This is an optimization exercise on Yosys and OpenROAD, whose aim is small area and a short achievable clock period, not a production implementation.
In this exercise RTL edits were held to simulation tests only and were not proved equivalent to the original.
Not every run is shown, and edits may drop behaviour that the tests do not exercise.

Run 1, cell outlines without signal wires:
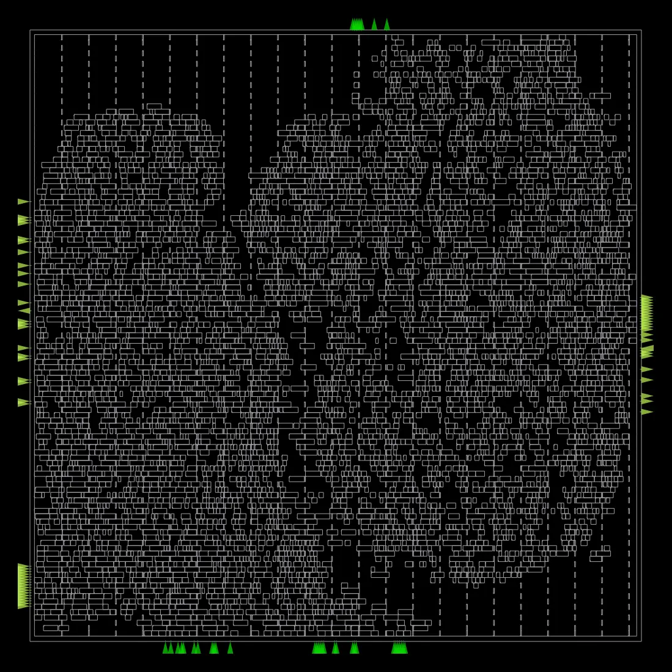
Run 1, routed metal per tile:
(1 px per um) 31 x 31 tiles, from black (low) to pale yellow (high), scaled to the fullest tile. Values are wire area over tile area, all layers added.
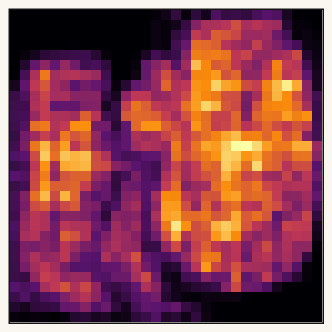
Run 1, met3 routing:
(1 px per um)
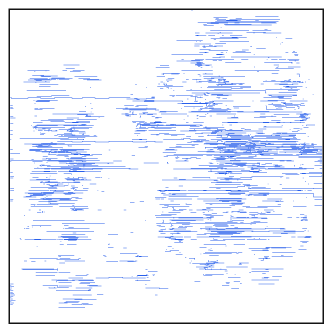
==> flow/design.v, too long to show whole: its modules and the start of the top module <==
// module booth_enc: 34 lines
// module floating_mult: 970 lines
// module floating_adder: 161 lines
// module conv_kernel: 60 lines
module conv_kernel(
  input         clk,
  input         rst_n,
  input         clear,
  input  [31:0] i_pixel,
  input  [31:0] i_weight,
  output [31:0] o_pixel
);
  // ...
==> flow/run.sh <==
#!/bin/bash
# synth_recipe.tcl (not shown) runs the flow's synth.tcl, then flattens the netlist and writes it again
# the make line also repeats each setting of config.mk as NAME=value (left out here)
make -C /OpenROAD-flow-scripts/flow DESIGN_CONFIG=/design/flow/config.mk WORK_HOME=/design/flow/orfs CLKGATE_MAP_FILE= SYNTH_SCRIPT=/design/flow/synth_recipe.tcl finish
==> flow/config.mk <==
export PLATFORM = sky130hd
export DESIGN_NAME = conv_kernel
export DESIGN_NICKNAME = conv_kernel
export VERILOG_FILES = /design/flow/design.v
export SDC_FILE = /design/flow/constraint.sdc
export NUM_CORES = 4
export LEC_CHECK = 0
export CAP_MARGIN = 20
export CORE_MARGIN = 2
export CORE_UTILIZATION = 40
export SETUP_SLACK_MARGIN = 5
export SLEW_MARGIN = 20
export TNS_END_PERCENT = 5
==> flow/constraint.sdc <==
create_clock -name core_clock -period 12.0 [get_ports {clk}]
set_input_delay 2.4000 -clock core_clock [delete_from_list [all_inputs] [get_ports {clk}]]
set_output_delay 2.4000 -clock core_clock [all_outputs]
set_load 0.01 [all_outputs]
==> results.yml, run 1 <==
status:
  status: "complete, no violations"
final_layout:
  area_delta_synth_final_pct: 15.2
  stdcell_count: 6202
  drive_gt1_share_pct: 14.9
placement:
  dpl.cell_count: 6024
  dp_slack_ns: 2.96
  routabilityCongestion: 1.05
  hpwl_um: 127000
  place.port_buffers: 98
sta:
  period_minus_slack_ns: 6.90
  fin_setup_tns_ns: 0
  maxSlewHeadroom_pct: 33.6
  fin_hold_ws_ns: 0.576
  worst_slew_pin_slew_ns: 0.992
  slew_viol_final: 0
  post-route-period-util_pct: 57.5
  worst_slack_ns: 5.10
routing:
  vias_per_cell: 6.51
  postRouteAntennaNets: 0
  first_pass_iters: 8
clocking:
  cts_hold_buf: 0
  root_buffer: "clkbuf_16"
  clkTransAtPathRegs_ns: 0.08
  clockBufferDepth: 2
  cts_tree: "done"
synth:
  yosysMostFrequentCell: "inv_1"
  ys_seq_area_share_pct: 8.22
  synth_common_cells: "inv_1, a21oi_1, xnor2_1, ha_1, nand2_1"
  yosys_warnings: 4
  syn_inst: 4912
  synth_top_flop_cell: "dfxtp_1"
  synth-edff-count: 0
  synth_cell_types: 129
  avgSynthCellArea_um2: 7.75
worst_setup_path:
  worstSetupPathType: "reg2reg"
  reg2reg_slack_ns: 5.10
  slowest_delay_ns: 0.65
  arrival_ns: 7.26
  worst-r2r-cell-count: 28
global_route:
  grt_use_met1_pct: 43.4
  grt.busiest_layer: "met2"
  grt_max_degree: 67
  grt_remaining_overflow: 0
  met2_usage_pct: 54.6
worst_hold_path:
  holdCritPathClass: "reg2reg"
floorplanning:
  io_pins: 99
  start_util_pct: 40.2
  num_rows: 113
  die_area_um2: 97600
About 'cell outlines without signal wires':
tap cells: 1265
Fillers: 9581
Core ar.: 94600 um2

About 'routed metal per tile':
The fullest tile reaches 0.82. The densest ninth of the die: middle right. The mean over all tiles is 0.30.
Post-Route WL: 172000 um
routed vias: 40400
DR WL/cell: 27.7 um
GRT Total Usage: 33.8%

About 'met3 routing':
The longest straight run is 99.4 um. The layer carries 16200 um of wire. The wires run mostly horizontal. 767 nets have wire on it. The layer holds 9.4% of the routed length.
routing usage on met3: 5.61%

[run 1: critical path, delay by kind of cell, from the launching register on]
family	cells	cell delay (ns)
muxes	3	0.85
AOI/OAI and AO/OA	11	2.48
adders and majority gates	3	1.29
xor gates and xnor gates	2	0.47
buffers and inverters	5	0.76
and+or+nand+nor	4	0.53
DFF	1	0.37
[run 1: cell families (layout without fill, tap and decap cells)]
logic type                 count (synthesis)  in the layout  synth area share, %
DFF                                      148            148                 8.22
muxes                                    135            135                 4.61
and+or+nand+nor                         1219           1219                 16.0
xor gates and xnor gates                 482            482                 11.2
buffers and inverters                    812            832                 8.49
AOI/OAI and AO/OA                       1556           1558                 27.9
adders and majority gates                559            559                 23.6
other                                      1              4              0.00985
[run 1: area by class of cell]
cell class              count  area, um2  area share, %
diodes                      1       2.50        0.00571
repair buffers            341       3320           7.56
multi-input cells        3956      33300           75.9
clock buffers              21        472           1.08
well taps                1265       1580           3.61
flip-flops and latches    148       3250           7.41
clock inverters            11        124          0.283
inverters                 459       1810           4.14
[run 1: layout by cell type (no fill, tap or decap), drive strengths merged, types with 97 or more instances in the layout]
cell,instances
o21ai,278
ha,296
inv,444
a21oi,381
nor2,268
a22oi,286
buf,236
nand3,124
clkdlybuf4s50,97
xnor2,321
fa,263
xor2,159
nor3,143
dfxtp,115
nand2,300
[run 1: metal layers]
layer / wire length [um] / part of all wire (%)
met1: 66800 / 39
met2: 78000 / 45
met3: 16200 / 9.4
met4: 10900 / 6.3
met5: 71 / 0.041
[run 1: repair_timing]
| item | in CTS | in global routing |
|---|---|---|
| gates cloned | 5 | 4 |
| buffers inserted | 51 | 85 |
| pin swaps | 35 | 65 |
| endpoints found under the setup margin | 62 | 53 |
| resized for setup | 256 | 266 |
Run 1, sequential cells colored by netlist name:
(1 px per um)
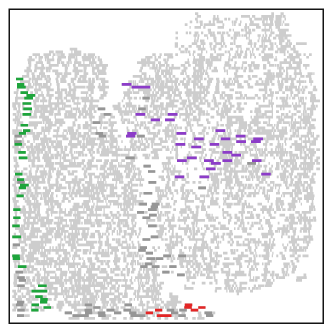

==> run 2, diff against run 1 <==
--- a/flow/design.v
+++ b/flow/design.v
@@ -958,17 +958,24 @@
 wire t_c592 = (ps11 & ma[23]) | (ps11 & t_c500) | (ma[23] & t_c500);
 wire [47:0] r1 = {t_s591, t_s589, t_s587, t_s585, t_s583, t_s581, t_s579, t_s577, t_s575, t_s573, t_s571, t_s569, t_s567, t_s565, t_s563, t_s561, t_s559, t_s557, t_s555, t_s553, t_s551, t_s549, t_s547, t_s545, t_s543, t_s541, t_s539, t_s537, t_s535, t_s533, t_s531, t_s529, t_s527, t_s525, t_s523, t_s521, t_s519, t_s517, t_s515, t_s513, t_s511, t_s509, t_s507, t_s505, t_s503, t_s501, pp0_1, pp0_0};
 wire [47:0] r2 = {t_c590, t_c588, t_c586, t_c584, t_c582, t_c580, t_c578, t_c576, t_c574, t_c572, t_c570, t_c568, t_c566, t_c564, t_c562, t_c560, t_c558, t_c556, t_c554, t_c552, t_c550, t_c548, t_c546, t_c544, t_c542, t_c540, t_c538, t_c536, t_c534, t_c532, t_c530, t_c528, t_c526, t_c524, t_c522, t_c520, t_c518, t_c516, t_c514, t_c512, t_c510, t_c508, t_c506, t_c504, t_c502, bd[3], 1'b0, bd[0]};
-wire [22:0] lo = {1'b0, r1[21:0]} + {1'b0, r2[21:0]};
+wire [22:0] lo;
+pfx_add #(.N(22)) u_lo (.a(r1[21:0]), .b(r2[21:0]), .ci(1'b0), .s(lo));
 wire        c22 = lo[22];
 wire [25:0] w1_s = {(r1[47] ^ r2[47]), (r1[46] ^ r2[46]), (r1[45] ^ r2[45]), (r1[44] ^ r2[44]), (r1[43] ^ r2[43]), (r1[42] ^ r2[42]), (r1[41] ^ r2[41]), (r1[40] ^ r2[40]), (r1[39] ^ r2[39]), (r1[38] ^ r2[38]), (r1[37] ^ r2[37]), (r1[36] ^ r2[36]), (r1[35] ^ r2[35]), (r1[34] ^ r2[34]), (r1[33] ^ r2[33]), (r1[32] ^ r2[32]), (r1[31] ^ r2[31]), (r1[30] ^ r2[30]), (r1[29] ^ r2[29]), (r1[28] ^ r2[28]), (r1[27] ^ r2[27]), (r1[26] ^ r2[26]), (r1[25] ^ r2[25]), (r1[24] ^ r2[24]), (r1[23] ^ r2[23]), ~(r1[22] ^ r2[22])};
 wire [25:0] w1_c = {(r1[46] & r2[46]), (r1[45] & r2[45]), (r1[44] & r2[44]), (r1[43] & r2[43]), (r1[42] & r2[42]), (r1[41] & r2[41]), (r1[40] & r2[40]), (r1[39] & r2[39]), (r1[38] & r2[38]), (r1[37] & r2[37]), (r1[36] & r2[36]), (r1[35] & r2[35]), (r1[34] & r2[34]), (r1[33] & r2[33]), (r1[32] & r2[32]), (r1[31] & r2[31]), (r1[30] & r2[30]), (r1[29] & r2[29]), (r1[28] & r2[28]), (r1[27] & r2[27]), (r1[26] & r2[26]), (r1[25] & r2[25]), (r1[24] & r2[24]), (r1[23] & r2[23]), (r1[22] | r2[22]), 1'b0};
-wire [25:0] w1 = w1_s + w1_c;
+wire [26:0] w1_x;
+pfx_add #(.N(26)) u_w1 (.a(w1_s), .b(w1_c), .ci(1'b0), .s(w1_x));
+wire [25:0] w1 = w1_x[25:0];
 wire [25:0] w2_s = {(r1[47] ^ r2[47]), (r1[46] ^ r2[46]), (r1[45] ^ r2[45]), (r1[44] ^ r2[44]), (r1[43] ^ r2[43]), (r1[42] ^ r2[42]), (r1[41] ^ r2[41]), (r1[40] ^ r2[40]), (r1[39] ^ r2[39]), (r1[38] ^ r2[38]), (r1[37] ^ r2[37]), (r1[36] ^ r2[36]), (r1[35] ^ r2[35]), (r1[34] ^ r2[34]), (r1[33] ^ r2[33]), (r1[32] ^ r2[32]), (r1[31] ^ r2[31]), (r1[30] ^ r2[30]), (r1[29] ^ r2[29]), (r1[28] ^ r2[28]), (r1[27] ^ r2[27]), (r1[26] ^ r2[26]), (r1[25] ^ r2[25]), (r1[24] ^ r2[24]), ~(r1[23] ^ r2[23]), (r1[22] ^ r2[22])};
 wire [25:0] w2_c = {(r1[46] & r2[46]), (r1[45] & r2[45]), (r1[44] & r2[44]), (r1[43] & r2[43]), (r1[42] & r2[42]), (r1[41] & r2[41]), (r1[40] & r2[40]), (r1[39] & r2[39]), (r1[38] & r2[38]), (r1[37] & r2[37]), (r1[36] & r2[36]), (r1[35] & r2[35]), (r1[34] & r2[34]), (r1[33] & r2[33]), (r1[32] & r2[32]), (r1[31] & r2[31]), (r1[30] & r2[30]), (r1[29] & r2[29]), (r1[28] & r2[28]), (r1[27] & r2[27]), (r1[26] & r2[26]), (r1[25] & r2[25]), (r1[24] & r2[24]), (r1[23] | r2[23]), (r1[22] & r2[22]), 1'b0};
-wire [25:0] w2 = w2_s + w2_c;
+wire [26:0] w2_x;
+pfx_add #(.N(26)) u_w2 (.a(w2_s), .b(w2_c), .ci(1'b0), .s(w2_x));
+wire [25:0] w2 = w2_x[25:0];
 wire [25:0] w3_s = {(r1[47] ^ r2[47]), (r1[46] ^ r2[46]), (r1[45] ^ r2[45]), (r1[44] ^ r2[44]), (r1[43] ^ r2[43]), (r1[42] ^ r2[42]), (r1[41] ^ r2[41]), (r1[40] ^ r2[40]), (r1[39] ^ r2[39]), (r1[38] ^ r2[38]), (r1[37] ^ r2[37]), (r1[36] ^ r2[36]), (r1[35] ^ r2[35]), (r1[34] ^ r2[34]), (r1[33] ^ r2[33]), (r1[32] ^ r2[32]), (r1[31] ^ r2[31]), (r1[30] ^ r2[30]), (r1[29] ^ r2[29]), (r1[28] ^ r2[28]), (r1[27] ^ r2[27]), (r1[26] ^ r2[26]), (r1[25] ^ r2[25]), (r1[24] ^ r2[24]), ~(r1[23] ^ r2[23]), ~(r1[22] ^ r2[22])};
 wire [25:0] w3_c = {(r1[46] & r2[46]), (r1[45] & r2[45]), (r1[44] & r2[44]), (r1[43] & r2[43]), (r1[42] & r2[42]), (r1[41] & r2[41]), (r1[40] & r2[40]), (r1[39] & r2[39]), (r1[38] & r2[38]), (r1[37] & r2[37]), (r1[36] & r2[36]), (r1[35] & r2[35]), (r1[34] & r2[34]), (r1[33] & r2[33]), (r1[32] & r2[32]), (r1[31] & r2[31]), (r1[30] & r2[30]), (r1[29] & r2[29]), (r1[28] & r2[28]), (r1[27] & r2[27]), (r1[26] & r2[26]), (r1[25] & r2[25]), (r1[24] & r2[24]), (r1[23] | r2[23]), (r1[22] | r2[22]), 1'b0};
-wire [25:0] w3 = w3_s + w3_c;
+wire [26:0] w3_x;
+pfx_add #(.N(26)) u_w3 (.a(w3_s), .b(w3_c), .ci(1'b0), .s(w3_x));
+wire [25:0] w3 = w3_x[25:0];
 wire [25:0] su = c22 ? w2 : w1;
 wire [25:0] sn = c22 ? w3 : w2;
 function [4:0] tz24;
@@ -1163,6 +1170,36 @@
 end
 assign r = res;
 endmodule
+module pfx_add #(parameter N = 26, parameter L = 5) (
+  input  [N-1:0] a,
+  input  [N-1:0] b,
+  input          ci,
+  output [N:0]   s
+);
+wire [N-1:0] p0 = a ^ b;
+wire [N-1:0] g0 = (a & b) | {{(N-1){1'b0}}, p0[0] & ci};
+wire [N-1:0] gl [0:L];
+wire [N-1:0] pl [0:L];
+assign gl[0] = g0;
+assign pl[0] = p0;
+genvar l, i;
+generate
+  for (l = 0; l < L; l = l + 1) begin : lev
+    for (i = 0; i < N; i = i + 1) begin : bit_
+      if ((i >> l) & 1) begin : comb
+        localparam integer J = ((i >> l) << l) - 1;
+        assign gl[l+1][i] = gl[l][i] | (pl[l][i] & gl[l][J]);
+        assign pl[l+1][i] = pl[l][i] & pl[l][J];
+      end else begin : pass
+        assign gl[l+1][i] = gl[l][i];
+        assign pl[l+1][i] = pl[l][i];
+      end
+    end
+  end
+endgenerate
+wire [N:0] cy = {gl[L], ci};
+assign s = {cy[N], p0 ^ cy[N-1:0]};
+endmodule
 module conv_kernel(
   input         clk,
   input         rst_n,
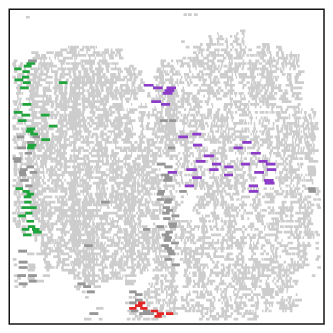
Run 2: sequential cells colored by netlist name
(1 px per um)
Key: red = `mult_b_e` [flops 8, where bottom center]; purple = `add_b` [flops 32]; green = `mult_b_bd` [flops 36]
Another 72 sequential cells are not colored.
Core Util, Final: 48.7%
register fraction of the total cell area: 7.12%

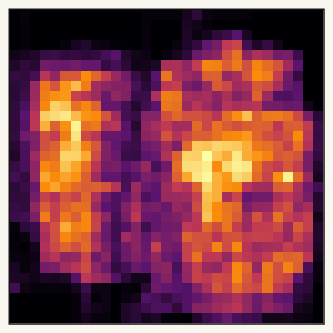
Run 2: routed metal per tile
(1 px per um) 31 x 31 tiles, from black (low) to pale yellow (high), scaled to the fullest tile. Values are wire area over tile area, all layers added.
The densest ninth of the die: middle right. The mean over all tiles is 0.31. The fullest tile reaches 0.86. 16% of the tiles are nearly empty.
routed vias: 40300
GRT Total Usage: 32.4%
DR WL/cell: 27.3 um
Post-Route WL: 169000 um

==> run 2 against run 1 <==
Clock-buffer cell count decreased by 4. Register-to-register slack lost 0.10 ns. Largest cell class unchanged. Critical path depth decreased by 5. Die area up 0.51%. Via count shrank 0.17%.
==> results.yml, run 2 <==
synth:
  yosys_warnings: 6
  yosys.area_share.adder_pct: 23.9
  synth-edff-count: 0
  yosysMostFrequentCell: "inv_1"
  synth_compound_area_share_pct: 26.7
  avgSynthCellArea_um2: 7.90
  syn_inst: 4840
  ys_ff_latch: 148
  yosysTopAreaCell: "fa_1"
  synth_cell_types: 133
  synth_common_cells: "inv_1, nand2_1, a21oi_1, xnor2_1, ha_1"
  synth_simple_gate_area_share_pct: 15.0
  ys_seq_area_share_pct: 8.18
  synthTopCellsByArea: "fa_1, ha_1, xnor2_1"
  synth_top_flop_cell: "dfxtp_1"
  synth_top_family_by_area: "compound AO/OA/AOI/OAI gates"
  synthMuxAreaShare_pct: 6.72
  synth-xor-area-share_pct: 10.8
  syn_area_um2: 38300
  async_flop_share_pct: 22.3
  synth_top_area_share_pct: 14.2
status:
  status: "complete, no violations"
clocking:
  cts_hold_buf: 0
  clock-sinks: 148
  cts_tree: "done"
  numCtsBuffers: 17
  clk-insertion-delay-late_ns: 0.52
  clkTransAtPathRegs_ns: 0.08
  root_buffer: "clkbuf_16"
  h-tree-depth: 4
  clockBufferDepth: 2
sta:
  slew_viol_final: 0
  period_minus_slack_ns: 7.00
  worst_slew_pin_slew_ns: 1.18
  maxSlewHeadroom_pct: 20.7
  setup_viol: 0
  fin_hold_ws_ns: 0.651
  clock.fmax_mhz: 143
  fin_setup_tns_ns: 0
  finalHoldViolations: 0
  worst_clock_skew_ns: 0.0332
  post-route-period-util_pct: 58.3
  rsz0062_at_grt: "true"
final_layout:
  layout.nets: 5549
  layout_common_cells: "inv_1, nand2_1, xnor2_1"
  final_area_um2: 46200
  drive_gt1_share_pct: 18.6
  largest_reg_flops: 36
  diodes: 0
  area_delta_synth_final_pct: 20.7
  final_common_cell: "inv_1"
  fillers: 9193
global_route:
  grt_antenna_before_repair: 2
  grt_pass1_wl_um: 243000
  grt_remaining_overflow: 0
  grt_pass1_vias: 38400
  grt_max_degree: 56
worst_hold_path:
  min_delay_path_depth: 1
  holdCritPathClass: "reg2reg"
floorplanning:
  core_area_um2: 94900
  start_util_pct: 40.3
  die_h_um: 313
  die_w_um: 313
  die_area_um2: 98100
  io_pins: 99
worst_setup_path:
  arrival_ns: 7.33
  worst-r2r-cell-count: 23
  required_ns: 12.33
  critPathMaxFanout: 13
  reg2reg_slack_ns: 5.00
  startpoint_type: "flip-flop"
  worstSetupEndpointType: "flip-flop"
  worstSetupPathType: "reg2reg"
routing:
  drt-initial-drc-count: 5254
  first_pass_iters: 9
  postRouteAntennaNets: 0
  vias_per_cell: 6.51
  drc_errors: 0
flow_run:
  max_cap_violations: 0
placement:
  place.port_buffers: 98
  routabilityCongestion: 1.05
  hpwl_um: 116000
  place_area_um2: 40200
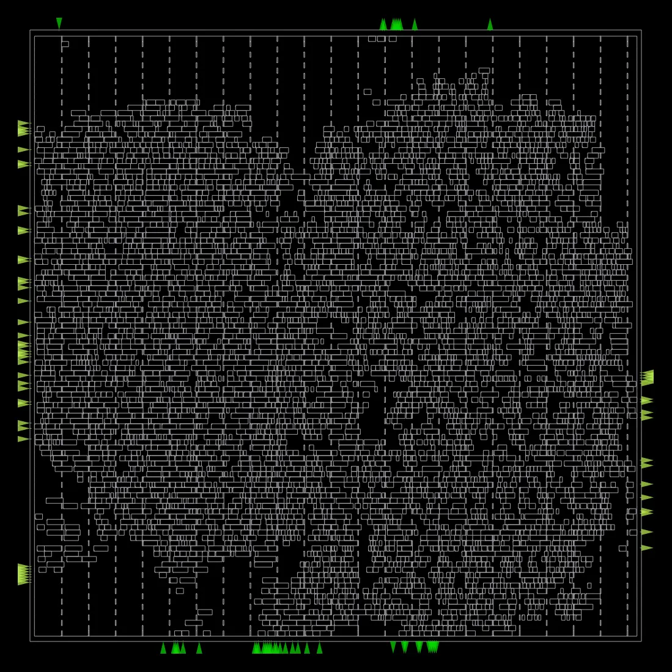
Run 2: cell outlines without signal wires
Rows: 113
fin cells: 6192
FF+latch count: 148

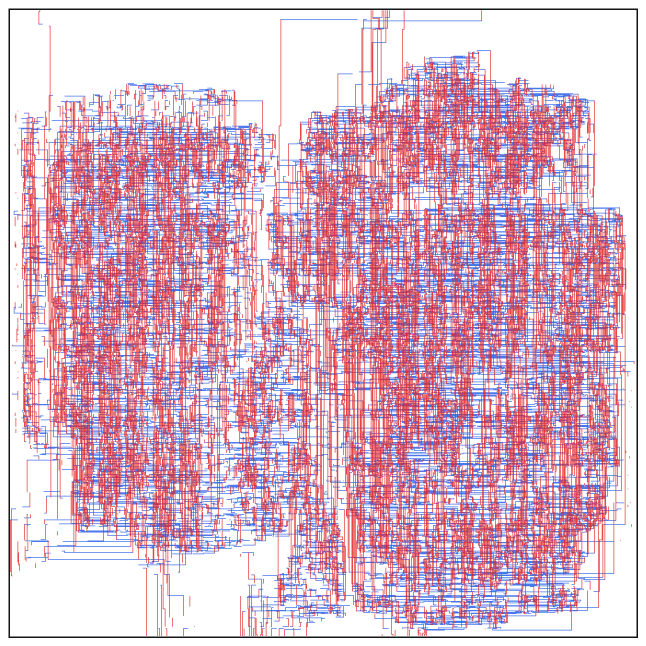
Run 2: routed metal, one color a layer
(2 px per um) Only two layers are drawn.
Key: red = M2 [wire length 73.9 mm]; blue = M1 [wire length 63.0 mm]

[run 2: changes by cell type after synthesis, sizes merged, moves of 20 or more]
| cell | delta |
|---|---|
| a31oi | -20 |
| o21ai | -27 |
| inv | +26 |
| nand2 | +37 |
| nor2 | -45 |
| mux2 | +26 |
| nand3 | -40 |
| mux2i | +67 |
| a21oi | -56 |
[run 2: per-layer routing]
layer,share of wire (%),vias to the layer above,GRT usage [%]
met5,0.0059,-,0
li1,-,17500,-
met2,44,2828,50.7
met4,8.1,2,21.6
met1,37,19200,40.1
met3,11,715,6.96
[run 2: cell families (layout without fill, tap and decap cells)]
group,after synthesis,after routing
DFF,148,148
buffers and inverters,817,900
AOI/OAI and AO/OA,1480,1480
adders and majority gates,568,568
and+or+nand+nor,1143,1144
xor gates and xnor gates,462,463
other,1,3
muxes,221,221
[run 2: final cells by class]
type / count / area [um2] / area share (%)
multi-input combinational: 3879 / 34000 / 73.5
timing repair buffer: 386 / 4820 / 10.4
sequential: 148 / 3290 / 7.12
inverter: 480 / 1880 / 4.07
tap: 1265 / 1580 / 3.43
clock buffer: 17 / 425 / 0.921
clock inverter: 15 / 203 / 0.439
timing repair inverter: 2 / 15.0 / 0.0325
[run 2: repair_timing]
| item | 4_1_cts | 5_1_grt |
|---|---|---|
| pin swaps | 59 | 144 |
| setup endpoints to repair | 62 | 62 |
| cloned | 23 | 21 |
| setup buffers | 51 | 77 |
| resized for setup | 421 | 323 |
[run 2: worst max-delay path: stages, from the launching register on]
cell and delay, ns:
dfxtp_2 0.37, buf_12 0.16, a22oi_2 0.28, xnor2_2 0.11, fa_1 0.56, inv_1 0.06, fa_1 0.49, fa_1 0.58
fa_1 0.48, fa_1 0.57, inv_1 0.05, ha_1 0.29, nor2b_1 0.13, o21ai_1 0.16, nand2b_1 0.17, a21oi_2 0.17
nor2b_1 0.06, or4_4 0.62, o21ai_4 0.26, nor3b_4 0.25, nor3_4 0.09, buf_4 0.16, and3b_2 0.26, a221oi_1 0.47
[run 2: through the flow]
stage | setup slack, ns | std cells
after global placement | 2.74 | 5987
after CTS | 4.96 | 6094
after global routing | 4.85 | 6192
after detailed placement | 2.72 | 5988
final | 5.00 | 6192
after floorplan | 5.00 | 4842
Run 2, met3 routing:
(1 px per um)
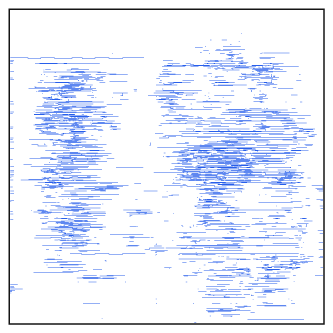

==> run 3, diff against run 2 <==
--- a/flow/design.v
+++ b/flow/design.v
@@ -958,24 +958,17 @@
 wire t_c592 = (ps11 & ma[23]) | (ps11 & t_c500) | (ma[23] & t_c500);
 wire [47:0] r1 = {t_s591, t_s589, t_s587, t_s585, t_s583, t_s581, t_s579, t_s577, t_s575, t_s573, t_s571, t_s569, t_s567, t_s565, t_s563, t_s561, t_s559, t_s557, t_s555, t_s553, t_s551, t_s549, t_s547, t_s545, t_s543, t_s541, t_s539, t_s537, t_s535, t_s533, t_s531, t_s529, t_s527, t_s525, t_s523, t_s521, t_s519, t_s517, t_s515, t_s513, t_s511, t_s509, t_s507, t_s505, t_s503, t_s501, pp0_1, pp0_0};
 wire [47:0] r2 = {t_c590, t_c588, t_c586, t_c584, t_c582, t_c580, t_c578, t_c576, t_c574, t_c572, t_c570, t_c568, t_c566, t_c564, t_c562, t_c560, t_c558, t_c556, t_c554, t_c552, t_c550, t_c548, t_c546, t_c544, t_c542, t_c540, t_c538, t_c536, t_c534, t_c532, t_c530, t_c528, t_c526, t_c524, t_c522, t_c520, t_c518, t_c516, t_c514, t_c512, t_c510, t_c508, t_c506, t_c504, t_c502, bd[3], 1'b0, bd[0]};
-wire [22:0] lo;
-pfx_add #(.N(22)) u_lo (.a(r1[21:0]), .b(r2[21:0]), .ci(1'b0), .s(lo));
+wire [22:0] lo = {1'b0, r1[21:0]} + {1'b0, r2[21:0]};
 wire        c22 = lo[22];
 wire [25:0] w1_s = {(r1[47] ^ r2[47]), (r1[46] ^ r2[46]), (r1[45] ^ r2[45]), (r1[44] ^ r2[44]), (r1[43] ^ r2[43]), (r1[42] ^ r2[42]), (r1[41] ^ r2[41]), (r1[40] ^ r2[40]), (r1[39] ^ r2[39]), (r1[38] ^ r2[38]), (r1[37] ^ r2[37]), (r1[36] ^ r2[36]), (r1[35] ^ r2[35]), (r1[34] ^ r2[34]), (r1[33] ^ r2[33]), (r1[32] ^ r2[32]), (r1[31] ^ r2[31]), (r1[30] ^ r2[30]), (r1[29] ^ r2[29]), (r1[28] ^ r2[28]), (r1[27] ^ r2[27]), (r1[26] ^ r2[26]), (r1[25] ^ r2[25]), (r1[24] ^ r2[24]), (r1[23] ^ r2[23]), ~(r1[22] ^ r2[22])};
 wire [25:0] w1_c = {(r1[46] & r2[46]), (r1[45] & r2[45]), (r1[44] & r2[44]), (r1[43] & r2[43]), (r1[42] & r2[42]), (r1[41] & r2[41]), (r1[40] & r2[40]), (r1[39] & r2[39]), (r1[38] & r2[38]), (r1[37] & r2[37]), (r1[36] & r2[36]), (r1[35] & r2[35]), (r1[34] & r2[34]), (r1[33] & r2[33]), (r1[32] & r2[32]), (r1[31] & r2[31]), (r1[30] & r2[30]), (r1[29] & r2[29]), (r1[28] & r2[28]), (r1[27] & r2[27]), (r1[26] & r2[26]), (r1[25] & r2[25]), (r1[24] & r2[24]), (r1[23] & r2[23]), (r1[22] | r2[22]), 1'b0};
-wire [26:0] w1_x;
-pfx_add #(.N(26)) u_w1 (.a(w1_s), .b(w1_c), .ci(1'b0), .s(w1_x));
-wire [25:0] w1 = w1_x[25:0];
+wire [25:0] w1 = w1_s + w1_c;
 wire [25:0] w2_s = {(r1[47] ^ r2[47]), (r1[46] ^ r2[46]), (r1[45] ^ r2[45]), (r1[44] ^ r2[44]), (r1[43] ^ r2[43]), (r1[42] ^ r2[42]), (r1[41] ^ r2[41]), (r1[40] ^ r2[40]), (r1[39] ^ r2[39]), (r1[38] ^ r2[38]), (r1[37] ^ r2[37]), (r1[36] ^ r2[36]), (r1[35] ^ r2[35]), (r1[34] ^ r2[34]), (r1[33] ^ r2[33]), (r1[32] ^ r2[32]), (r1[31] ^ r2[31]), (r1[30] ^ r2[30]), (r1[29] ^ r2[29]), (r1[28] ^ r2[28]), (r1[27] ^ r2[27]), (r1[26] ^ r2[26]), (r1[25] ^ r2[25]), (r1[24] ^ r2[24]), ~(r1[23] ^ r2[23]), (r1[22] ^ r2[22])};
 wire [25:0] w2_c = {(r1[46] & r2[46]), (r1[45] & r2[45]), (r1[44] & r2[44]), (r1[43] & r2[43]), (r1[42] & r2[42]), (r1[41] & r2[41]), (r1[40] & r2[40]), (r1[39] & r2[39]), (r1[38] & r2[38]), (r1[37] & r2[37]), (r1[36] & r2[36]), (r1[35] & r2[35]), (r1[34] & r2[34]), (r1[33] & r2[33]), (r1[32] & r2[32]), (r1[31] & r2[31]), (r1[30] & r2[30]), (r1[29] & r2[29]), (r1[28] & r2[28]), (r1[27] & r2[27]), (r1[26] & r2[26]), (r1[25] & r2[25]), (r1[24] & r2[24]), (r1[23] | r2[23]), (r1[22] & r2[22]), 1'b0};
-wire [26:0] w2_x;
-pfx_add #(.N(26)) u_w2 (.a(w2_s), .b(w2_c), .ci(1'b0), .s(w2_x));
-wire [25:0] w2 = w2_x[25:0];
+wire [25:0] w2 = w2_s + w2_c;
 wire [25:0] w3_s = {(r1[47] ^ r2[47]), (r1[46] ^ r2[46]), (r1[45] ^ r2[45]), (r1[44] ^ r2[44]), (r1[43] ^ r2[43]), (r1[42] ^ r2[42]), (r1[41] ^ r2[41]), (r1[40] ^ r2[40]), (r1[39] ^ r2[39]), (r1[38] ^ r2[38]), (r1[37] ^ r2[37]), (r1[36] ^ r2[36]), (r1[35] ^ r2[35]), (r1[34] ^ r2[34]), (r1[33] ^ r2[33]), (r1[32] ^ r2[32]), (r1[31] ^ r2[31]), (r1[30] ^ r2[30]), (r1[29] ^ r2[29]), (r1[28] ^ r2[28]), (r1[27] ^ r2[27]), (r1[26] ^ r2[26]), (r1[25] ^ r2[25]), (r1[24] ^ r2[24]), ~(r1[23] ^ r2[23]), ~(r1[22] ^ r2[22])};
 wire [25:0] w3_c = {(r1[46] & r2[46]), (r1[45] & r2[45]), (r1[44] & r2[44]), (r1[43] & r2[43]), (r1[42] & r2[42]), (r1[41] & r2[41]), (r1[40] & r2[40]), (r1[39] & r2[39]), (r1[38] & r2[38]), (r1[37] & r2[37]), (r1[36] & r2[36]), (r1[35] & r2[35]), (r1[34] & r2[34]), (r1[33] & r2[33]), (r1[32] & r2[32]), (r1[31] & r2[31]), (r1[30] & r2[30]), (r1[29] & r2[29]), (r1[28] & r2[28]), (r1[27] & r2[27]), (r1[26] & r2[26]), (r1[25] & r2[25]), (r1[24] & r2[24]), (r1[23] | r2[23]), (r1[22] | r2[22]), 1'b0};
-wire [26:0] w3_x;
-pfx_add #(.N(26)) u_w3 (.a(w3_s), .b(w3_c), .ci(1'b0), .s(w3_x));
-wire [25:0] w3 = w3_x[25:0];
+wire [25:0] w3 = w3_s + w3_c;
 wire [25:0] su = c22 ? w2 : w1;
 wire [25:0] sn = c22 ? w3 : w2;
 function [4:0] tz24;
@@ -1081,16 +1074,15 @@
 wire [7:0] exp1  = ex + 8'd1;
 wire       ex254 = (ex == 8'd254);
 wire       ex1   = (ex == 8'd1);
-wire [30:0] pR  = ex254 ? {8'hFF, 23'd0} : {exp1, fR};
-wire [30:0] pN0 = {ex, fN};
-wire [30:0] pN1 = ex254 ? {8'hFF, 23'd0} : {exp1, 23'd0};
-wire [30:0] pL0 = ex1 ? 31'd0 : {exm1, fL};
-wire [30:0] pL1 = {ex, 23'd0};
-wire [30:0] pfar = ({31{caseR}}               & pR)
-                 | ({31{caseN & ~oN}}         & pN0)
-                 | ({31{caseN &  oN}}         & pN1)
-                 | ({31{caseL & ~oL}}         & pL0)
-                 | ({31{caseL &  oL}}         & pL1);
+wire [22:0] mR = ex254 ? 23'd0 : fR;
+wire [22:0] mN = fN;
+wire [22:0] mL = ex1 ? 23'd0 : fL;
+wire [7:0]  eR = ex254 ? 8'hFF : exp1;
+wire [7:0]  eN = oN ? eR : ex;
+wire [7:0]  eL = oL ? ex : (ex1 ? 8'd0 : exm1);
+wire [30:0] pfar = ({31{caseR}} & {eR, mR})
+                 | ({31{caseN}} & {eN, mN})
+                 | ({31{caseL}} & {eL, mL});
 wire [31:0] rfar = {sx, pfar};
 wire        e_eq = (ea == eb);
 wire        e_a1 = (dab == 9'd1);
@@ -1170,36 +1162,6 @@
 end
 assign r = res;
 endmodule
-module pfx_add #(parameter N = 26, parameter L = 5) (
-  input  [N-1:0] a,
-  input  [N-1:0] b,
-  input          ci,
-  output [N:0]   s
-);
-wire [N-1:0] p0 = a ^ b;
-wire [N-1:0] g0 = (a & b) | {{(N-1){1'b0}}, p0[0] & ci};
-wire [N-1:0] gl [0:L];
-wire [N-1:0] pl [0:L];
-assign gl[0] = g0;
-assign pl[0] = p0;
-genvar l, i;
-generate
-  for (l = 0; l < L; l = l + 1) begin : lev
-    for (i = 0; i < N; i = i + 1) begin : bit_
-      if ((i >> l) & 1) begin : comb
-        localparam integer J = ((i >> l) << l) - 1;
-        assign gl[l+1][i] = gl[l][i] | (pl[l][i] & gl[l][J]);
-        assign pl[l+1][i] = pl[l][i] & pl[l][J];
-      end else begin : pass
-        assign gl[l+1][i] = gl[l][i];
-        assign pl[l+1][i] = pl[l][i];
-      end
-    end
-  end
-endgenerate
-wire [N:0] cy = {gl[L], ci};
-assign s = {cy[N], p0 ^ cy[N-1:0]};
-endmodule
 module conv_kernel(
   input         clk,
   input         rst_n,
@@ -1224,34 +1186,34 @@
 wire [4:0]  w_tz;
 wire [35:0] w_bd;
 booth_enc U_booth_enc (.b(i_weight), .sb(w_s), .eb(w_e), .fbz(w_fz), .tzb(w_tz), .bd(w_bd));
-reg run;
 always @(posedge clk, negedge rst_n) begin
-  if (!rst_n)
-    run <= 1'b0;
-  else
-    run <= 1'b1;
-end
-always @(posedge clk) begin
-  mult_a    <= i_pixel;
-  mult_b_s  <= w_s;
-  mult_b_e  <= w_e;
-  mult_b_fz <= w_fz;
-  mult_b_tz <= w_tz;
-  mult_b_bd <= w_bd;
-end
-always @(posedge clk) begin
-  if (clear || !run)
-    add_a <= 32'b0;
-  else
-    add_a <= product;
+  if (!rst_n) begin
+    mult_a    <= 32'b0;
+    mult_b_s  <= 1'b0;
+    mult_b_e  <= 8'b0;
+    mult_b_fz <= 1'b0;
+    mult_b_tz <= 5'b0;
+    mult_b_bd <= 36'b0;
+  end else begin
+    mult_a    <= i_pixel;
+    mult_b_s  <= w_s;
+    mult_b_e  <= w_e;
+    mult_b_fz <= w_fz;
+    mult_b_tz <= w_tz;
+    mult_b_bd <= w_bd;
+  end
 end
 always @(posedge clk, negedge rst_n) begin
-  if (!rst_n)
+  if (!rst_n) begin
+    add_a <= 32'b0;
     add_b <= 32'b0;
-  else if (clear || !run)
+  end else if (clear) begin
+    add_a <= 32'b0;
     add_b <= 32'b0;
-  else
+  end else begin
+    add_a <= product;
     add_b <= sum;
+  end
 end
 assign o_pixel = add_b;
 floating_mult U_floating_mult (
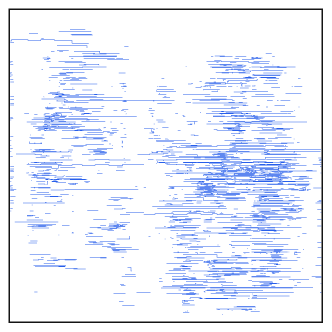
Run 3: met3 routing
(1 px per um)
The layer holds 10% of the routed length. 816 nets have wire on it. The longest straight run is 133 um. The layer carries 16400 um of wire. The wires run mostly horizontal.

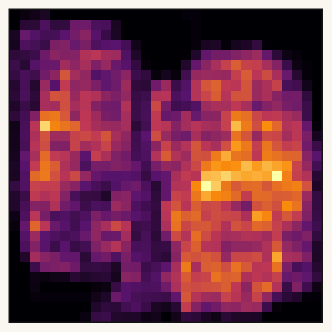
Run 3: routed metal per tile
(1 px per um) 31 x 31 tiles, from black (low) to pale yellow (high), scaled to the fullest tile. Values are wire area over tile area, all layers added.
The fullest tile reaches 0.94. The densest ninth of the die: middle right. 16% of the tiles are nearly empty. The mean over all tiles is 0.29. 22% of the tiles are over half the peak. The emptiest ninth of the die: lower left.
DR WL/cell: 26.7 um
routed vias: 39500
GRT Total Usage: 32.2%
Post-Route WL: 165000 um

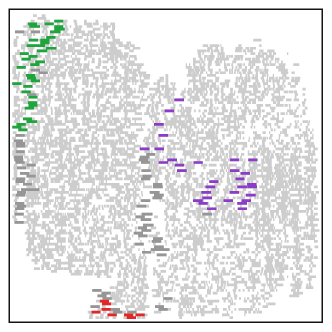
Run 3: sequential cells colored by netlist name
(1 px per um)
Key: red = `mult_b_e` [flops 8]; green = `mult_b_bd` [flops 36, where upper left]; purple = `add_b` [flops 32]

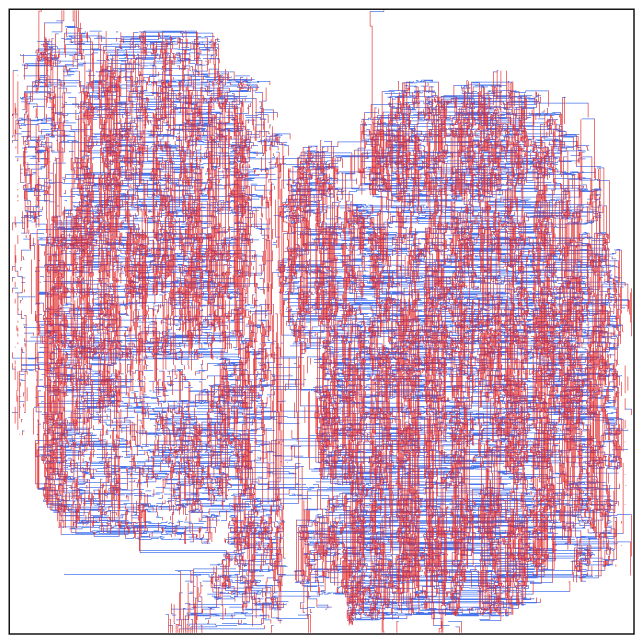
Run 3: routed metal, one color a layer
(2 px per um) Only two layers are drawn.
Key: red = M2 [wire length 72.0 mm]; blue = M1 [wire length 64.9 mm]

==> run 3 against run 2 <==
Still clean on timing, DRC and antenna. Register-to-register slack improved by 0.02 ns. Clock-buffer cell count rose by 3. Critical path depth is 11 higher. First-iteration DRC count decreased by 2.8%. Synthesized area fell by 1.1%. Cell count down 0.27%.
==> results.yml, run 3 <==
synth:
  syn_inst: 4823
  async_flop_share_pct: 100
  ys_seq_area_share_pct: 9.72
  ys_ff_latch: 147
  yosysTopAreaCell: "fa_1"
  synth_cell_types: 117
  yosysMostFrequentCell: "inv_1"
worst_setup_path:
  arrival_ns: 7.33
  required_ns: 12.36
  slowest_delay_ns: 0.55
  worst_path_max_delay_cell: "dfrtp_2"
  cp_common_cell: "a21oi_1"
placement:
  routabilityCongestion: 1.03
final_layout:
  fin_util_pct: 47.3
  final_common_cell: "inv_1"
  multiInputGateArea_um2: 32800
  area_delta_synth_final_pct: 16.9
  regArea_um2: 3760
  fillers: 9446
floorplanning:
  die_area_um2: 97100
  die_w_um: 312
  start_util_pct: 40.4
  io_pins: 99
  core_area_um2: 93600
routing:
  drt-initial-drc-count: 5106
  postRouteAntennaNets: 0
  vias_per_cell: 6.40
  drc_errors: 0
sta:
  slew_viol_final: 0
  clock.fmax_mhz: 143
  fin_setup_tns_ns: 0
  rsz0062_at_grt: "true"
  post-route-period-util_pct: 58.1
global_route:
  grt_pass1_wl_um: 240000
  grt_max_degree: 52
  grt_pass1_vias: 37600
  grt_remaining_overflow: 0
clocking:
  numCtsBuffers: 17
  clock-sinks: 147
  clockBufferDepth: 2
  clkTransAtPathRegs_ns: 0.07
  h-tree-depth: 4
  root_buffer: "clkbuf_16"
worst_hold_path:
  holdCritPathClass: "reg2reg"
status:
  status: "complete, no violations"
-- run 3: logic make-up (layout without fill, tap and decap cells) --
family                   count (synthesis)  in the layout  synth area share [%]
multiplexers                           185            185                  5.77
adder cells (fa/ha/maj)                558            558                  23.7
XOR/XNOR                               482            482                  11.2
other                                    1              5               0.00991
AO/OA/AOI/OAI                         1491           1494                  26.5
flip-flops                             147            147                  9.72
buffers and inverters                  809            899                  8.52
AND/OR/NAND/NOR                       1150           1151                  14.6
-- run 3: final cells by class --
class | instances | share of cell area, %
Clock inverter | 11 | 0.291
Tap cell | 1254 | 3.55
Timing Repair Buffer | 403 | 8.33
Antenna cell | 3 | 0.0170
Clock buffer | 20 | 1.01
Inverter | 465 | 4.10
Sequential cell | 147 | 8.50
Multi-Input combinational cell | 3872 | 74.2
-- run 3: per-layer routing --
| layer | up-vias | wire length [um] | global-route usage, % | part of all wire, % |
|---|---|---|---|---|
| met4 | 0 | 11300 | 18.9 | 6.8 |
| met2 | 2545 | 72000 | 49.9 | 44 |
| met1 | 19200 | 64900 | 41.8 | 39 |
| li1 | 17300 | - | - | - |
| met3 | 531 | 16400 | 6.03 | 10 |
| met5 | - | 0 | 0 | 0 |
-- run 3: worst max-delay path: cells and delay by family, from the launching register on --
| family | cells | cell delay (ns) |
|---|---|---|
| AND/OR/NAND/NOR | 4 | 0.46 |
| AO/OA/AOI/OAI | 22 | 4.00 |
| XOR/XNOR | 1 | 0.18 |
| buffers and inverters | 3 | 0.73 |
| multiplexers | 2 | 0.45 |
| flip-flops | 1 | 0.55 |
| adder cells (fa/ha/maj) | 2 | 0.46 |
-- run 3: what timing repair did --
action,CTS,global route
gates cloned,4,4
buffers inserted,74,133
pin swaps,30,75
endpoints found under the setup margin,62,62
resized for setup,241,304
-- run 3: stage by stage --
step	worst slack, ns	cell area, um2	cells	hold slack (ns)
2_1_floorplan	5.01	37900	4824	0.502
3_3_place_gp	3.12	39700	5925	0.540
3_5_place_dp	3.09	39700	5926	0.540
4_1_cts	4.89	41800	6035	0.556
5_1_grt	4.84	44200	6173	0.586
6_report	5.02	44300	6175	0.546
Run 3, cell outlines without signal wires:
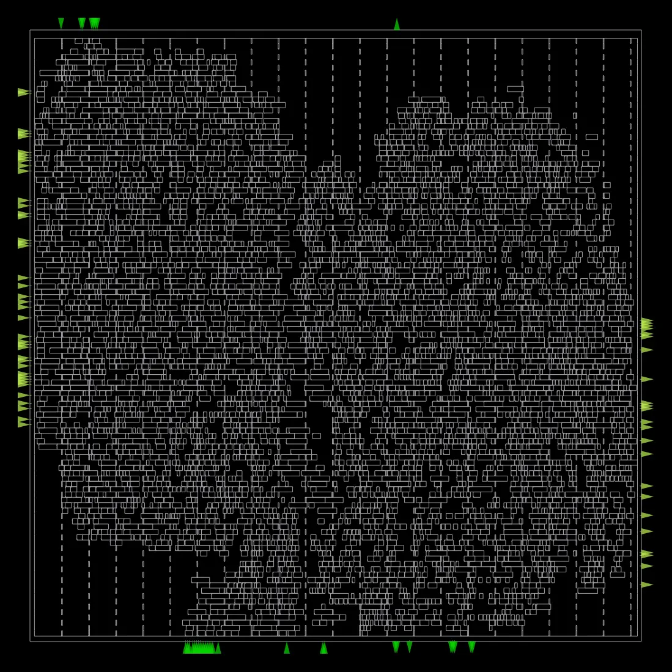

==> run 4, diff against run 3 <==
--- a/flow/design.v
+++ b/flow/design.v
@@ -958,19 +958,21 @@
 wire t_c592 = (ps11 & ma[23]) | (ps11 & t_c500) | (ma[23] & t_c500);
 wire [47:0] r1 = {t_s591, t_s589, t_s587, t_s585, t_s583, t_s581, t_s579, t_s577, t_s575, t_s573, t_s571, t_s569, t_s567, t_s565, t_s563, t_s561, t_s559, t_s557, t_s555, t_s553, t_s551, t_s549, t_s547, t_s545, t_s543, t_s541, t_s539, t_s537, t_s535, t_s533, t_s531, t_s529, t_s527, t_s525, t_s523, t_s521, t_s519, t_s517, t_s515, t_s513, t_s511, t_s509, t_s507, t_s505, t_s503, t_s501, pp0_1, pp0_0};
 wire [47:0] r2 = {t_c590, t_c588, t_c586, t_c584, t_c582, t_c580, t_c578, t_c576, t_c574, t_c572, t_c570, t_c568, t_c566, t_c564, t_c562, t_c560, t_c558, t_c556, t_c554, t_c552, t_c550, t_c548, t_c546, t_c544, t_c542, t_c540, t_c538, t_c536, t_c534, t_c532, t_c530, t_c528, t_c526, t_c524, t_c522, t_c520, t_c518, t_c516, t_c514, t_c512, t_c510, t_c508, t_c506, t_c504, t_c502, bd[3], 1'b0, bd[0]};
-wire [22:0] lo = {1'b0, r1[21:0]} + {1'b0, r2[21:0]};
+wire [22:0] lo;
+pfx_add #(.N(22), .L(5)) u_lo (.a(r1[21:0]), .b(r2[21:0]), .ci(1'b0), .s(lo));
 wire        c22 = lo[22];
 wire [25:0] w1_s = {(r1[47] ^ r2[47]), (r1[46] ^ r2[46]), (r1[45] ^ r2[45]), (r1[44] ^ r2[44]), (r1[43] ^ r2[43]), (r1[42] ^ r2[42]), (r1[41] ^ r2[41]), (r1[40] ^ r2[40]), (r1[39] ^ r2[39]), (r1[38] ^ r2[38]), (r1[37] ^ r2[37]), (r1[36] ^ r2[36]), (r1[35] ^ r2[35]), (r1[34] ^ r2[34]), (r1[33] ^ r2[33]), (r1[32] ^ r2[32]), (r1[31] ^ r2[31]), (r1[30] ^ r2[30]), (r1[29] ^ r2[29]), (r1[28] ^ r2[28]), (r1[27] ^ r2[27]), (r1[26] ^ r2[26]), (r1[25] ^ r2[25]), (r1[24] ^ r2[24]), (r1[23] ^ r2[23]), ~(r1[22] ^ r2[22])};
 wire [25:0] w1_c = {(r1[46] & r2[46]), (r1[45] & r2[45]), (r1[44] & r2[44]), (r1[43] & r2[43]), (r1[42] & r2[42]), (r1[41] & r2[41]), (r1[40] & r2[40]), (r1[39] & r2[39]), (r1[38] & r2[38]), (r1[37] & r2[37]), (r1[36] & r2[36]), (r1[35] & r2[35]), (r1[34] & r2[34]), (r1[33] & r2[33]), (r1[32] & r2[32]), (r1[31] & r2[31]), (r1[30] & r2[30]), (r1[29] & r2[29]), (r1[28] & r2[28]), (r1[27] & r2[27]), (r1[26] & r2[26]), (r1[25] & r2[25]), (r1[24] & r2[24]), (r1[23] & r2[23]), (r1[22] | r2[22]), 1'b0};
-wire [25:0] w1 = w1_s + w1_c;
-wire [25:0] w2_s = {(r1[47] ^ r2[47]), (r1[46] ^ r2[46]), (r1[45] ^ r2[45]), (r1[44] ^ r2[44]), (r1[43] ^ r2[43]), (r1[42] ^ r2[42]), (r1[41] ^ r2[41]), (r1[40] ^ r2[40]), (r1[39] ^ r2[39]), (r1[38] ^ r2[38]), (r1[37] ^ r2[37]), (r1[36] ^ r2[36]), (r1[35] ^ r2[35]), (r1[34] ^ r2[34]), (r1[33] ^ r2[33]), (r1[32] ^ r2[32]), (r1[31] ^ r2[31]), (r1[30] ^ r2[30]), (r1[29] ^ r2[29]), (r1[28] ^ r2[28]), (r1[27] ^ r2[27]), (r1[26] ^ r2[26]), (r1[25] ^ r2[25]), (r1[24] ^ r2[24]), ~(r1[23] ^ r2[23]), (r1[22] ^ r2[22])};
-wire [25:0] w2_c = {(r1[46] & r2[46]), (r1[45] & r2[45]), (r1[44] & r2[44]), (r1[43] & r2[43]), (r1[42] & r2[42]), (r1[41] & r2[41]), (r1[40] & r2[40]), (r1[39] & r2[39]), (r1[38] & r2[38]), (r1[37] & r2[37]), (r1[36] & r2[36]), (r1[35] & r2[35]), (r1[34] & r2[34]), (r1[33] & r2[33]), (r1[32] & r2[32]), (r1[31] & r2[31]), (r1[30] & r2[30]), (r1[29] & r2[29]), (r1[28] & r2[28]), (r1[27] & r2[27]), (r1[26] & r2[26]), (r1[25] & r2[25]), (r1[24] & r2[24]), (r1[23] | r2[23]), (r1[22] & r2[22]), 1'b0};
-wire [25:0] w2 = w2_s + w2_c;
 wire [25:0] w3_s = {(r1[47] ^ r2[47]), (r1[46] ^ r2[46]), (r1[45] ^ r2[45]), (r1[44] ^ r2[44]), (r1[43] ^ r2[43]), (r1[42] ^ r2[42]), (r1[41] ^ r2[41]), (r1[40] ^ r2[40]), (r1[39] ^ r2[39]), (r1[38] ^ r2[38]), (r1[37] ^ r2[37]), (r1[36] ^ r2[36]), (r1[35] ^ r2[35]), (r1[34] ^ r2[34]), (r1[33] ^ r2[33]), (r1[32] ^ r2[32]), (r1[31] ^ r2[31]), (r1[30] ^ r2[30]), (r1[29] ^ r2[29]), (r1[28] ^ r2[28]), (r1[27] ^ r2[27]), (r1[26] ^ r2[26]), (r1[25] ^ r2[25]), (r1[24] ^ r2[24]), ~(r1[23] ^ r2[23]), ~(r1[22] ^ r2[22])};
 wire [25:0] w3_c = {(r1[46] & r2[46]), (r1[45] & r2[45]), (r1[44] & r2[44]), (r1[43] & r2[43]), (r1[42] & r2[42]), (r1[41] & r2[41]), (r1[40] & r2[40]), (r1[39] & r2[39]), (r1[38] & r2[38]), (r1[37] & r2[37]), (r1[36] & r2[36]), (r1[35] & r2[35]), (r1[34] & r2[34]), (r1[33] & r2[33]), (r1[32] & r2[32]), (r1[31] & r2[31]), (r1[30] & r2[30]), (r1[29] & r2[29]), (r1[28] & r2[28]), (r1[27] & r2[27]), (r1[26] & r2[26]), (r1[25] & r2[25]), (r1[24] & r2[24]), (r1[23] | r2[23]), (r1[22] | r2[22]), 1'b0};
-wire [25:0] w3 = w3_s + w3_c;
-wire [25:0] su = c22 ? w2 : w1;
-wire [25:0] sn = c22 ? w3 : w2;
+wire [26:0] w1_x;
+wire [26:0] w2_x;
+cmp_add #(.N(26), .L(5)) u_w12 (.a(w1_s), .b(w1_c), .s0(w1_x), .s1(w2_x));
+wire [26:0] w3_x;
+pfx_add #(.N(26), .L(5)) u_w3 (.a(w3_s), .b(w3_c), .ci(1'b0), .s(w3_x));
+wire [25:0] w1 = w1_x[25:0];
+wire [25:0] w2 = w2_x[25:0];
+wire [25:0] w3 = w3_x[25:0];
 function [4:0] tz24;
   input [23:0] v;
   integer i;
@@ -983,7 +985,6 @@
 wire [5:0] tzp   = {1'b0, tz24(ma)} + {1'b0, tzb};
 wire       tie_u = (tzp == 6'd22);
 wire       tie_n = (tzp == 6'd23);
-wire        nrm = su[25];
 wire signed [10:0] e0  = $signed({3'b000, ea}) + $signed({3'b000, eb}) - 11'sd127;
 wire [7:0]         e0l = ea + eb + 8'd129;
 wire [7:0]         e1l = ea + eb + 8'd130;
@@ -996,11 +997,33 @@
 wire        spec_zero = a_zero || b_zero;
 wire        spec      = spec_nan || spec_inf || spec_zero;
 wire [31:0] rspec     = spec_nan ? 32'h7FC00000 : spec_inf ? {s, 8'hFF, 23'd0} : {s, 31'd0};
-wire [22:0] mu = {su[23:2], su[1] & ~tie_u};
-wire [22:0] mn = {sn[24:3], sn[2] & ~tie_n};
-wire [31:0] ru = spec ? rspec : ovf_u ? {s, 8'hFF, 23'd0} : unf_u ? {s, 31'd0} : {s, e0l, mu};
-wire [31:0] rn = spec ? rspec : ovf_n ? {s, 8'hFF, 23'd0} : unf_n ? {s, 31'd0} : {s, e1l, mn};
-assign r = nrm ? rn : ru;
+function [31:0] fin;
+  input        sp;
+  input        ov;
+  input        un;
+  input [7:0]  ef;
+  input [22:0] mf;
+  begin
+    if (sp)
+      fin = rspec;
+    else if (ov)
+      fin = {s, 8'hFF, 23'd0};
+    else if (un)
+      fin = {s, 31'd0};
+    else
+      fin = {s, ef, mf};
+  end
+endfunction
+wire [31:0] r_u1 = fin(spec, ovf_u, unf_u, e0l, {w1[23:2], w1[1] & ~tie_u});
+wire [31:0] r_n2 = fin(spec, ovf_n, unf_n, e1l, {w2[24:3], w2[2] & ~tie_n});
+wire [31:0] r_u2 = fin(spec, ovf_u, unf_u, e0l, {w2[23:2], w2[1] & ~tie_u});
+wire [31:0] r_n3 = fin(spec, ovf_n, unf_n, e1l, {w3[24:3], w3[2] & ~tie_n});
+wire sel_u1 = ~c22 & ~w1[25];
+wire sel_n2 = ~c22 &  w1[25];
+wire sel_u2 =  c22 & ~w2[25];
+wire sel_n3 =  c22 &  w2[25];
+assign r = ({32{sel_u1}} & r_u1) | ({32{sel_n2}} & r_n2)
+         | ({32{sel_u2}} & r_u2) | ({32{sel_n3}} & r_n3);
 endmodule
 module floating_adder (
   input  [31:0] a,
@@ -1041,23 +1064,26 @@
 endfunction
 wire [4:0] tza = tz24(ma);
 wire [4:0] tzb = tz24(mb);
-wire [26:0] a27   = {ma, 3'b000};
-wire [26:0] b27   = {mb, 3'b000};
+wire [26:0] a27x  = {ma, 3'b000} ^ {27{sub}};
+wire [26:0] b27x  = {mb, 3'b000} ^ {27{sub}};
 wire        bigab = (dab[7:0] >= 8'd27);
 wire        bigba = (dba[7:0] >= 8'd27);
-wire [26:0] b_sh  = bigab ? 27'd0 : (b27 >> dab[4:0]);
-wire [26:0] a_sh  = bigba ? 27'd0 : (a27 >> dba[4:0]);
+wire [53:0] b_shw = {{27{sub}}, b27x} >> dab[4:0];
+wire [53:0] a_shw = {{27{sub}}, a27x} >> dba[4:0];
+wire [26:0] b_shx = bigab ? {27{sub}} : b_shw[26:0];
+wire [26:0] a_shx = bigba ? {27{sub}} : a_shw[26:0];
 wire        stb   = (dab[7:0] > ({3'd0, tzb} + 8'd2));
 wire        sta   = (dba[7:0] > ({3'd0, tza} + 8'd2));
-wire [26:0] y_al  = a_ge ? {b_sh[26:1], b_sh[0] | stb} : {a_sh[26:1], a_sh[0] | sta};
-wire [23:0] zh = sub ? ~y_al[26:3] : y_al[26:3];
-wire [2:0]  yl = y_al[2:0];
+wire [26:0] y_x   = a_ge ? b_shx : a_shx;
+wire        st_y  = a_ge ? stb : sta;
+wire [23:0] zh = y_x[26:3];
+wire [2:0]  yl = {y_x[2:1] ^ {2{sub}}, (y_x[0] ^ sub) | st_y};
 wire [3:0]  lo = sub ? ({1'b0, ~yl} + 4'd1) : {1'b0, yl};
 wire [2:0]  tl = lo[2:0];
 wire        c3 = lo[3];
-wire [24:0] h0 = {1'b0, mx} + {1'b0, zh};
-wire [25:0] h1w = {1'b0, mx, 1'b1} + {1'b0, zh, 1'b1};
-wire [24:0] h1  = h1w[25:1];
+wire [24:0] h0;
+wire [24:0] h1;
+ks_cmp_add #(.N(24), .L(5)) u_h (.a(mx), .b(zh), .s0(h0), .s1(h1));
 wire [24:0] h  = c3 ? h1 : h0;
 wire caseR = ~sub & h0[24];
 wire caseL = sub & ~h[23];
@@ -1074,28 +1100,30 @@
 wire [7:0] exp1  = ex + 8'd1;
 wire       ex254 = (ex == 8'd254);
 wire       ex1   = (ex == 8'd1);
-wire [22:0] mR = ex254 ? 23'd0 : fR;
-wire [22:0] mN = fN;
-wire [22:0] mL = ex1 ? 23'd0 : fL;
-wire [7:0]  eR = ex254 ? 8'hFF : exp1;
-wire [7:0]  eN = oN ? eR : ex;
-wire [7:0]  eL = oL ? ex : (ex1 ? 8'd0 : exm1);
-wire [30:0] pfar = ({31{caseR}} & {eR, mR})
-                 | ({31{caseN}} & {eN, mN})
-                 | ({31{caseL}} & {eL, mL});
+wire [30:0] pR  = ex254 ? {8'hFF, 23'd0} : {exp1, fR};
+wire [30:0] pN0 = {ex, fN};
+wire [30:0] pN1 = ex254 ? {8'hFF, 23'd0} : {exp1, 23'd0};
+wire [30:0] pL0 = ex1 ? 31'd0 : {exm1, fL};
+wire [30:0] pL1 = {ex, 23'd0};
+wire [30:0] pfar = ({31{caseR}}               & pR)
+                 | ({31{caseN & ~oN}}         & pN0)
+                 | ({31{caseN &  oN}}         & pN1)
+                 | ({31{caseL & ~oL}}         & pL0)
+                 | ({31{caseL &  oL}}         & pL1);
 wire [31:0] rfar = {sx, pfar};
 wire        e_eq = (ea == eb);
 wire        e_a1 = (dab == 9'd1);
 wire        e_b1 = (dba == 9'd1);
 wire [25:0] cab  = {1'b0, ma, 1'b0} - {2'b00, mb};
 wire [25:0] cba  = {1'b0, mb, 1'b0} - {2'b00, ma};
-wire [25:0] cea  = {1'b0, ma, 1'b0} - {1'b0, mb, 1'b0};
-wire [25:0] ceb  = {1'b0, mb, 1'b0} - {1'b0, ma, 1'b0};
-wire        eneg = cea[25];
+wire [24:0] dq0;
+wire [24:0] dq1;
+cmp_add #(.N(24), .L(5)) u_d (.a(ma), .b(~mb), .s0(dq0), .s1(dq1));
+wire        eneg = ~dq1[24];
 wire d0   = ~(ea[0] ^ eb[0]);
 wire a_gt = (ea > eb);
 wire [24:0] c1 = a_gt ? cab[24:0] : cba[24:0];
-wire [24:0] c0 = eneg ? ceb[24:0] : cea[24:0];
+wire [24:0] c0 = eneg ? {~dq0[23:0], 1'b0} : {dq1[23:0], 1'b0};
 wire [24:0] c  = d0 ? c0 : c1;
 wire        cs = d0 ? (eneg ? sb : sa) : (a_gt ? sa : sb);
 wire [31:0] cz = {c, 7'h7F};
@@ -1162,6 +1190,95 @@
 end
 assign r = res;
 endmodule
+module pfx_add #(parameter N = 26, parameter L = 5) (
+  input  [N-1:0] a,
+  input  [N-1:0] b,
+  input          ci,
+  output [N:0]   s
+);
+wire [N-1:0] p0 = a ^ b;
+wire [N-1:0] g0 = (a & b) | {{(N-1){1'b0}}, p0[0] & ci};
+wire [N-1:0] gl [0:L];
+wire [N-1:0] pl [0:L];
+assign gl[0] = g0;
+assign pl[0] = p0;
+genvar l, i;
+generate
+  for (l = 0; l < L; l = l + 1) begin : lev
+    for (i = 0; i < N; i = i + 1) begin : bit_
+      if ((i >> l) & 1) begin : comb
+        localparam integer J = ((i >> l) << l) - 1;
+        assign gl[l+1][i] = gl[l][i] | (pl[l][i] & gl[l][J]);
+        assign pl[l+1][i] = pl[l][i] & pl[l][J];
+      end else begin : pass
+        assign gl[l+1][i] = gl[l][i];
+        assign pl[l+1][i] = pl[l][i];
+      end
+    end
+  end
+endgenerate
+wire [N:0] cy = {gl[L], ci};
+assign s = {cy[N], p0 ^ cy[N-1:0]};
+endmodule
+module cmp_add #(parameter N = 25, parameter L = 5) (
+  input  [N-1:0] a,
+  input  [N-1:0] b,
+  output [N:0]   s0,
+  output [N:0]   s1
+);
+wire [N-1:0] gl [0:L];
+wire [N-1:0] pl [0:L];
+assign gl[0] = a & b;
+assign pl[0] = a ^ b;
+genvar l, i;
+generate
+  for (l = 0; l < L; l = l + 1) begin : lev
+    for (i = 0; i < N; i = i + 1) begin : bit_
+      if ((i >> l) & 1) begin : comb
+        localparam integer J = ((i >> l) << l) - 1;
+        assign gl[l+1][i] = gl[l][i] | (pl[l][i] & gl[l][J]);
+        assign pl[l+1][i] = pl[l][i] & pl[l][J];
+      end else begin : pass
+        assign gl[l+1][i] = gl[l][i];
+        assign pl[l+1][i] = pl[l][i];
+      end
+    end
+  end
+endgenerate
+wire [N:0] c0 = {gl[L], 1'b0};
+wire [N:0] c1 = {gl[L] | pl[L], 1'b1};
+assign s0 = {c0[N], pl[0] ^ c0[N-1:0]};
+assign s1 = {c1[N], pl[0] ^ c1[N-1:0]};
+endmodule
+module ks_cmp_add #(parameter N = 24, parameter L = 5) (
+  input  [N-1:0] a,
+  input  [N-1:0] b,
+  output [N:0]   s0,
+  output [N:0]   s1
+);
+wire [N-1:0] gl [0:L];
+wire [N-1:0] pl [0:L];
+assign gl[0] = a & b;
+assign pl[0] = a ^ b;
+genvar l, i;
+generate
+  for (l = 0; l < L; l = l + 1) begin : lev
+    for (i = 0; i < N; i = i + 1) begin : bit_
+      if (i >= (1 << l)) begin : comb
+        assign gl[l+1][i] = gl[l][i] | (pl[l][i] & gl[l][i - (1 << l)]);
+        assign pl[l+1][i] = pl[l][i] & pl[l][i - (1 << l)];
+      end else begin : pass
+        assign gl[l+1][i] = gl[l][i];
+        assign pl[l+1][i] = pl[l][i];
+      end
+    end
+  end
+endgenerate
+wire [N:0] c0 = {gl[L], 1'b0};
+wire [N:0] c1 = {gl[L] | pl[L], 1'b1};
+assign s0 = {c0[N], pl[0] ^ c0[N-1:0]};
+assign s1 = {c1[N], pl[0] ^ c1[N-1:0]};
+endmodule
 module conv_kernel(
   input         clk,
   input         rst_n,
@@ -1186,34 +1303,34 @@
 wire [4:0]  w_tz;
 wire [35:0] w_bd;
 booth_enc U_booth_enc (.b(i_weight), .sb(w_s), .eb(w_e), .fbz(w_fz), .tzb(w_tz), .bd(w_bd));
+reg run;
 always @(posedge clk, negedge rst_n) begin
-  if (!rst_n) begin
-    mult_a    <= 32'b0;
-    mult_b_s  <= 1'b0;
-    mult_b_e  <= 8'b0;
-    mult_b_fz <= 1'b0;
-    mult_b_tz <= 5'b0;
-    mult_b_bd <= 36'b0;
-  end else begin
-    mult_a    <= i_pixel;
-    mult_b_s  <= w_s;
-    mult_b_e  <= w_e;
-    mult_b_fz <= w_fz;
-    mult_b_tz <= w_tz;
-    mult_b_bd <= w_bd;
-  end
+  if (!rst_n)
+    run <= 1'b0;
+  else
+    run <= 1'b1;
 end
-always @(posedge clk, negedge rst_n) begin
-  if (!rst_n) begin
+always @(posedge clk) begin
+  mult_a    <= i_pixel;
+  mult_b_s  <= w_s;
+  mult_b_e  <= w_e;
+  mult_b_fz <= w_fz;
+  mult_b_tz <= w_tz;
+  mult_b_bd <= w_bd;
+end
+always @(posedge clk) begin
+  if (clear || !run)
     add_a <= 32'b0;
+  else
+    add_a <= product;
+end
+always @(posedge clk, negedge rst_n) begin
+  if (!rst_n)
     add_b <= 32'b0;
-  end else if (clear) begin
-    add_a <= 32'b0;
+  else if (clear || !run)
     add_b <= 32'b0;
-  end else begin
-    add_a <= product;
+  else
     add_b <= sum;
-  end
 end
 assign o_pixel = add_b;
 floating_mult U_floating_mult (
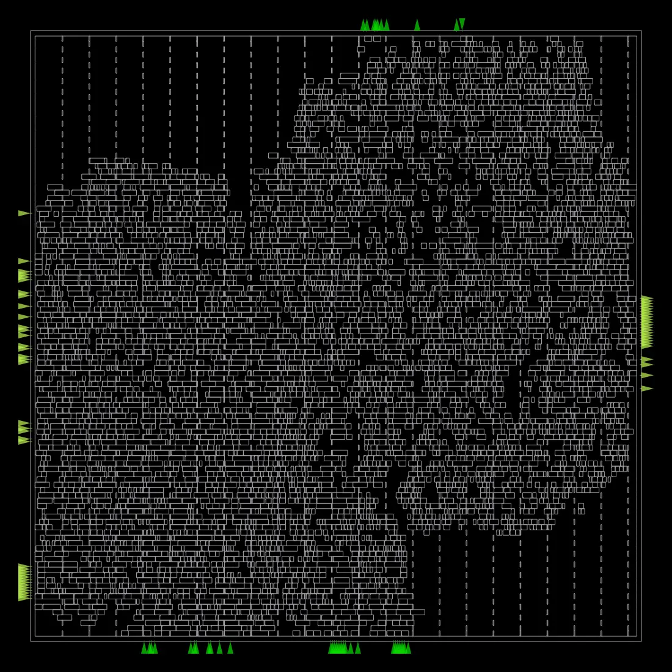
Run 4: cell outlines without signal wires
fin cells: 6351
register fraction of the total cell area: 7.06%
Core Util, Final: 48.9%
Core ar.: 94700 um2

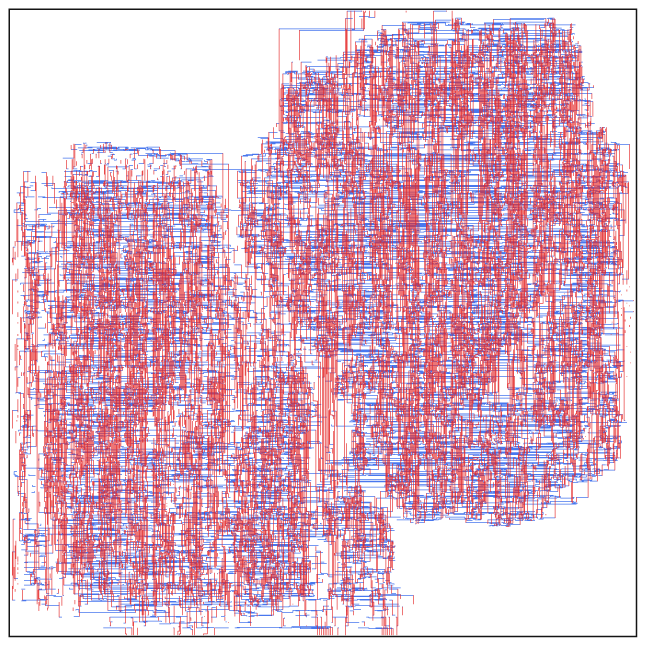
Run 4: routed metal, one color a layer
(2 px per um) Only two layers are drawn.
Key: blue = M1 [wire length 63.2 mm]; red = M2 [wire length 75.4 mm]
routed vias: 41000
DR WL/cell: 26.8 um
Post-Route WL: 170000 um
GRT Total Usage: 32.9%

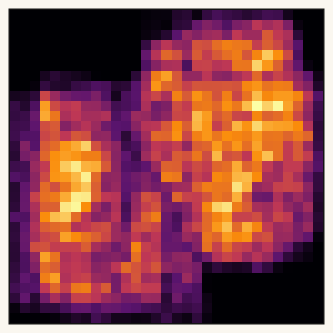
Run 4: routed metal per tile
(1 px per um) 31 x 31 tiles, from black (low) to pale yellow (high), scaled to the fullest tile. Values are wire area over tile area, all layers added.
The emptiest ninth of the die: upper left. The fullest tile reaches 0.83. The mean over all tiles is 0.31. 36% of the tiles are over half the peak.

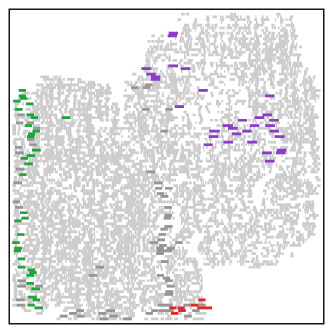
Run 4: sequential cells colored by netlist name
(1 px per um)
Key: red = `mult_b_e` [flops 8, where bottom center]; purple = `add_b` [flops 32]; green = `mult_b_bd` [flops 36, where a column on the left]

==> run 4 against run 3 <==
Synthesized cell count up 2.1%. Critical endpoint is now add_a[1]. First-iteration DRC count down 7.2%. Hold slack improved by 0.081 ns. Die area up 0.83%. Global-route usage is 0.72 points higher. Core utilization up 1.6 points.
==> results.yml, run 4 <==
global_route:
  grt_use_met1_pct: 40.4
  grt_max_degree: 68
  met2_usage_pct: 52.3
  grtUsageMet3_pct: 5.68
  grt_remaining_overflow: 0
  grt_antenna_before_repair: 2
synth:
  yosysTopAreaCell: "fa_1"
  avgSynthCellArea_um2: 7.75
  synth_top_family_by_area: "compound AO/OA/AOI/OAI gates"
  yosys_warnings: 9
  async_flop_share_pct: 22.3
  synth_cell_types: 127
  syn_inst: 4923
  synth_compound_area_share_pct: 28.4
  synthTopCellsByArea: "fa_1, ha_1, xnor2_1"
  syn_area_um2: 38200
  ys_ff_latch: 148
  yosys.area_share.adder_pct: 23.3
routing:
  drt-initial-drc-count: 4736
  vias_per_cell: 6.46
floorplanning:
  io_pins: 99
  die_h_um: 313
  die_area_um2: 97900
  num_rows: 113
clocking:
  h-tree-depth: 4
  numCtsBuffers: 17
  cts_tree: "done"
  clkTransAtPathRegs_ns: 0.08
  clock-sinks: 148
  root_buffer: "clkbuf_16"
  clk-insertion-delay-late_ns: 0.53
worst_hold_path:
  min_delay_path_depth: 1
placement:
  dpl.cell_count: 6060
  hpwl_um: 118000
sta:
  worst_slew_pin_slew_ns: 1.16
  post-route-period-util_pct: 59.0
  period_minus_slack_ns: 7.08
  maxSlewHeadroom_pct: 21.7
  worst_clock_skew_ns: 0.0429
  fin_setup_tns_ns: 0
  finalHoldViolations: 0
  slew_viol_final: 0
worst_setup_path:
  arrival_ns: 7.46
  critPathMaxFanout: 24
  startpoint_type: "flip-flop"
final_layout:
  layout.nets: 5686
  drive_gt1_share_pct: 18.3
  area_delta_synth_final_pct: 21.4
status:
  status: "complete, no violations"
run 4: through the flow:
step                hold WS (ns)  worst slack (ns)  area (um2)
floorplan                  0.490              4.90       38300
global placement           0.628              2.27       40200
detailed placement         0.629              2.27       40200
CTS                        0.618              4.94       43800
global route               0.650              4.65       46300
finish                     0.627              4.92       46300
run 4: area by class of cell:
cell class | instances | area, um2 | area share [%]
Sequential cell | 148 | 3270 | 7.06
Tap cell | 1265 | 1580 | 3.42
Timing Repair Buffer | 458 | 5010 | 10.8
Timing Repair inverter | 4 | 25.0 | 0.0540
Inverter | 463 | 1840 | 3.97
Clock inverter | 13 | 168 | 0.362
Multi-Input combinational cell | 3980 | 34000 | 73.4
Antenna cell | 1 | 2.50 | 0.00540
Clock buffer | 19 | 443 | 0.956
run 4: cell families after synthesis:
| logic type | after synthesis |
|---|---|
| other | 1 |
| adders and majority gates | 547 |
| muxes | 175 |
| DFF | 148 |
| buffers and inverters | 800 |
| AOI/OAI and AO/OA | 1565 |
| and+or+nand+nor | 1200 |
| xor gates and xnor gates | 487 |
run 4: metal layers:
layer | vias to the layer above | share of wire (%) | wire, um
li1 | 18000 | - | -
met1 | 19700 | 37 | 63200
met2 | 2653 | 44 | 75400
met3 | 718 | 9.7 | 16600
met4 | 2 | 8.9 | 15100
met5 | - | 0.0065 | 11
run 4: worst max-delay path, cell delays in order, from the launching register on:
cell       delay [ns]
dfxtp_1          0.36
buf_12           0.21
a22oi_2          0.11
xnor2_1          0.16
fa_1             0.57
inv_1            0.07
fa_1             0.51
fa_1             0.57
inv_1            0.06
fa_1             0.49
fa_2             0.60
ha_4             0.22
ha_4             0.28
a21o_1           0.19
a21o_1           0.18
a21oi_2          0.19
o21ai_2          0.09
a21o_1           0.25
a2111oi_4        0.32
o31ai_1          0.10
buf_4            0.17
xnor2_2          0.20
nor3_2           0.09
buf_2            0.29
a221o_1          0.38
a32o_1           0.26
run 4: repair_timing:
action                                  in CTS  in global routing
buffers inserted                            98                126
endpoints found under the setup margin      62                 62
hold buffers                                 0                  0
pin swaps                                   54                117
gates cloned                                21                 13
gates resized for setup                    428                291
Run 4, met3 routing:
(1 px per um)
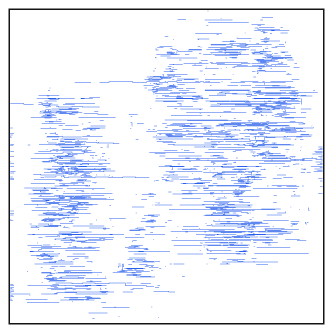

==> run 5, diff against run 4 <==
--- a/flow/design.v
+++ b/flow/design.v
@@ -1,25 +1,24 @@
-module booth_enc (
-  input  [31:0] b,
-  output        sb,
-  output [7:0]  eb,
-  output        fbz,
-  output [4:0]  tzb,
-  output [35:0] bd
+module mult_front (
+  input  [31:0]     a,
+  input  [31:0]     b,
+  output [112:0]    t
 );
-wire [26:0] bx = {2'b00, 1'b1, b[22:0], 1'b0};
-assign sb  = b[31];
-assign eb  = b[30:23];
-assign fbz = (b[22:0] == 23'd0);
-function [4:0] tz24e;
-  input [23:0] v;
-  integer i;
-  begin
-    tz24e = 5'd23;
-    for (i = 22; i >= 0; i = i - 1)
-      if (v[i]) tz24e = i[4:0];
-  end
-endfunction
-assign tzb = tz24e({1'b1, b[22:0]});
+wire        sa = a[31];
+wire        sb = b[31];
+wire [7:0]  ea = a[30:23];
+wire [7:0]  eb = b[30:23];
+wire [22:0] fa = a[22:0];
+wire [22:0] fb = b[22:0];
+wire [23:0] ma = {1'b1, fa};
+wire [23:0] mb = {1'b1, fb};
+wire a_zero = (ea == 8'd0);
+wire b_zero = (eb == 8'd0);
+wire a_inf  = (ea == 8'hFF) && (fa == 23'd0);
+wire b_inf  = (eb == 8'hFF) && (fb == 23'd0);
+wire a_nan  = (ea == 8'hFF) && (fa != 23'd0);
+wire b_nan  = (eb == 8'hFF) && (fb != 23'd0);
+wire [26:0] bx = {2'b00, mb, 1'b0};
+wire [35:0] bd;
 genvar gi;
 generate
   for (gi = 0; gi < 12; gi = gi + 1) begin : dig
@@ -31,27 +30,6 @@
     assign bd[3*gi+2] = (x2 & ~x1 & ~x0) | (~x2 & x1 & x0);
   end
 endgenerate
-endmodule
-module floating_mult (
-  input  [31:0] a,
-  input         sb,
-  input  [7:0]  eb,
-  input         fbz,
-  input  [4:0]  tzb,
-  input  [35:0] bd,
-  output [31:0] r
-);
-wire        sa = a[31];
-wire [7:0]  ea = a[30:23];
-wire [22:0] fa = a[22:0];
-wire [23:0] ma = {1'b1, fa};
-wire a_zero = (ea == 8'd0);
-wire b_zero = (eb == 8'd0);
-wire a_inf  = (ea == 8'hFF) && (fa == 23'd0);
-wire b_inf  = (eb == 8'hFF) && fbz;
-wire a_nan  = (ea == 8'hFF) && (fa != 23'd0);
-wire b_nan  = (eb == 8'hFF) && !fbz;
-wire s = sa ^ sb;
 wire pp0_0 = (bd[1] & ma[0]) ^ bd[0];
 wire pp0_1 = ((bd[1] & ma[1]) | (bd[2] & ma[0])) ^ bd[0];
 wire pp0_2 = ((bd[1] & ma[2]) | (bd[2] & ma[1])) ^ bd[0];
@@ -956,8 +934,136 @@
 wire t_c590 = (t_s499 & t_c498) | (t_s499 & 1'b1) | (t_c498 & 1'b1);
 wire t_s591 = ps11 ^ ma[23] ^ t_c500;
 wire t_c592 = (ps11 & ma[23]) | (ps11 & t_c500) | (ma[23] & t_c500);
-wire [47:0] r1 = {t_s591, t_s589, t_s587, t_s585, t_s583, t_s581, t_s579, t_s577, t_s575, t_s573, t_s571, t_s569, t_s567, t_s565, t_s563, t_s561, t_s559, t_s557, t_s555, t_s553, t_s551, t_s549, t_s547, t_s545, t_s543, t_s541, t_s539, t_s537, t_s535, t_s533, t_s531, t_s529, t_s527, t_s525, t_s523, t_s521, t_s519, t_s517, t_s515, t_s513, t_s511, t_s509, t_s507, t_s505, t_s503, t_s501, pp0_1, pp0_0};
-wire [47:0] r2 = {t_c590, t_c588, t_c586, t_c584, t_c582, t_c580, t_c578, t_c576, t_c574, t_c572, t_c570, t_c568, t_c566, t_c564, t_c562, t_c560, t_c558, t_c556, t_c554, t_c552, t_c550, t_c548, t_c546, t_c544, t_c542, t_c540, t_c538, t_c536, t_c534, t_c532, t_c530, t_c528, t_c526, t_c524, t_c522, t_c520, t_c518, t_c516, t_c514, t_c512, t_c510, t_c508, t_c506, t_c504, t_c502, bd[3], 1'b0, bd[0]};
+assign t[0] = pp0_0;    
+assign t[1] = bd[0];    
+assign t[2] = pp0_1;    
+assign t[3] = t_s501;    
+assign t[4] = bd[3];    
+assign t[5] = t_s503;    
+assign t[6] = t_c502;    
+assign t[7] = t_s505;    
+assign t[8] = t_c504;    
+assign t[9] = t_s507;    
+assign t[10] = t_c506;    
+assign t[11] = t_s509;    
+assign t[12] = t_c508;    
+assign t[13] = t_s511;    
+assign t[14] = t_c510;    
+assign t[15] = t_s513;    
+assign t[16] = t_c512;    
+assign t[17] = t_s515;    
+assign t[18] = t_c514;    
+assign t[19] = t_s517;    
+assign t[20] = t_c516;    
+assign t[21] = t_s519;    
+assign t[22] = t_c518;    
+assign t[23] = t_s521;    
+assign t[24] = t_c520;    
+assign t[25] = t_s523;    
+assign t[26] = t_c522;    
+assign t[27] = t_s525;    
+assign t[28] = t_c524;    
+assign t[29] = t_s527;    
+assign t[30] = t_c526;    
+assign t[31] = t_s529;    
+assign t[32] = t_c528;    
+assign t[33] = t_s531;    
+assign t[34] = t_c530;    
+assign t[35] = t_s533;    
+assign t[36] = t_c532;    
+assign t[37] = t_s535;    
+assign t[38] = t_c534;    
+assign t[39] = t_s537;    
+assign t[40] = t_c536;    
+assign t[41] = t_s539;    
+assign t[42] = t_c538;    
+assign t[43] = t_s541;    
+assign t[44] = t_c540;    
+assign t[45] = t_s543;    
+assign t[46] = t_c542;    
+assign t[47] = t_s545;    
+assign t[48] = t_c544;    
+assign t[49] = t_s547;    
+assign t[50] = t_c546;    
+assign t[51] = t_s549;    
+assign t[52] = t_c548;    
+assign t[53] = t_s551;    
+assign t[54] = t_c550;    
+assign t[55] = t_s553;    
+assign t[56] = t_c552;    
+assign t[57] = t_s555;    
+assign t[58] = t_c554;    
+assign t[59] = t_s557;    
+assign t[60] = t_c556;    
+assign t[61] = t_s559;    
+assign t[62] = t_c558;    
+assign t[63] = t_s561;    
+assign t[64] = t_c560;    
+assign t[65] = t_s563;    
+assign t[66] = t_c562;    
+assign t[67] = t_s565;    
+assign t[68] = t_c564;    
+assign t[69] = t_s567;    
+assign t[70] = t_c566;    
+assign t[71] = t_s569;    
+assign t[72] = t_c568;    
+assign t[73] = t_s571;    
+assign t[74] = t_c570;    
+assign t[75] = t_s573;    
+assign t[76] = t_c572;    
+assign t[77] = t_s575;    
+assign t[78] = t_c574;    
+assign t[79] = t_s577;    
+assign t[80] = t_c576;    
+assign t[81] = t_s579;    
+assign t[82] = t_c578;    
+assign t[83] = t_s581;    
+assign t[84] = t_c580;    
+assign t[85] = t_s583;    
+assign t[86] = t_c582;    
+assign t[87] = t_s585;    
+assign t[88] = t_c584;    
+assign t[89] = t_s587;    
+assign t[90] = t_c586;    
+assign t[91] = t_s589;    
+assign t[92] = t_c588;    
+assign t[93] = t_s591;    
+assign t[94] = t_c590;    
+function [4:0] tz24;
+  input [23:0] v;
+  integer i;
+  begin
+    tz24 = 5'd23;
+    for (i = 22; i >= 0; i = i - 1)
+      if (v[i]) tz24 = i[4:0];
+  end
+endfunction
+wire [5:0] tzp   = {1'b0, tz24(ma)} + {1'b0, tz24(mb)};
+wire signed [10:0] e0 = $signed({3'b000, ea}) + $signed({3'b000, eb}) - 11'sd127;
+assign t[112:95] = {tzp == 6'd23, tzp == 6'd22, ea + eb + 8'd129,
+                   e0 <= -11'sd1, e0 <= 11'sd0, e0 >= 11'sd254, e0 >= 11'sd255,
+                   a_zero || b_zero, a_inf || b_inf,
+                   a_nan || b_nan || (a_inf && b_zero) || (b_inf && a_zero),
+                   sa ^ sb};
+endmodule
+module mult_back (
+  input  [112:0]    t,
+  output [31:0]     r
+);
+wire [47:0] r1 = {t[93], t[91], t[89], t[87], t[85], t[83], t[81], t[79], t[77], t[75], t[73], t[71], t[69], t[67], t[65], t[63], t[61], t[59], t[57], t[55], t[53], t[51], t[49], t[47], t[45], t[43], t[41], t[39], t[37], t[35], t[33], t[31], t[29], t[27], t[25], t[23], t[21], t[19], t[17], t[15], t[13], t[11], t[9], t[7], t[5], t[3], t[2], t[0]};
+wire [47:0] r2 = {t[94], t[92], t[90], t[88], t[86], t[84], t[82], t[80], t[78], t[76], t[74], t[72], t[70], t[68], t[66], t[64], t[62], t[60], t[58], t[56], t[54], t[52], t[50], t[48], t[46], t[44], t[42], t[40], t[38], t[36], t[34], t[32], t[30], t[28], t[26], t[24], t[22], t[20], t[18], t[16], t[14], t[12], t[10], t[8], t[6], t[4], 1'b0, t[1]};
+wire       s         = t[95];
+wire       spec_nan  = t[96];
+wire       spec_inf  = t[97];
+wire       spec_zero = t[98];
+wire       ovf_u     = t[99];
+wire       ovf_n     = t[100];
+wire       unf_u     = t[101];
+wire       unf_n     = t[102];
+wire [7:0] e0l       = t[110:103];
+wire       tie_u     = t[111];
+wire       tie_n     = t[112];
+wire [7:0] e1l       = e0l + 8'd1;
 wire [22:0] lo;
 pfx_add #(.N(22), .L(5)) u_lo (.a(r1[21:0]), .b(r2[21:0]), .ci(1'b0), .s(lo));
 wire        c22 = lo[22];
@@ -973,38 +1079,15 @@
 wire [25:0] w1 = w1_x[25:0];
 wire [25:0] w2 = w2_x[25:0];
 wire [25:0] w3 = w3_x[25:0];
-function [4:0] tz24;
-  input [23:0] v;
-  integer i;
-  begin
-    tz24 = 5'd23;
-    for (i = 22; i >= 0; i = i - 1)
-      if (v[i]) tz24 = i[4:0];
-  end
-endfunction
-wire [5:0] tzp   = {1'b0, tz24(ma)} + {1'b0, tzb};
-wire       tie_u = (tzp == 6'd22);
-wire       tie_n = (tzp == 6'd23);
-wire signed [10:0] e0  = $signed({3'b000, ea}) + $signed({3'b000, eb}) - 11'sd127;
-wire [7:0]         e0l = ea + eb + 8'd129;
-wire [7:0]         e1l = ea + eb + 8'd130;
-wire ovf_u = (e0 >= 11'sd255);
-wire ovf_n = (e0 >= 11'sd254);
-wire unf_u = (e0 <= 11'sd0);
-wire unf_n = (e0 <= -11'sd1);
-wire        spec_nan  = a_nan || b_nan || (a_inf && b_zero) || (b_inf && a_zero);
-wire        spec_inf  = a_inf || b_inf;
-wire        spec_zero = a_zero || b_zero;
-wire        spec      = spec_nan || spec_inf || spec_zero;
-wire [31:0] rspec     = spec_nan ? 32'h7FC00000 : spec_inf ? {s, 8'hFF, 23'd0} : {s, 31'd0};
+wire        spec  = spec_nan || spec_inf || spec_zero;
+wire [31:0] rspec = spec_nan ? 32'h7FC00000 : spec_inf ? {s, 8'hFF, 23'd0} : {s, 31'd0};
 function [31:0] fin;
-  input        sp;
   input        ov;
   input        un;
   input [7:0]  ef;
   input [22:0] mf;
   begin
-    if (sp)
+    if (spec)
       fin = rspec;
     else if (ov)
       fin = {s, 8'hFF, 23'd0};
@@ -1014,10 +1097,10 @@
       fin = {s, ef, mf};
   end
 endfunction
-wire [31:0] r_u1 = fin(spec, ovf_u, unf_u, e0l, {w1[23:2], w1[1] & ~tie_u});
-wire [31:0] r_n2 = fin(spec, ovf_n, unf_n, e1l, {w2[24:3], w2[2] & ~tie_n});
-wire [31:0] r_u2 = fin(spec, ovf_u, unf_u, e0l, {w2[23:2], w2[1] & ~tie_u});
-wire [31:0] r_n3 = fin(spec, ovf_n, unf_n, e1l, {w3[24:3], w3[2] & ~tie_n});
+wire [31:0] r_u1 = fin(ovf_u, unf_u, e0l, {w1[23:2], w1[1] & ~tie_u});
+wire [31:0] r_n2 = fin(ovf_n, unf_n, e1l, {w2[24:3], w2[2] & ~tie_n});
+wire [31:0] r_u2 = fin(ovf_u, unf_u, e0l, {w2[23:2], w2[1] & ~tie_u});
+wire [31:0] r_n3 = fin(ovf_n, unf_n, e1l, {w3[24:3], w3[2] & ~tie_n});
 wire sel_u1 = ~c22 & ~w1[25];
 wire sel_n2 = ~c22 &  w1[25];
 wire sel_u2 =  c22 & ~w2[25];
@@ -1083,7 +1166,7 @@
 wire        c3 = lo[3];
 wire [24:0] h0;
 wire [24:0] h1;
-ks_cmp_add #(.N(24), .L(5)) u_h (.a(mx), .b(zh), .s0(h0), .s1(h1));
+cmp_add #(.N(24), .L(5)) u_h (.a(mx), .b(zh), .s0(h0), .s1(h1));
 wire [24:0] h  = c3 ? h1 : h0;
 wire caseR = ~sub & h0[24];
 wire caseL = sub & ~h[23];
@@ -1250,35 +1333,6 @@
 assign s0 = {c0[N], pl[0] ^ c0[N-1:0]};
 assign s1 = {c1[N], pl[0] ^ c1[N-1:0]};
 endmodule
-module ks_cmp_add #(parameter N = 24, parameter L = 5) (
-  input  [N-1:0] a,
-  input  [N-1:0] b,
-  output [N:0]   s0,
-  output [N:0]   s1
-);
-wire [N-1:0] gl [0:L];
-wire [N-1:0] pl [0:L];
-assign gl[0] = a & b;
-assign pl[0] = a ^ b;
-genvar l, i;
-generate
-  for (l = 0; l < L; l = l + 1) begin : lev
-    for (i = 0; i < N; i = i + 1) begin : bit_
-      if (i >= (1 << l)) begin : comb
-        assign gl[l+1][i] = gl[l][i] | (pl[l][i] & gl[l][i - (1 << l)]);
-        assign pl[l+1][i] = pl[l][i] & pl[l][i - (1 << l)];
-      end else begin : pass
-        assign gl[l+1][i] = gl[l][i];
-        assign pl[l+1][i] = pl[l][i];
-      end
-    end
-  end
-endgenerate
-wire [N:0] c0 = {gl[L], 1'b0};
-wire [N:0] c1 = {gl[L] | pl[L], 1'b1};
-assign s0 = {c0[N], pl[0] ^ c0[N-1:0]};
-assign s1 = {c1[N], pl[0] ^ c1[N-1:0]};
-endmodule
 module conv_kernel(
   input         clk,
   input         rst_n,
@@ -1287,22 +1341,13 @@
   input  [31:0] i_weight,
   output [31:0] o_pixel
 );
-reg  [31:0] mult_a;
-reg         mult_b_s;
-reg  [7:0]  mult_b_e;
-reg         mult_b_fz;
-reg  [4:0]  mult_b_tz;
-reg  [35:0] mult_b_bd;
-reg  [31:0] add_a;
-reg  [31:0] add_b;
-wire [31:0] product;
-wire [31:0] sum;
-wire        w_s;
-wire [7:0]  w_e;
-wire        w_fz;
-wire [4:0]  w_tz;
-wire [35:0] w_bd;
-booth_enc U_booth_enc (.b(i_weight), .sb(w_s), .eb(w_e), .fbz(w_fz), .tzb(w_tz), .bd(w_bd));
+reg  [112:0] mult_t;
+reg  [31:0]  add_a;
+reg  [31:0]  add_b;
+wire [112:0] front;
+wire [31:0]  product;
+wire [31:0]  sum;
+mult_front U_mult_front (.a(i_pixel), .b(i_weight), .t(front));
 reg run;
 always @(posedge clk, negedge rst_n) begin
   if (!rst_n)
@@ -1311,12 +1356,7 @@
     run <= 1'b1;
 end
 always @(posedge clk) begin
-  mult_a    <= i_pixel;
-  mult_b_s  <= w_s;
-  mult_b_e  <= w_e;
-  mult_b_fz <= w_fz;
-  mult_b_tz <= w_tz;
-  mult_b_bd <= w_bd;
+  mult_t <= front;
 end
 always @(posedge clk) begin
   if (clear || !run)
@@ -1333,9 +1373,6 @@
     add_b <= sum;
 end
 assign o_pixel = add_b;
-floating_mult U_floating_mult (
-  .a(mult_a), .sb(mult_b_s), .eb(mult_b_e), .fbz(mult_b_fz), .tzb(mult_b_tz), .bd(mult_b_bd),
-  .r(product)
-);
+mult_back U_mult_back (.t(mult_t), .r(product));
 floating_adder U_floating_adder (.a(add_a), .b(add_b), .r(sum));
 endmodule
--- a/flow/config.mk
+++ b/flow/config.mk
@@ -8,6 +8,7 @@
 export CAP_MARGIN = 20
 export CORE_MARGIN = 2
 export CORE_UTILIZATION = 40
+export GPL_TIMING_DRIVEN = 1
 export SETUP_SLACK_MARGIN = 5
 export SLEW_MARGIN = 20
 export TNS_END_PERCENT = 5
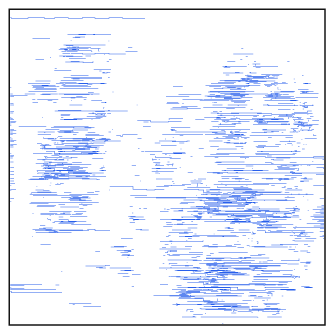
Run 5: met3 routing
(1 px per um)
The layer carries 16400 um of wire. The layer holds 10% of the routed length.

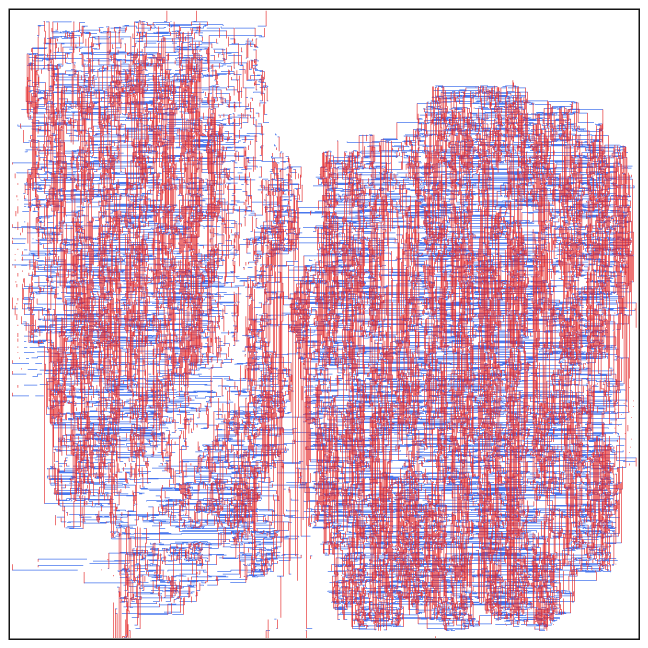
Run 5: routed metal, one color a layer
(2 px per um) Only two layers are drawn.
Key: blue = M1 [wire length 64.3 mm]; red = M2 [wire length 73.2 mm]

==> run 5 against run 4 <==
Clock skew decreased by 0.026 ns. First-iteration DRC count increased by 0.97%. Worst setup slack improved by 0.072 ns. Sequential cell count increased by 30. Highest routed layer unchanged.
==> results.yml, run 5 <==
final_layout:
  largest_reg_flops: 113
  layout_common_cells: "inv_1, nand2_1, xnor2_1"
  area_delta_synth_final_pct: 16.9
  final_area_um2: 45000
  layout.nets: 5641
  fin_util_pct: 47.3
  diodes: 0
  drive_gt1_share_pct: 15.9
  final_common_cell: "inv_1"
clocking:
  root_buffer: "clkbuf_16"
  clockBufferDepth: 2
  cts_tree: "done"
  clk-insertion-delay-late_ns: 0.51
  clkTransAtPathRegs_ns: 0.09
  h-tree-depth: 4
  clock-sinks: 178
placement:
  place.port_buffers: 98
  dp_slack_ns: 2.76
  place_area_um2: 40600
  hpwl_um: 119000
worst_setup_path:
  critPathTopFamily: "compound AO/OA/AOI/OAI gates"
  reg2reg_slack_ns: 4.99
  slowest_delay_ns: 0.44
  cp_common_cell: "buf_4"
  required_ns: 12.39
  crit_cells: 30
  critPathMaxFanout: 24
  worst-r2r-cell-count: 30
  worst_path_max_delay_cell: "clkinvlp_4"
  worstSetupEndpointType: "flip-flop"
  arrival_ns: 7.40
global_route:
  grt_remaining_overflow: 0
  grt_max_degree: 54
  globalRouteTotalUtil_pct: 31.9
  grt_pass1_wl_um: 241000
  grt_antenna_before_repair: 5
synth:
  synth_common_cells: "inv_1, nand2_1, a21oi_1, xnor2_1, ha_1"
  synth-edff-count: 0
  synth_cell_types: 108
  yosysTopAreaCell: "fa_1"
  syn_inst: 4937
  yosysMostFrequentCell: "inv_1"
  synth_top_area_share_pct: 14.7
  syn_area_um2: 38500
  synthTopCellsByArea: "fa_1, ha_1, dfxtp_1"
  async_flop_share_pct: 18.5
  yosys_warnings: 8
  ys_ff_latch: 178
  avgSynthCellArea_um2: 7.80
floorplanning:
  die_h_um: 314
  core_area_um2: 95200
  io_pins: 99
  die_w_um: 314
sta:
  worst_slack_ns: 4.99
  worst_slew_pin_slew_ns: 1.26
  finalHoldViolations: 0
  post-route-period-util_pct: 58.4
  slew_viol_final: 0
  setup_viol: 0
  clock.fmax_mhz: 143
routing:
  drc_errors: 0
  wirelength_um: 165000
  first_pass_iters: 6
  vias: 40300
  postRouteAntennaNets: 0
worst_hold_path:
  min_delay_path_depth: 1
flow_run:
  max_cap_violations: 0
status:
  status: "complete, no violations"
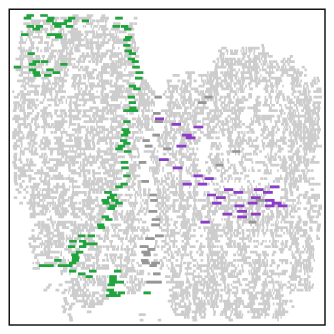
Run 5: sequential cells colored by netlist name
(1 px per um)
Key: purple = `add_b` [flops 32]; green = `mult_t` [flops 113]
Another 33 sequential cells are not colored.

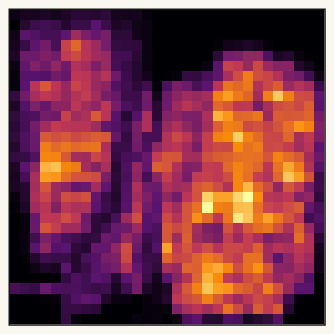
Run 5: routed metal per tile
(1 px per um) 31 x 31 tiles, from black (low) to pale yellow (high), scaled to the fullest tile. Values are wire area over tile area, all layers added.
The fullest tile reaches 0.87. The mean over all tiles is 0.29. The densest ninth of the die: middle right. 28% of the tiles are over half the peak.

==> run 5: cell types whose count changed in the layout (fill, tap and decap cells not counted), moves of 33 or more <==
cell,previous run,this run
nand3_1,80,113
xor2_1,135,186
buf_12,52,12
nor2_1,271,233
dfxtp_1,71,125
xnor2_1,334,301
==> run 5: worst register-to-register path, delay by kind of cell (launching register included) <==
kind | cells | cell delay, ns
flip-flops | 1 | 0.42
AND/OR/NAND/NOR | 8 | 1.27
buffers and inverters | 9 | 2.02
adder cells (fa/ha/maj) | 3 | 1.02
AO/OA/AOI/OAI | 10 | 2.17
==> run 5: layout make-up <==
| cell class | count | area (um2) |
|---|---|---|
| Timing Repair Buffer | 401 | 3580 |
| Clock buffer | 17 | 425 |
| Inverter | 446 | 1770 |
| Fill cell | 9363 | 50100 |
| Clock inverter | 15 | 210 |
| Tap cell | 1265 | 1580 |
| Multi-Input combinational cell | 3959 | 33600 |
| Sequential cell | 178 | 3810 |
| Timing Repair inverter | 6 | 41.3 |
==> run 5: repair_timing <==
| action | 4_1_cts | 5_1_grt |
|---|---|---|
| endpoints found under the setup margin | 48 | 65 |
| hold buffers | 0 | 0 |
| resized for setup | 228 | 287 |
| setup buffers | 62 | 131 |
| gates cloned | 10 | 8 |
| pin swaps | 26 | 71 |
==> run 5: kinds of logic (layout without fill, tap and decap cells) <==
group                    Yosys count  in the layout  share of synthesized area (%)
AO/OA/AOI/OAI                   1536           1539                           26.9
multiplexers                     151            151                           4.57
XOR/XNOR                         492            492                           11.2
flip-flops                       178            178                           9.69
other                              1              3                        0.00974
adder cells (fa/ha/maj)          565            565                           23.9
AND/OR/NAND/NOR                 1207           1209                           15.5
buffers and inverters            807            885                           8.15
==> run 5: through the flow <==
step,hold WS [ns],instances
after floorplan,0.442,4939
after global placement,0.465,6044
after detailed placement,0.472,6044
after CTS,0.484,6148
after global routing,0.497,6287
final,0.479,6287
==> run 5: metal layers <==
metal / part of all wire (%) / GRT usage (%) / vias up / routed length [um]
li1: - / - / 17900 / -
met1: 39 / 40.8 / 19500 / 64300
met2: 44 / 50.1 / 2462 / 73200
met3: 10 / 5.92 / 553 / 16400
met4: 6.5 / 18.5 / 4 / 10700
met5: 0.016 / 0.0967 / - / 27
==> run 6, diff against run 5 <==
--- a/flow/config.mk
+++ b/flow/config.mk
@@ -8,7 +8,6 @@
 export CAP_MARGIN = 20
 export CORE_MARGIN = 2
 export CORE_UTILIZATION = 40
-export GPL_TIMING_DRIVEN = 1
 export SETUP_SLACK_MARGIN = 5
 export SLEW_MARGIN = 20
 export TNS_END_PERCENT = 5
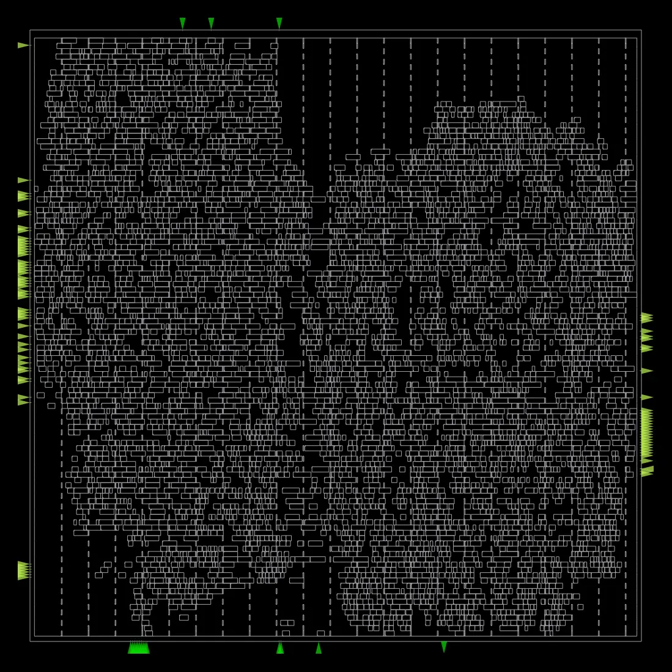
Run 6: cell outlines without signal wires
Fillers: 9363
fin cells: 6287

==> run 6 against run 5 <==
Still clean. Cell area unchanged. Synthesized cell count unchanged. Sequential share of layout area unchanged. First-iteration DRC count is the same. Die area unchanged. Non-clock buffer count did not move. Highest routed layer unchanged.
==> results.yml, run 6 <==
floorplanning:
  start_util_pct: 40.5
  io_pins: 99
  num_rows: 113
  die_w_um: 314
  die_area_um2: 98700
  core_area_um2: 95200
  die_h_um: 314
routing:
  drt-initial-drc-count: 4782
  wirelength_um: 165000
  vias_per_cell: 6.42
  vias: 40300
  wl_per_cell_um: 26.2
  postRouteAntennaNets: 0
synth:
  yosysMostFrequentCell: "inv_1"
  synth_top_flop_cell: "dfxtp_1"
  ys_ff_latch: 178
  synth_common_cells: "inv_1, nand2_1, a21oi_1, xnor2_1, ha_1"
  syn_area_um2: 38500
  async_flop_share_pct: 18.5
  synthTopCellsByArea: "fa_1, ha_1, dfxtp_1"
  avgSynthCellArea_um2: 7.80
  synth-edff-count: 0
  yosysTopAreaCell: "fa_1"
  syn_inst: 4937
  synth_top_area_share_pct: 14.7
  synth_cell_types: 108
  yosys_warnings: 8
  ys_seq_area_share_pct: 9.69
final_layout:
  layout.nets: 5641
  area_delta_synth_final_pct: 16.9
  drive_gt1_share_pct: 15.9
  final_area_um2: 45000
  largest_reg_flops: 113
  layout_common_cells: "inv_1, nand2_1, xnor2_1"
  diodes: 0
global_route:
  grt_remaining_overflow: 0
  grt_antenna_before_repair: 5
  grt_max_degree: 54
  grt_pass1_vias: 37700
  globalRouteTotalUtil_pct: 31.9
  grt_pass1_wl_um: 241000
placement:
  place.port_buffers: 98
  routabilityCongestion: 1.03
  hpwl_um: 119000
  dp_slack_ns: 2.76
  place_area_um2: 40600
worst_setup_path:
  critPathMaxFanout: 24
  critPathTopFamily: "compound AO/OA/AOI/OAI gates"
  crit_buf_inv: 9
  reg2reg_slack_ns: 4.99
  worstSetupEndpointType: "flip-flop"
  required_ns: 12.39
  slowest_delay_ns: 0.44
  worst_path_max_delay_cell: "clkinvlp_4"
  startpoint_type: "flip-flop"
  cp_common_cell: "buf_4"
clocking:
  numCtsBuffers: 17
  h-tree-depth: 4
  root_buffer: "clkbuf_16"
  clock-sinks: 178
  clkTransAtPathRegs_ns: 0.09
  clockBufferDepth: 2
  cts_tree: "done"
  clk-insertion-delay-late_ns: 0.51
sta:
  worst_slew_pin_slew_ns: 1.26
  post-route-period-util_pct: 58.4
  worst_clock_skew_ns: 0.0172
  finalHoldViolations: 0
  slew_viol_final: 0
  clock.fmax_mhz: 143
  period_minus_slack_ns: 7.01
  rsz0062_at_grt: "true"
  setup_viol: 0
  worst_slack_ns: 4.99
flow_run:
  max_cap_violations: 0
worst_hold_path:
  holdCritPathClass: "reg2reg"
  min_delay_path_depth: 1
status:
  status: "complete, no violations"
==> run 6: metrics by stage <==
step / cells / util (%) / hold slack (ns)
global placement: 6044 / 42.6 / 0.465
global route: 6287 / 47.3 / 0.497
CTS: 6148 / 44.8 / 0.484
finish: 6287 / 47.3 / 0.479
floorplan: 4939 / - / 0.442
detailed placement: 6044 / 42.6 / 0.472
==> run 6: layout make-up <==
class,count,area (um2)
repair inverters,6,41.3
fillers,9363,50100
flip-flops and latches,178,3810
well taps,1265,1580
inverters,446,1770
multi-input cells,3959,33600
clock inverters,15,210
clock buffers,17,425
repair buffers,401,3580
==> run 6: worst reg2reg max path, delay by kind of cell, from the launching register on <==
family / cells / cell delay (ns)
flip-flops: 1 / 0.42
AND/OR/NAND/NOR: 8 / 1.27
buffers and inverters: 9 / 2.02
AO/OA/AOI/OAI: 10 / 2.17
adder cells (fa/ha/maj): 3 / 1.02
==> run 6: layer usage <==
layer  up-vias  global-route usage, %  part of all wire (%)
li1      17900                      -                     -
met1     19500                   40.8                    39
met2      2462                   50.1                    44
met3       553                   5.92                    10
met4         4                   18.5                   6.5
met5         -                 0.0967                 0.016
==> run 6: what timing repair did <==
action | in CTS | in global routing
pin swaps | 26 | 71
gates cloned | 10 | 8
endpoints found under the hold margin | 0 | 0
gates resized for setup | 228 | 287
buffers inserted | 62 | 131
endpoints found under the setup margin | 48 | 65
hold buffers | 0 | 0
==> run 6: cells by family (layout without fill, tap and decap cells) <==
kind of cell | count (synthesis) | after routing | share of synthesized area [%]
other | 1 | 3 | 0.00974
xor gates and xnor gates | 492 | 492 | 11.2
muxes | 151 | 151 | 4.57
AOI/OAI and AO/OA | 1536 | 1539 | 26.9
and+or+nand+nor | 1207 | 1209 | 15.5
adders and majority gates | 565 | 565 | 23.9
DFF | 178 | 178 | 9.69
buffers and inverters | 807 | 885 | 8.15

[what the ideal ports hide]
In the flow no input, the clock included, has a driving cell. The finished layouts below were timed again as built, in two steps. Step 1, drivers: a clkbuf_16 drives clk and a buf_2 each remaining input, both assumed. Step 2 also shifts input and output timing later by t, the mid clock arrival at the registers, as if the neighbouring blocks saw the same clock. Three values: no drivers, after step 1, after step 2; two values: the first two.
run	t, ns	setup slack, ns	slew at the worst register clock pin (ns)
run 1	0.550	5.102 / 5.102 / 5.102	0.08 / 0.08
run 2	0.575	5.002 / 5.002 / 5.002	0.10 / 0.10
run 3	0.559	5.025 / 5.025 / 5.025	0.09 / 0.09
run 4	0.570	4.915 / 4.915 / 4.915	0.08 / 0.08
run 5	0.567	4.987 / 4.987 / 4.537	0.09 / 0.09
run 6	0.567	4.987 / 4.987 / 4.537	0.09 / 0.09
After both steps setup and hold are still met in every run listed.
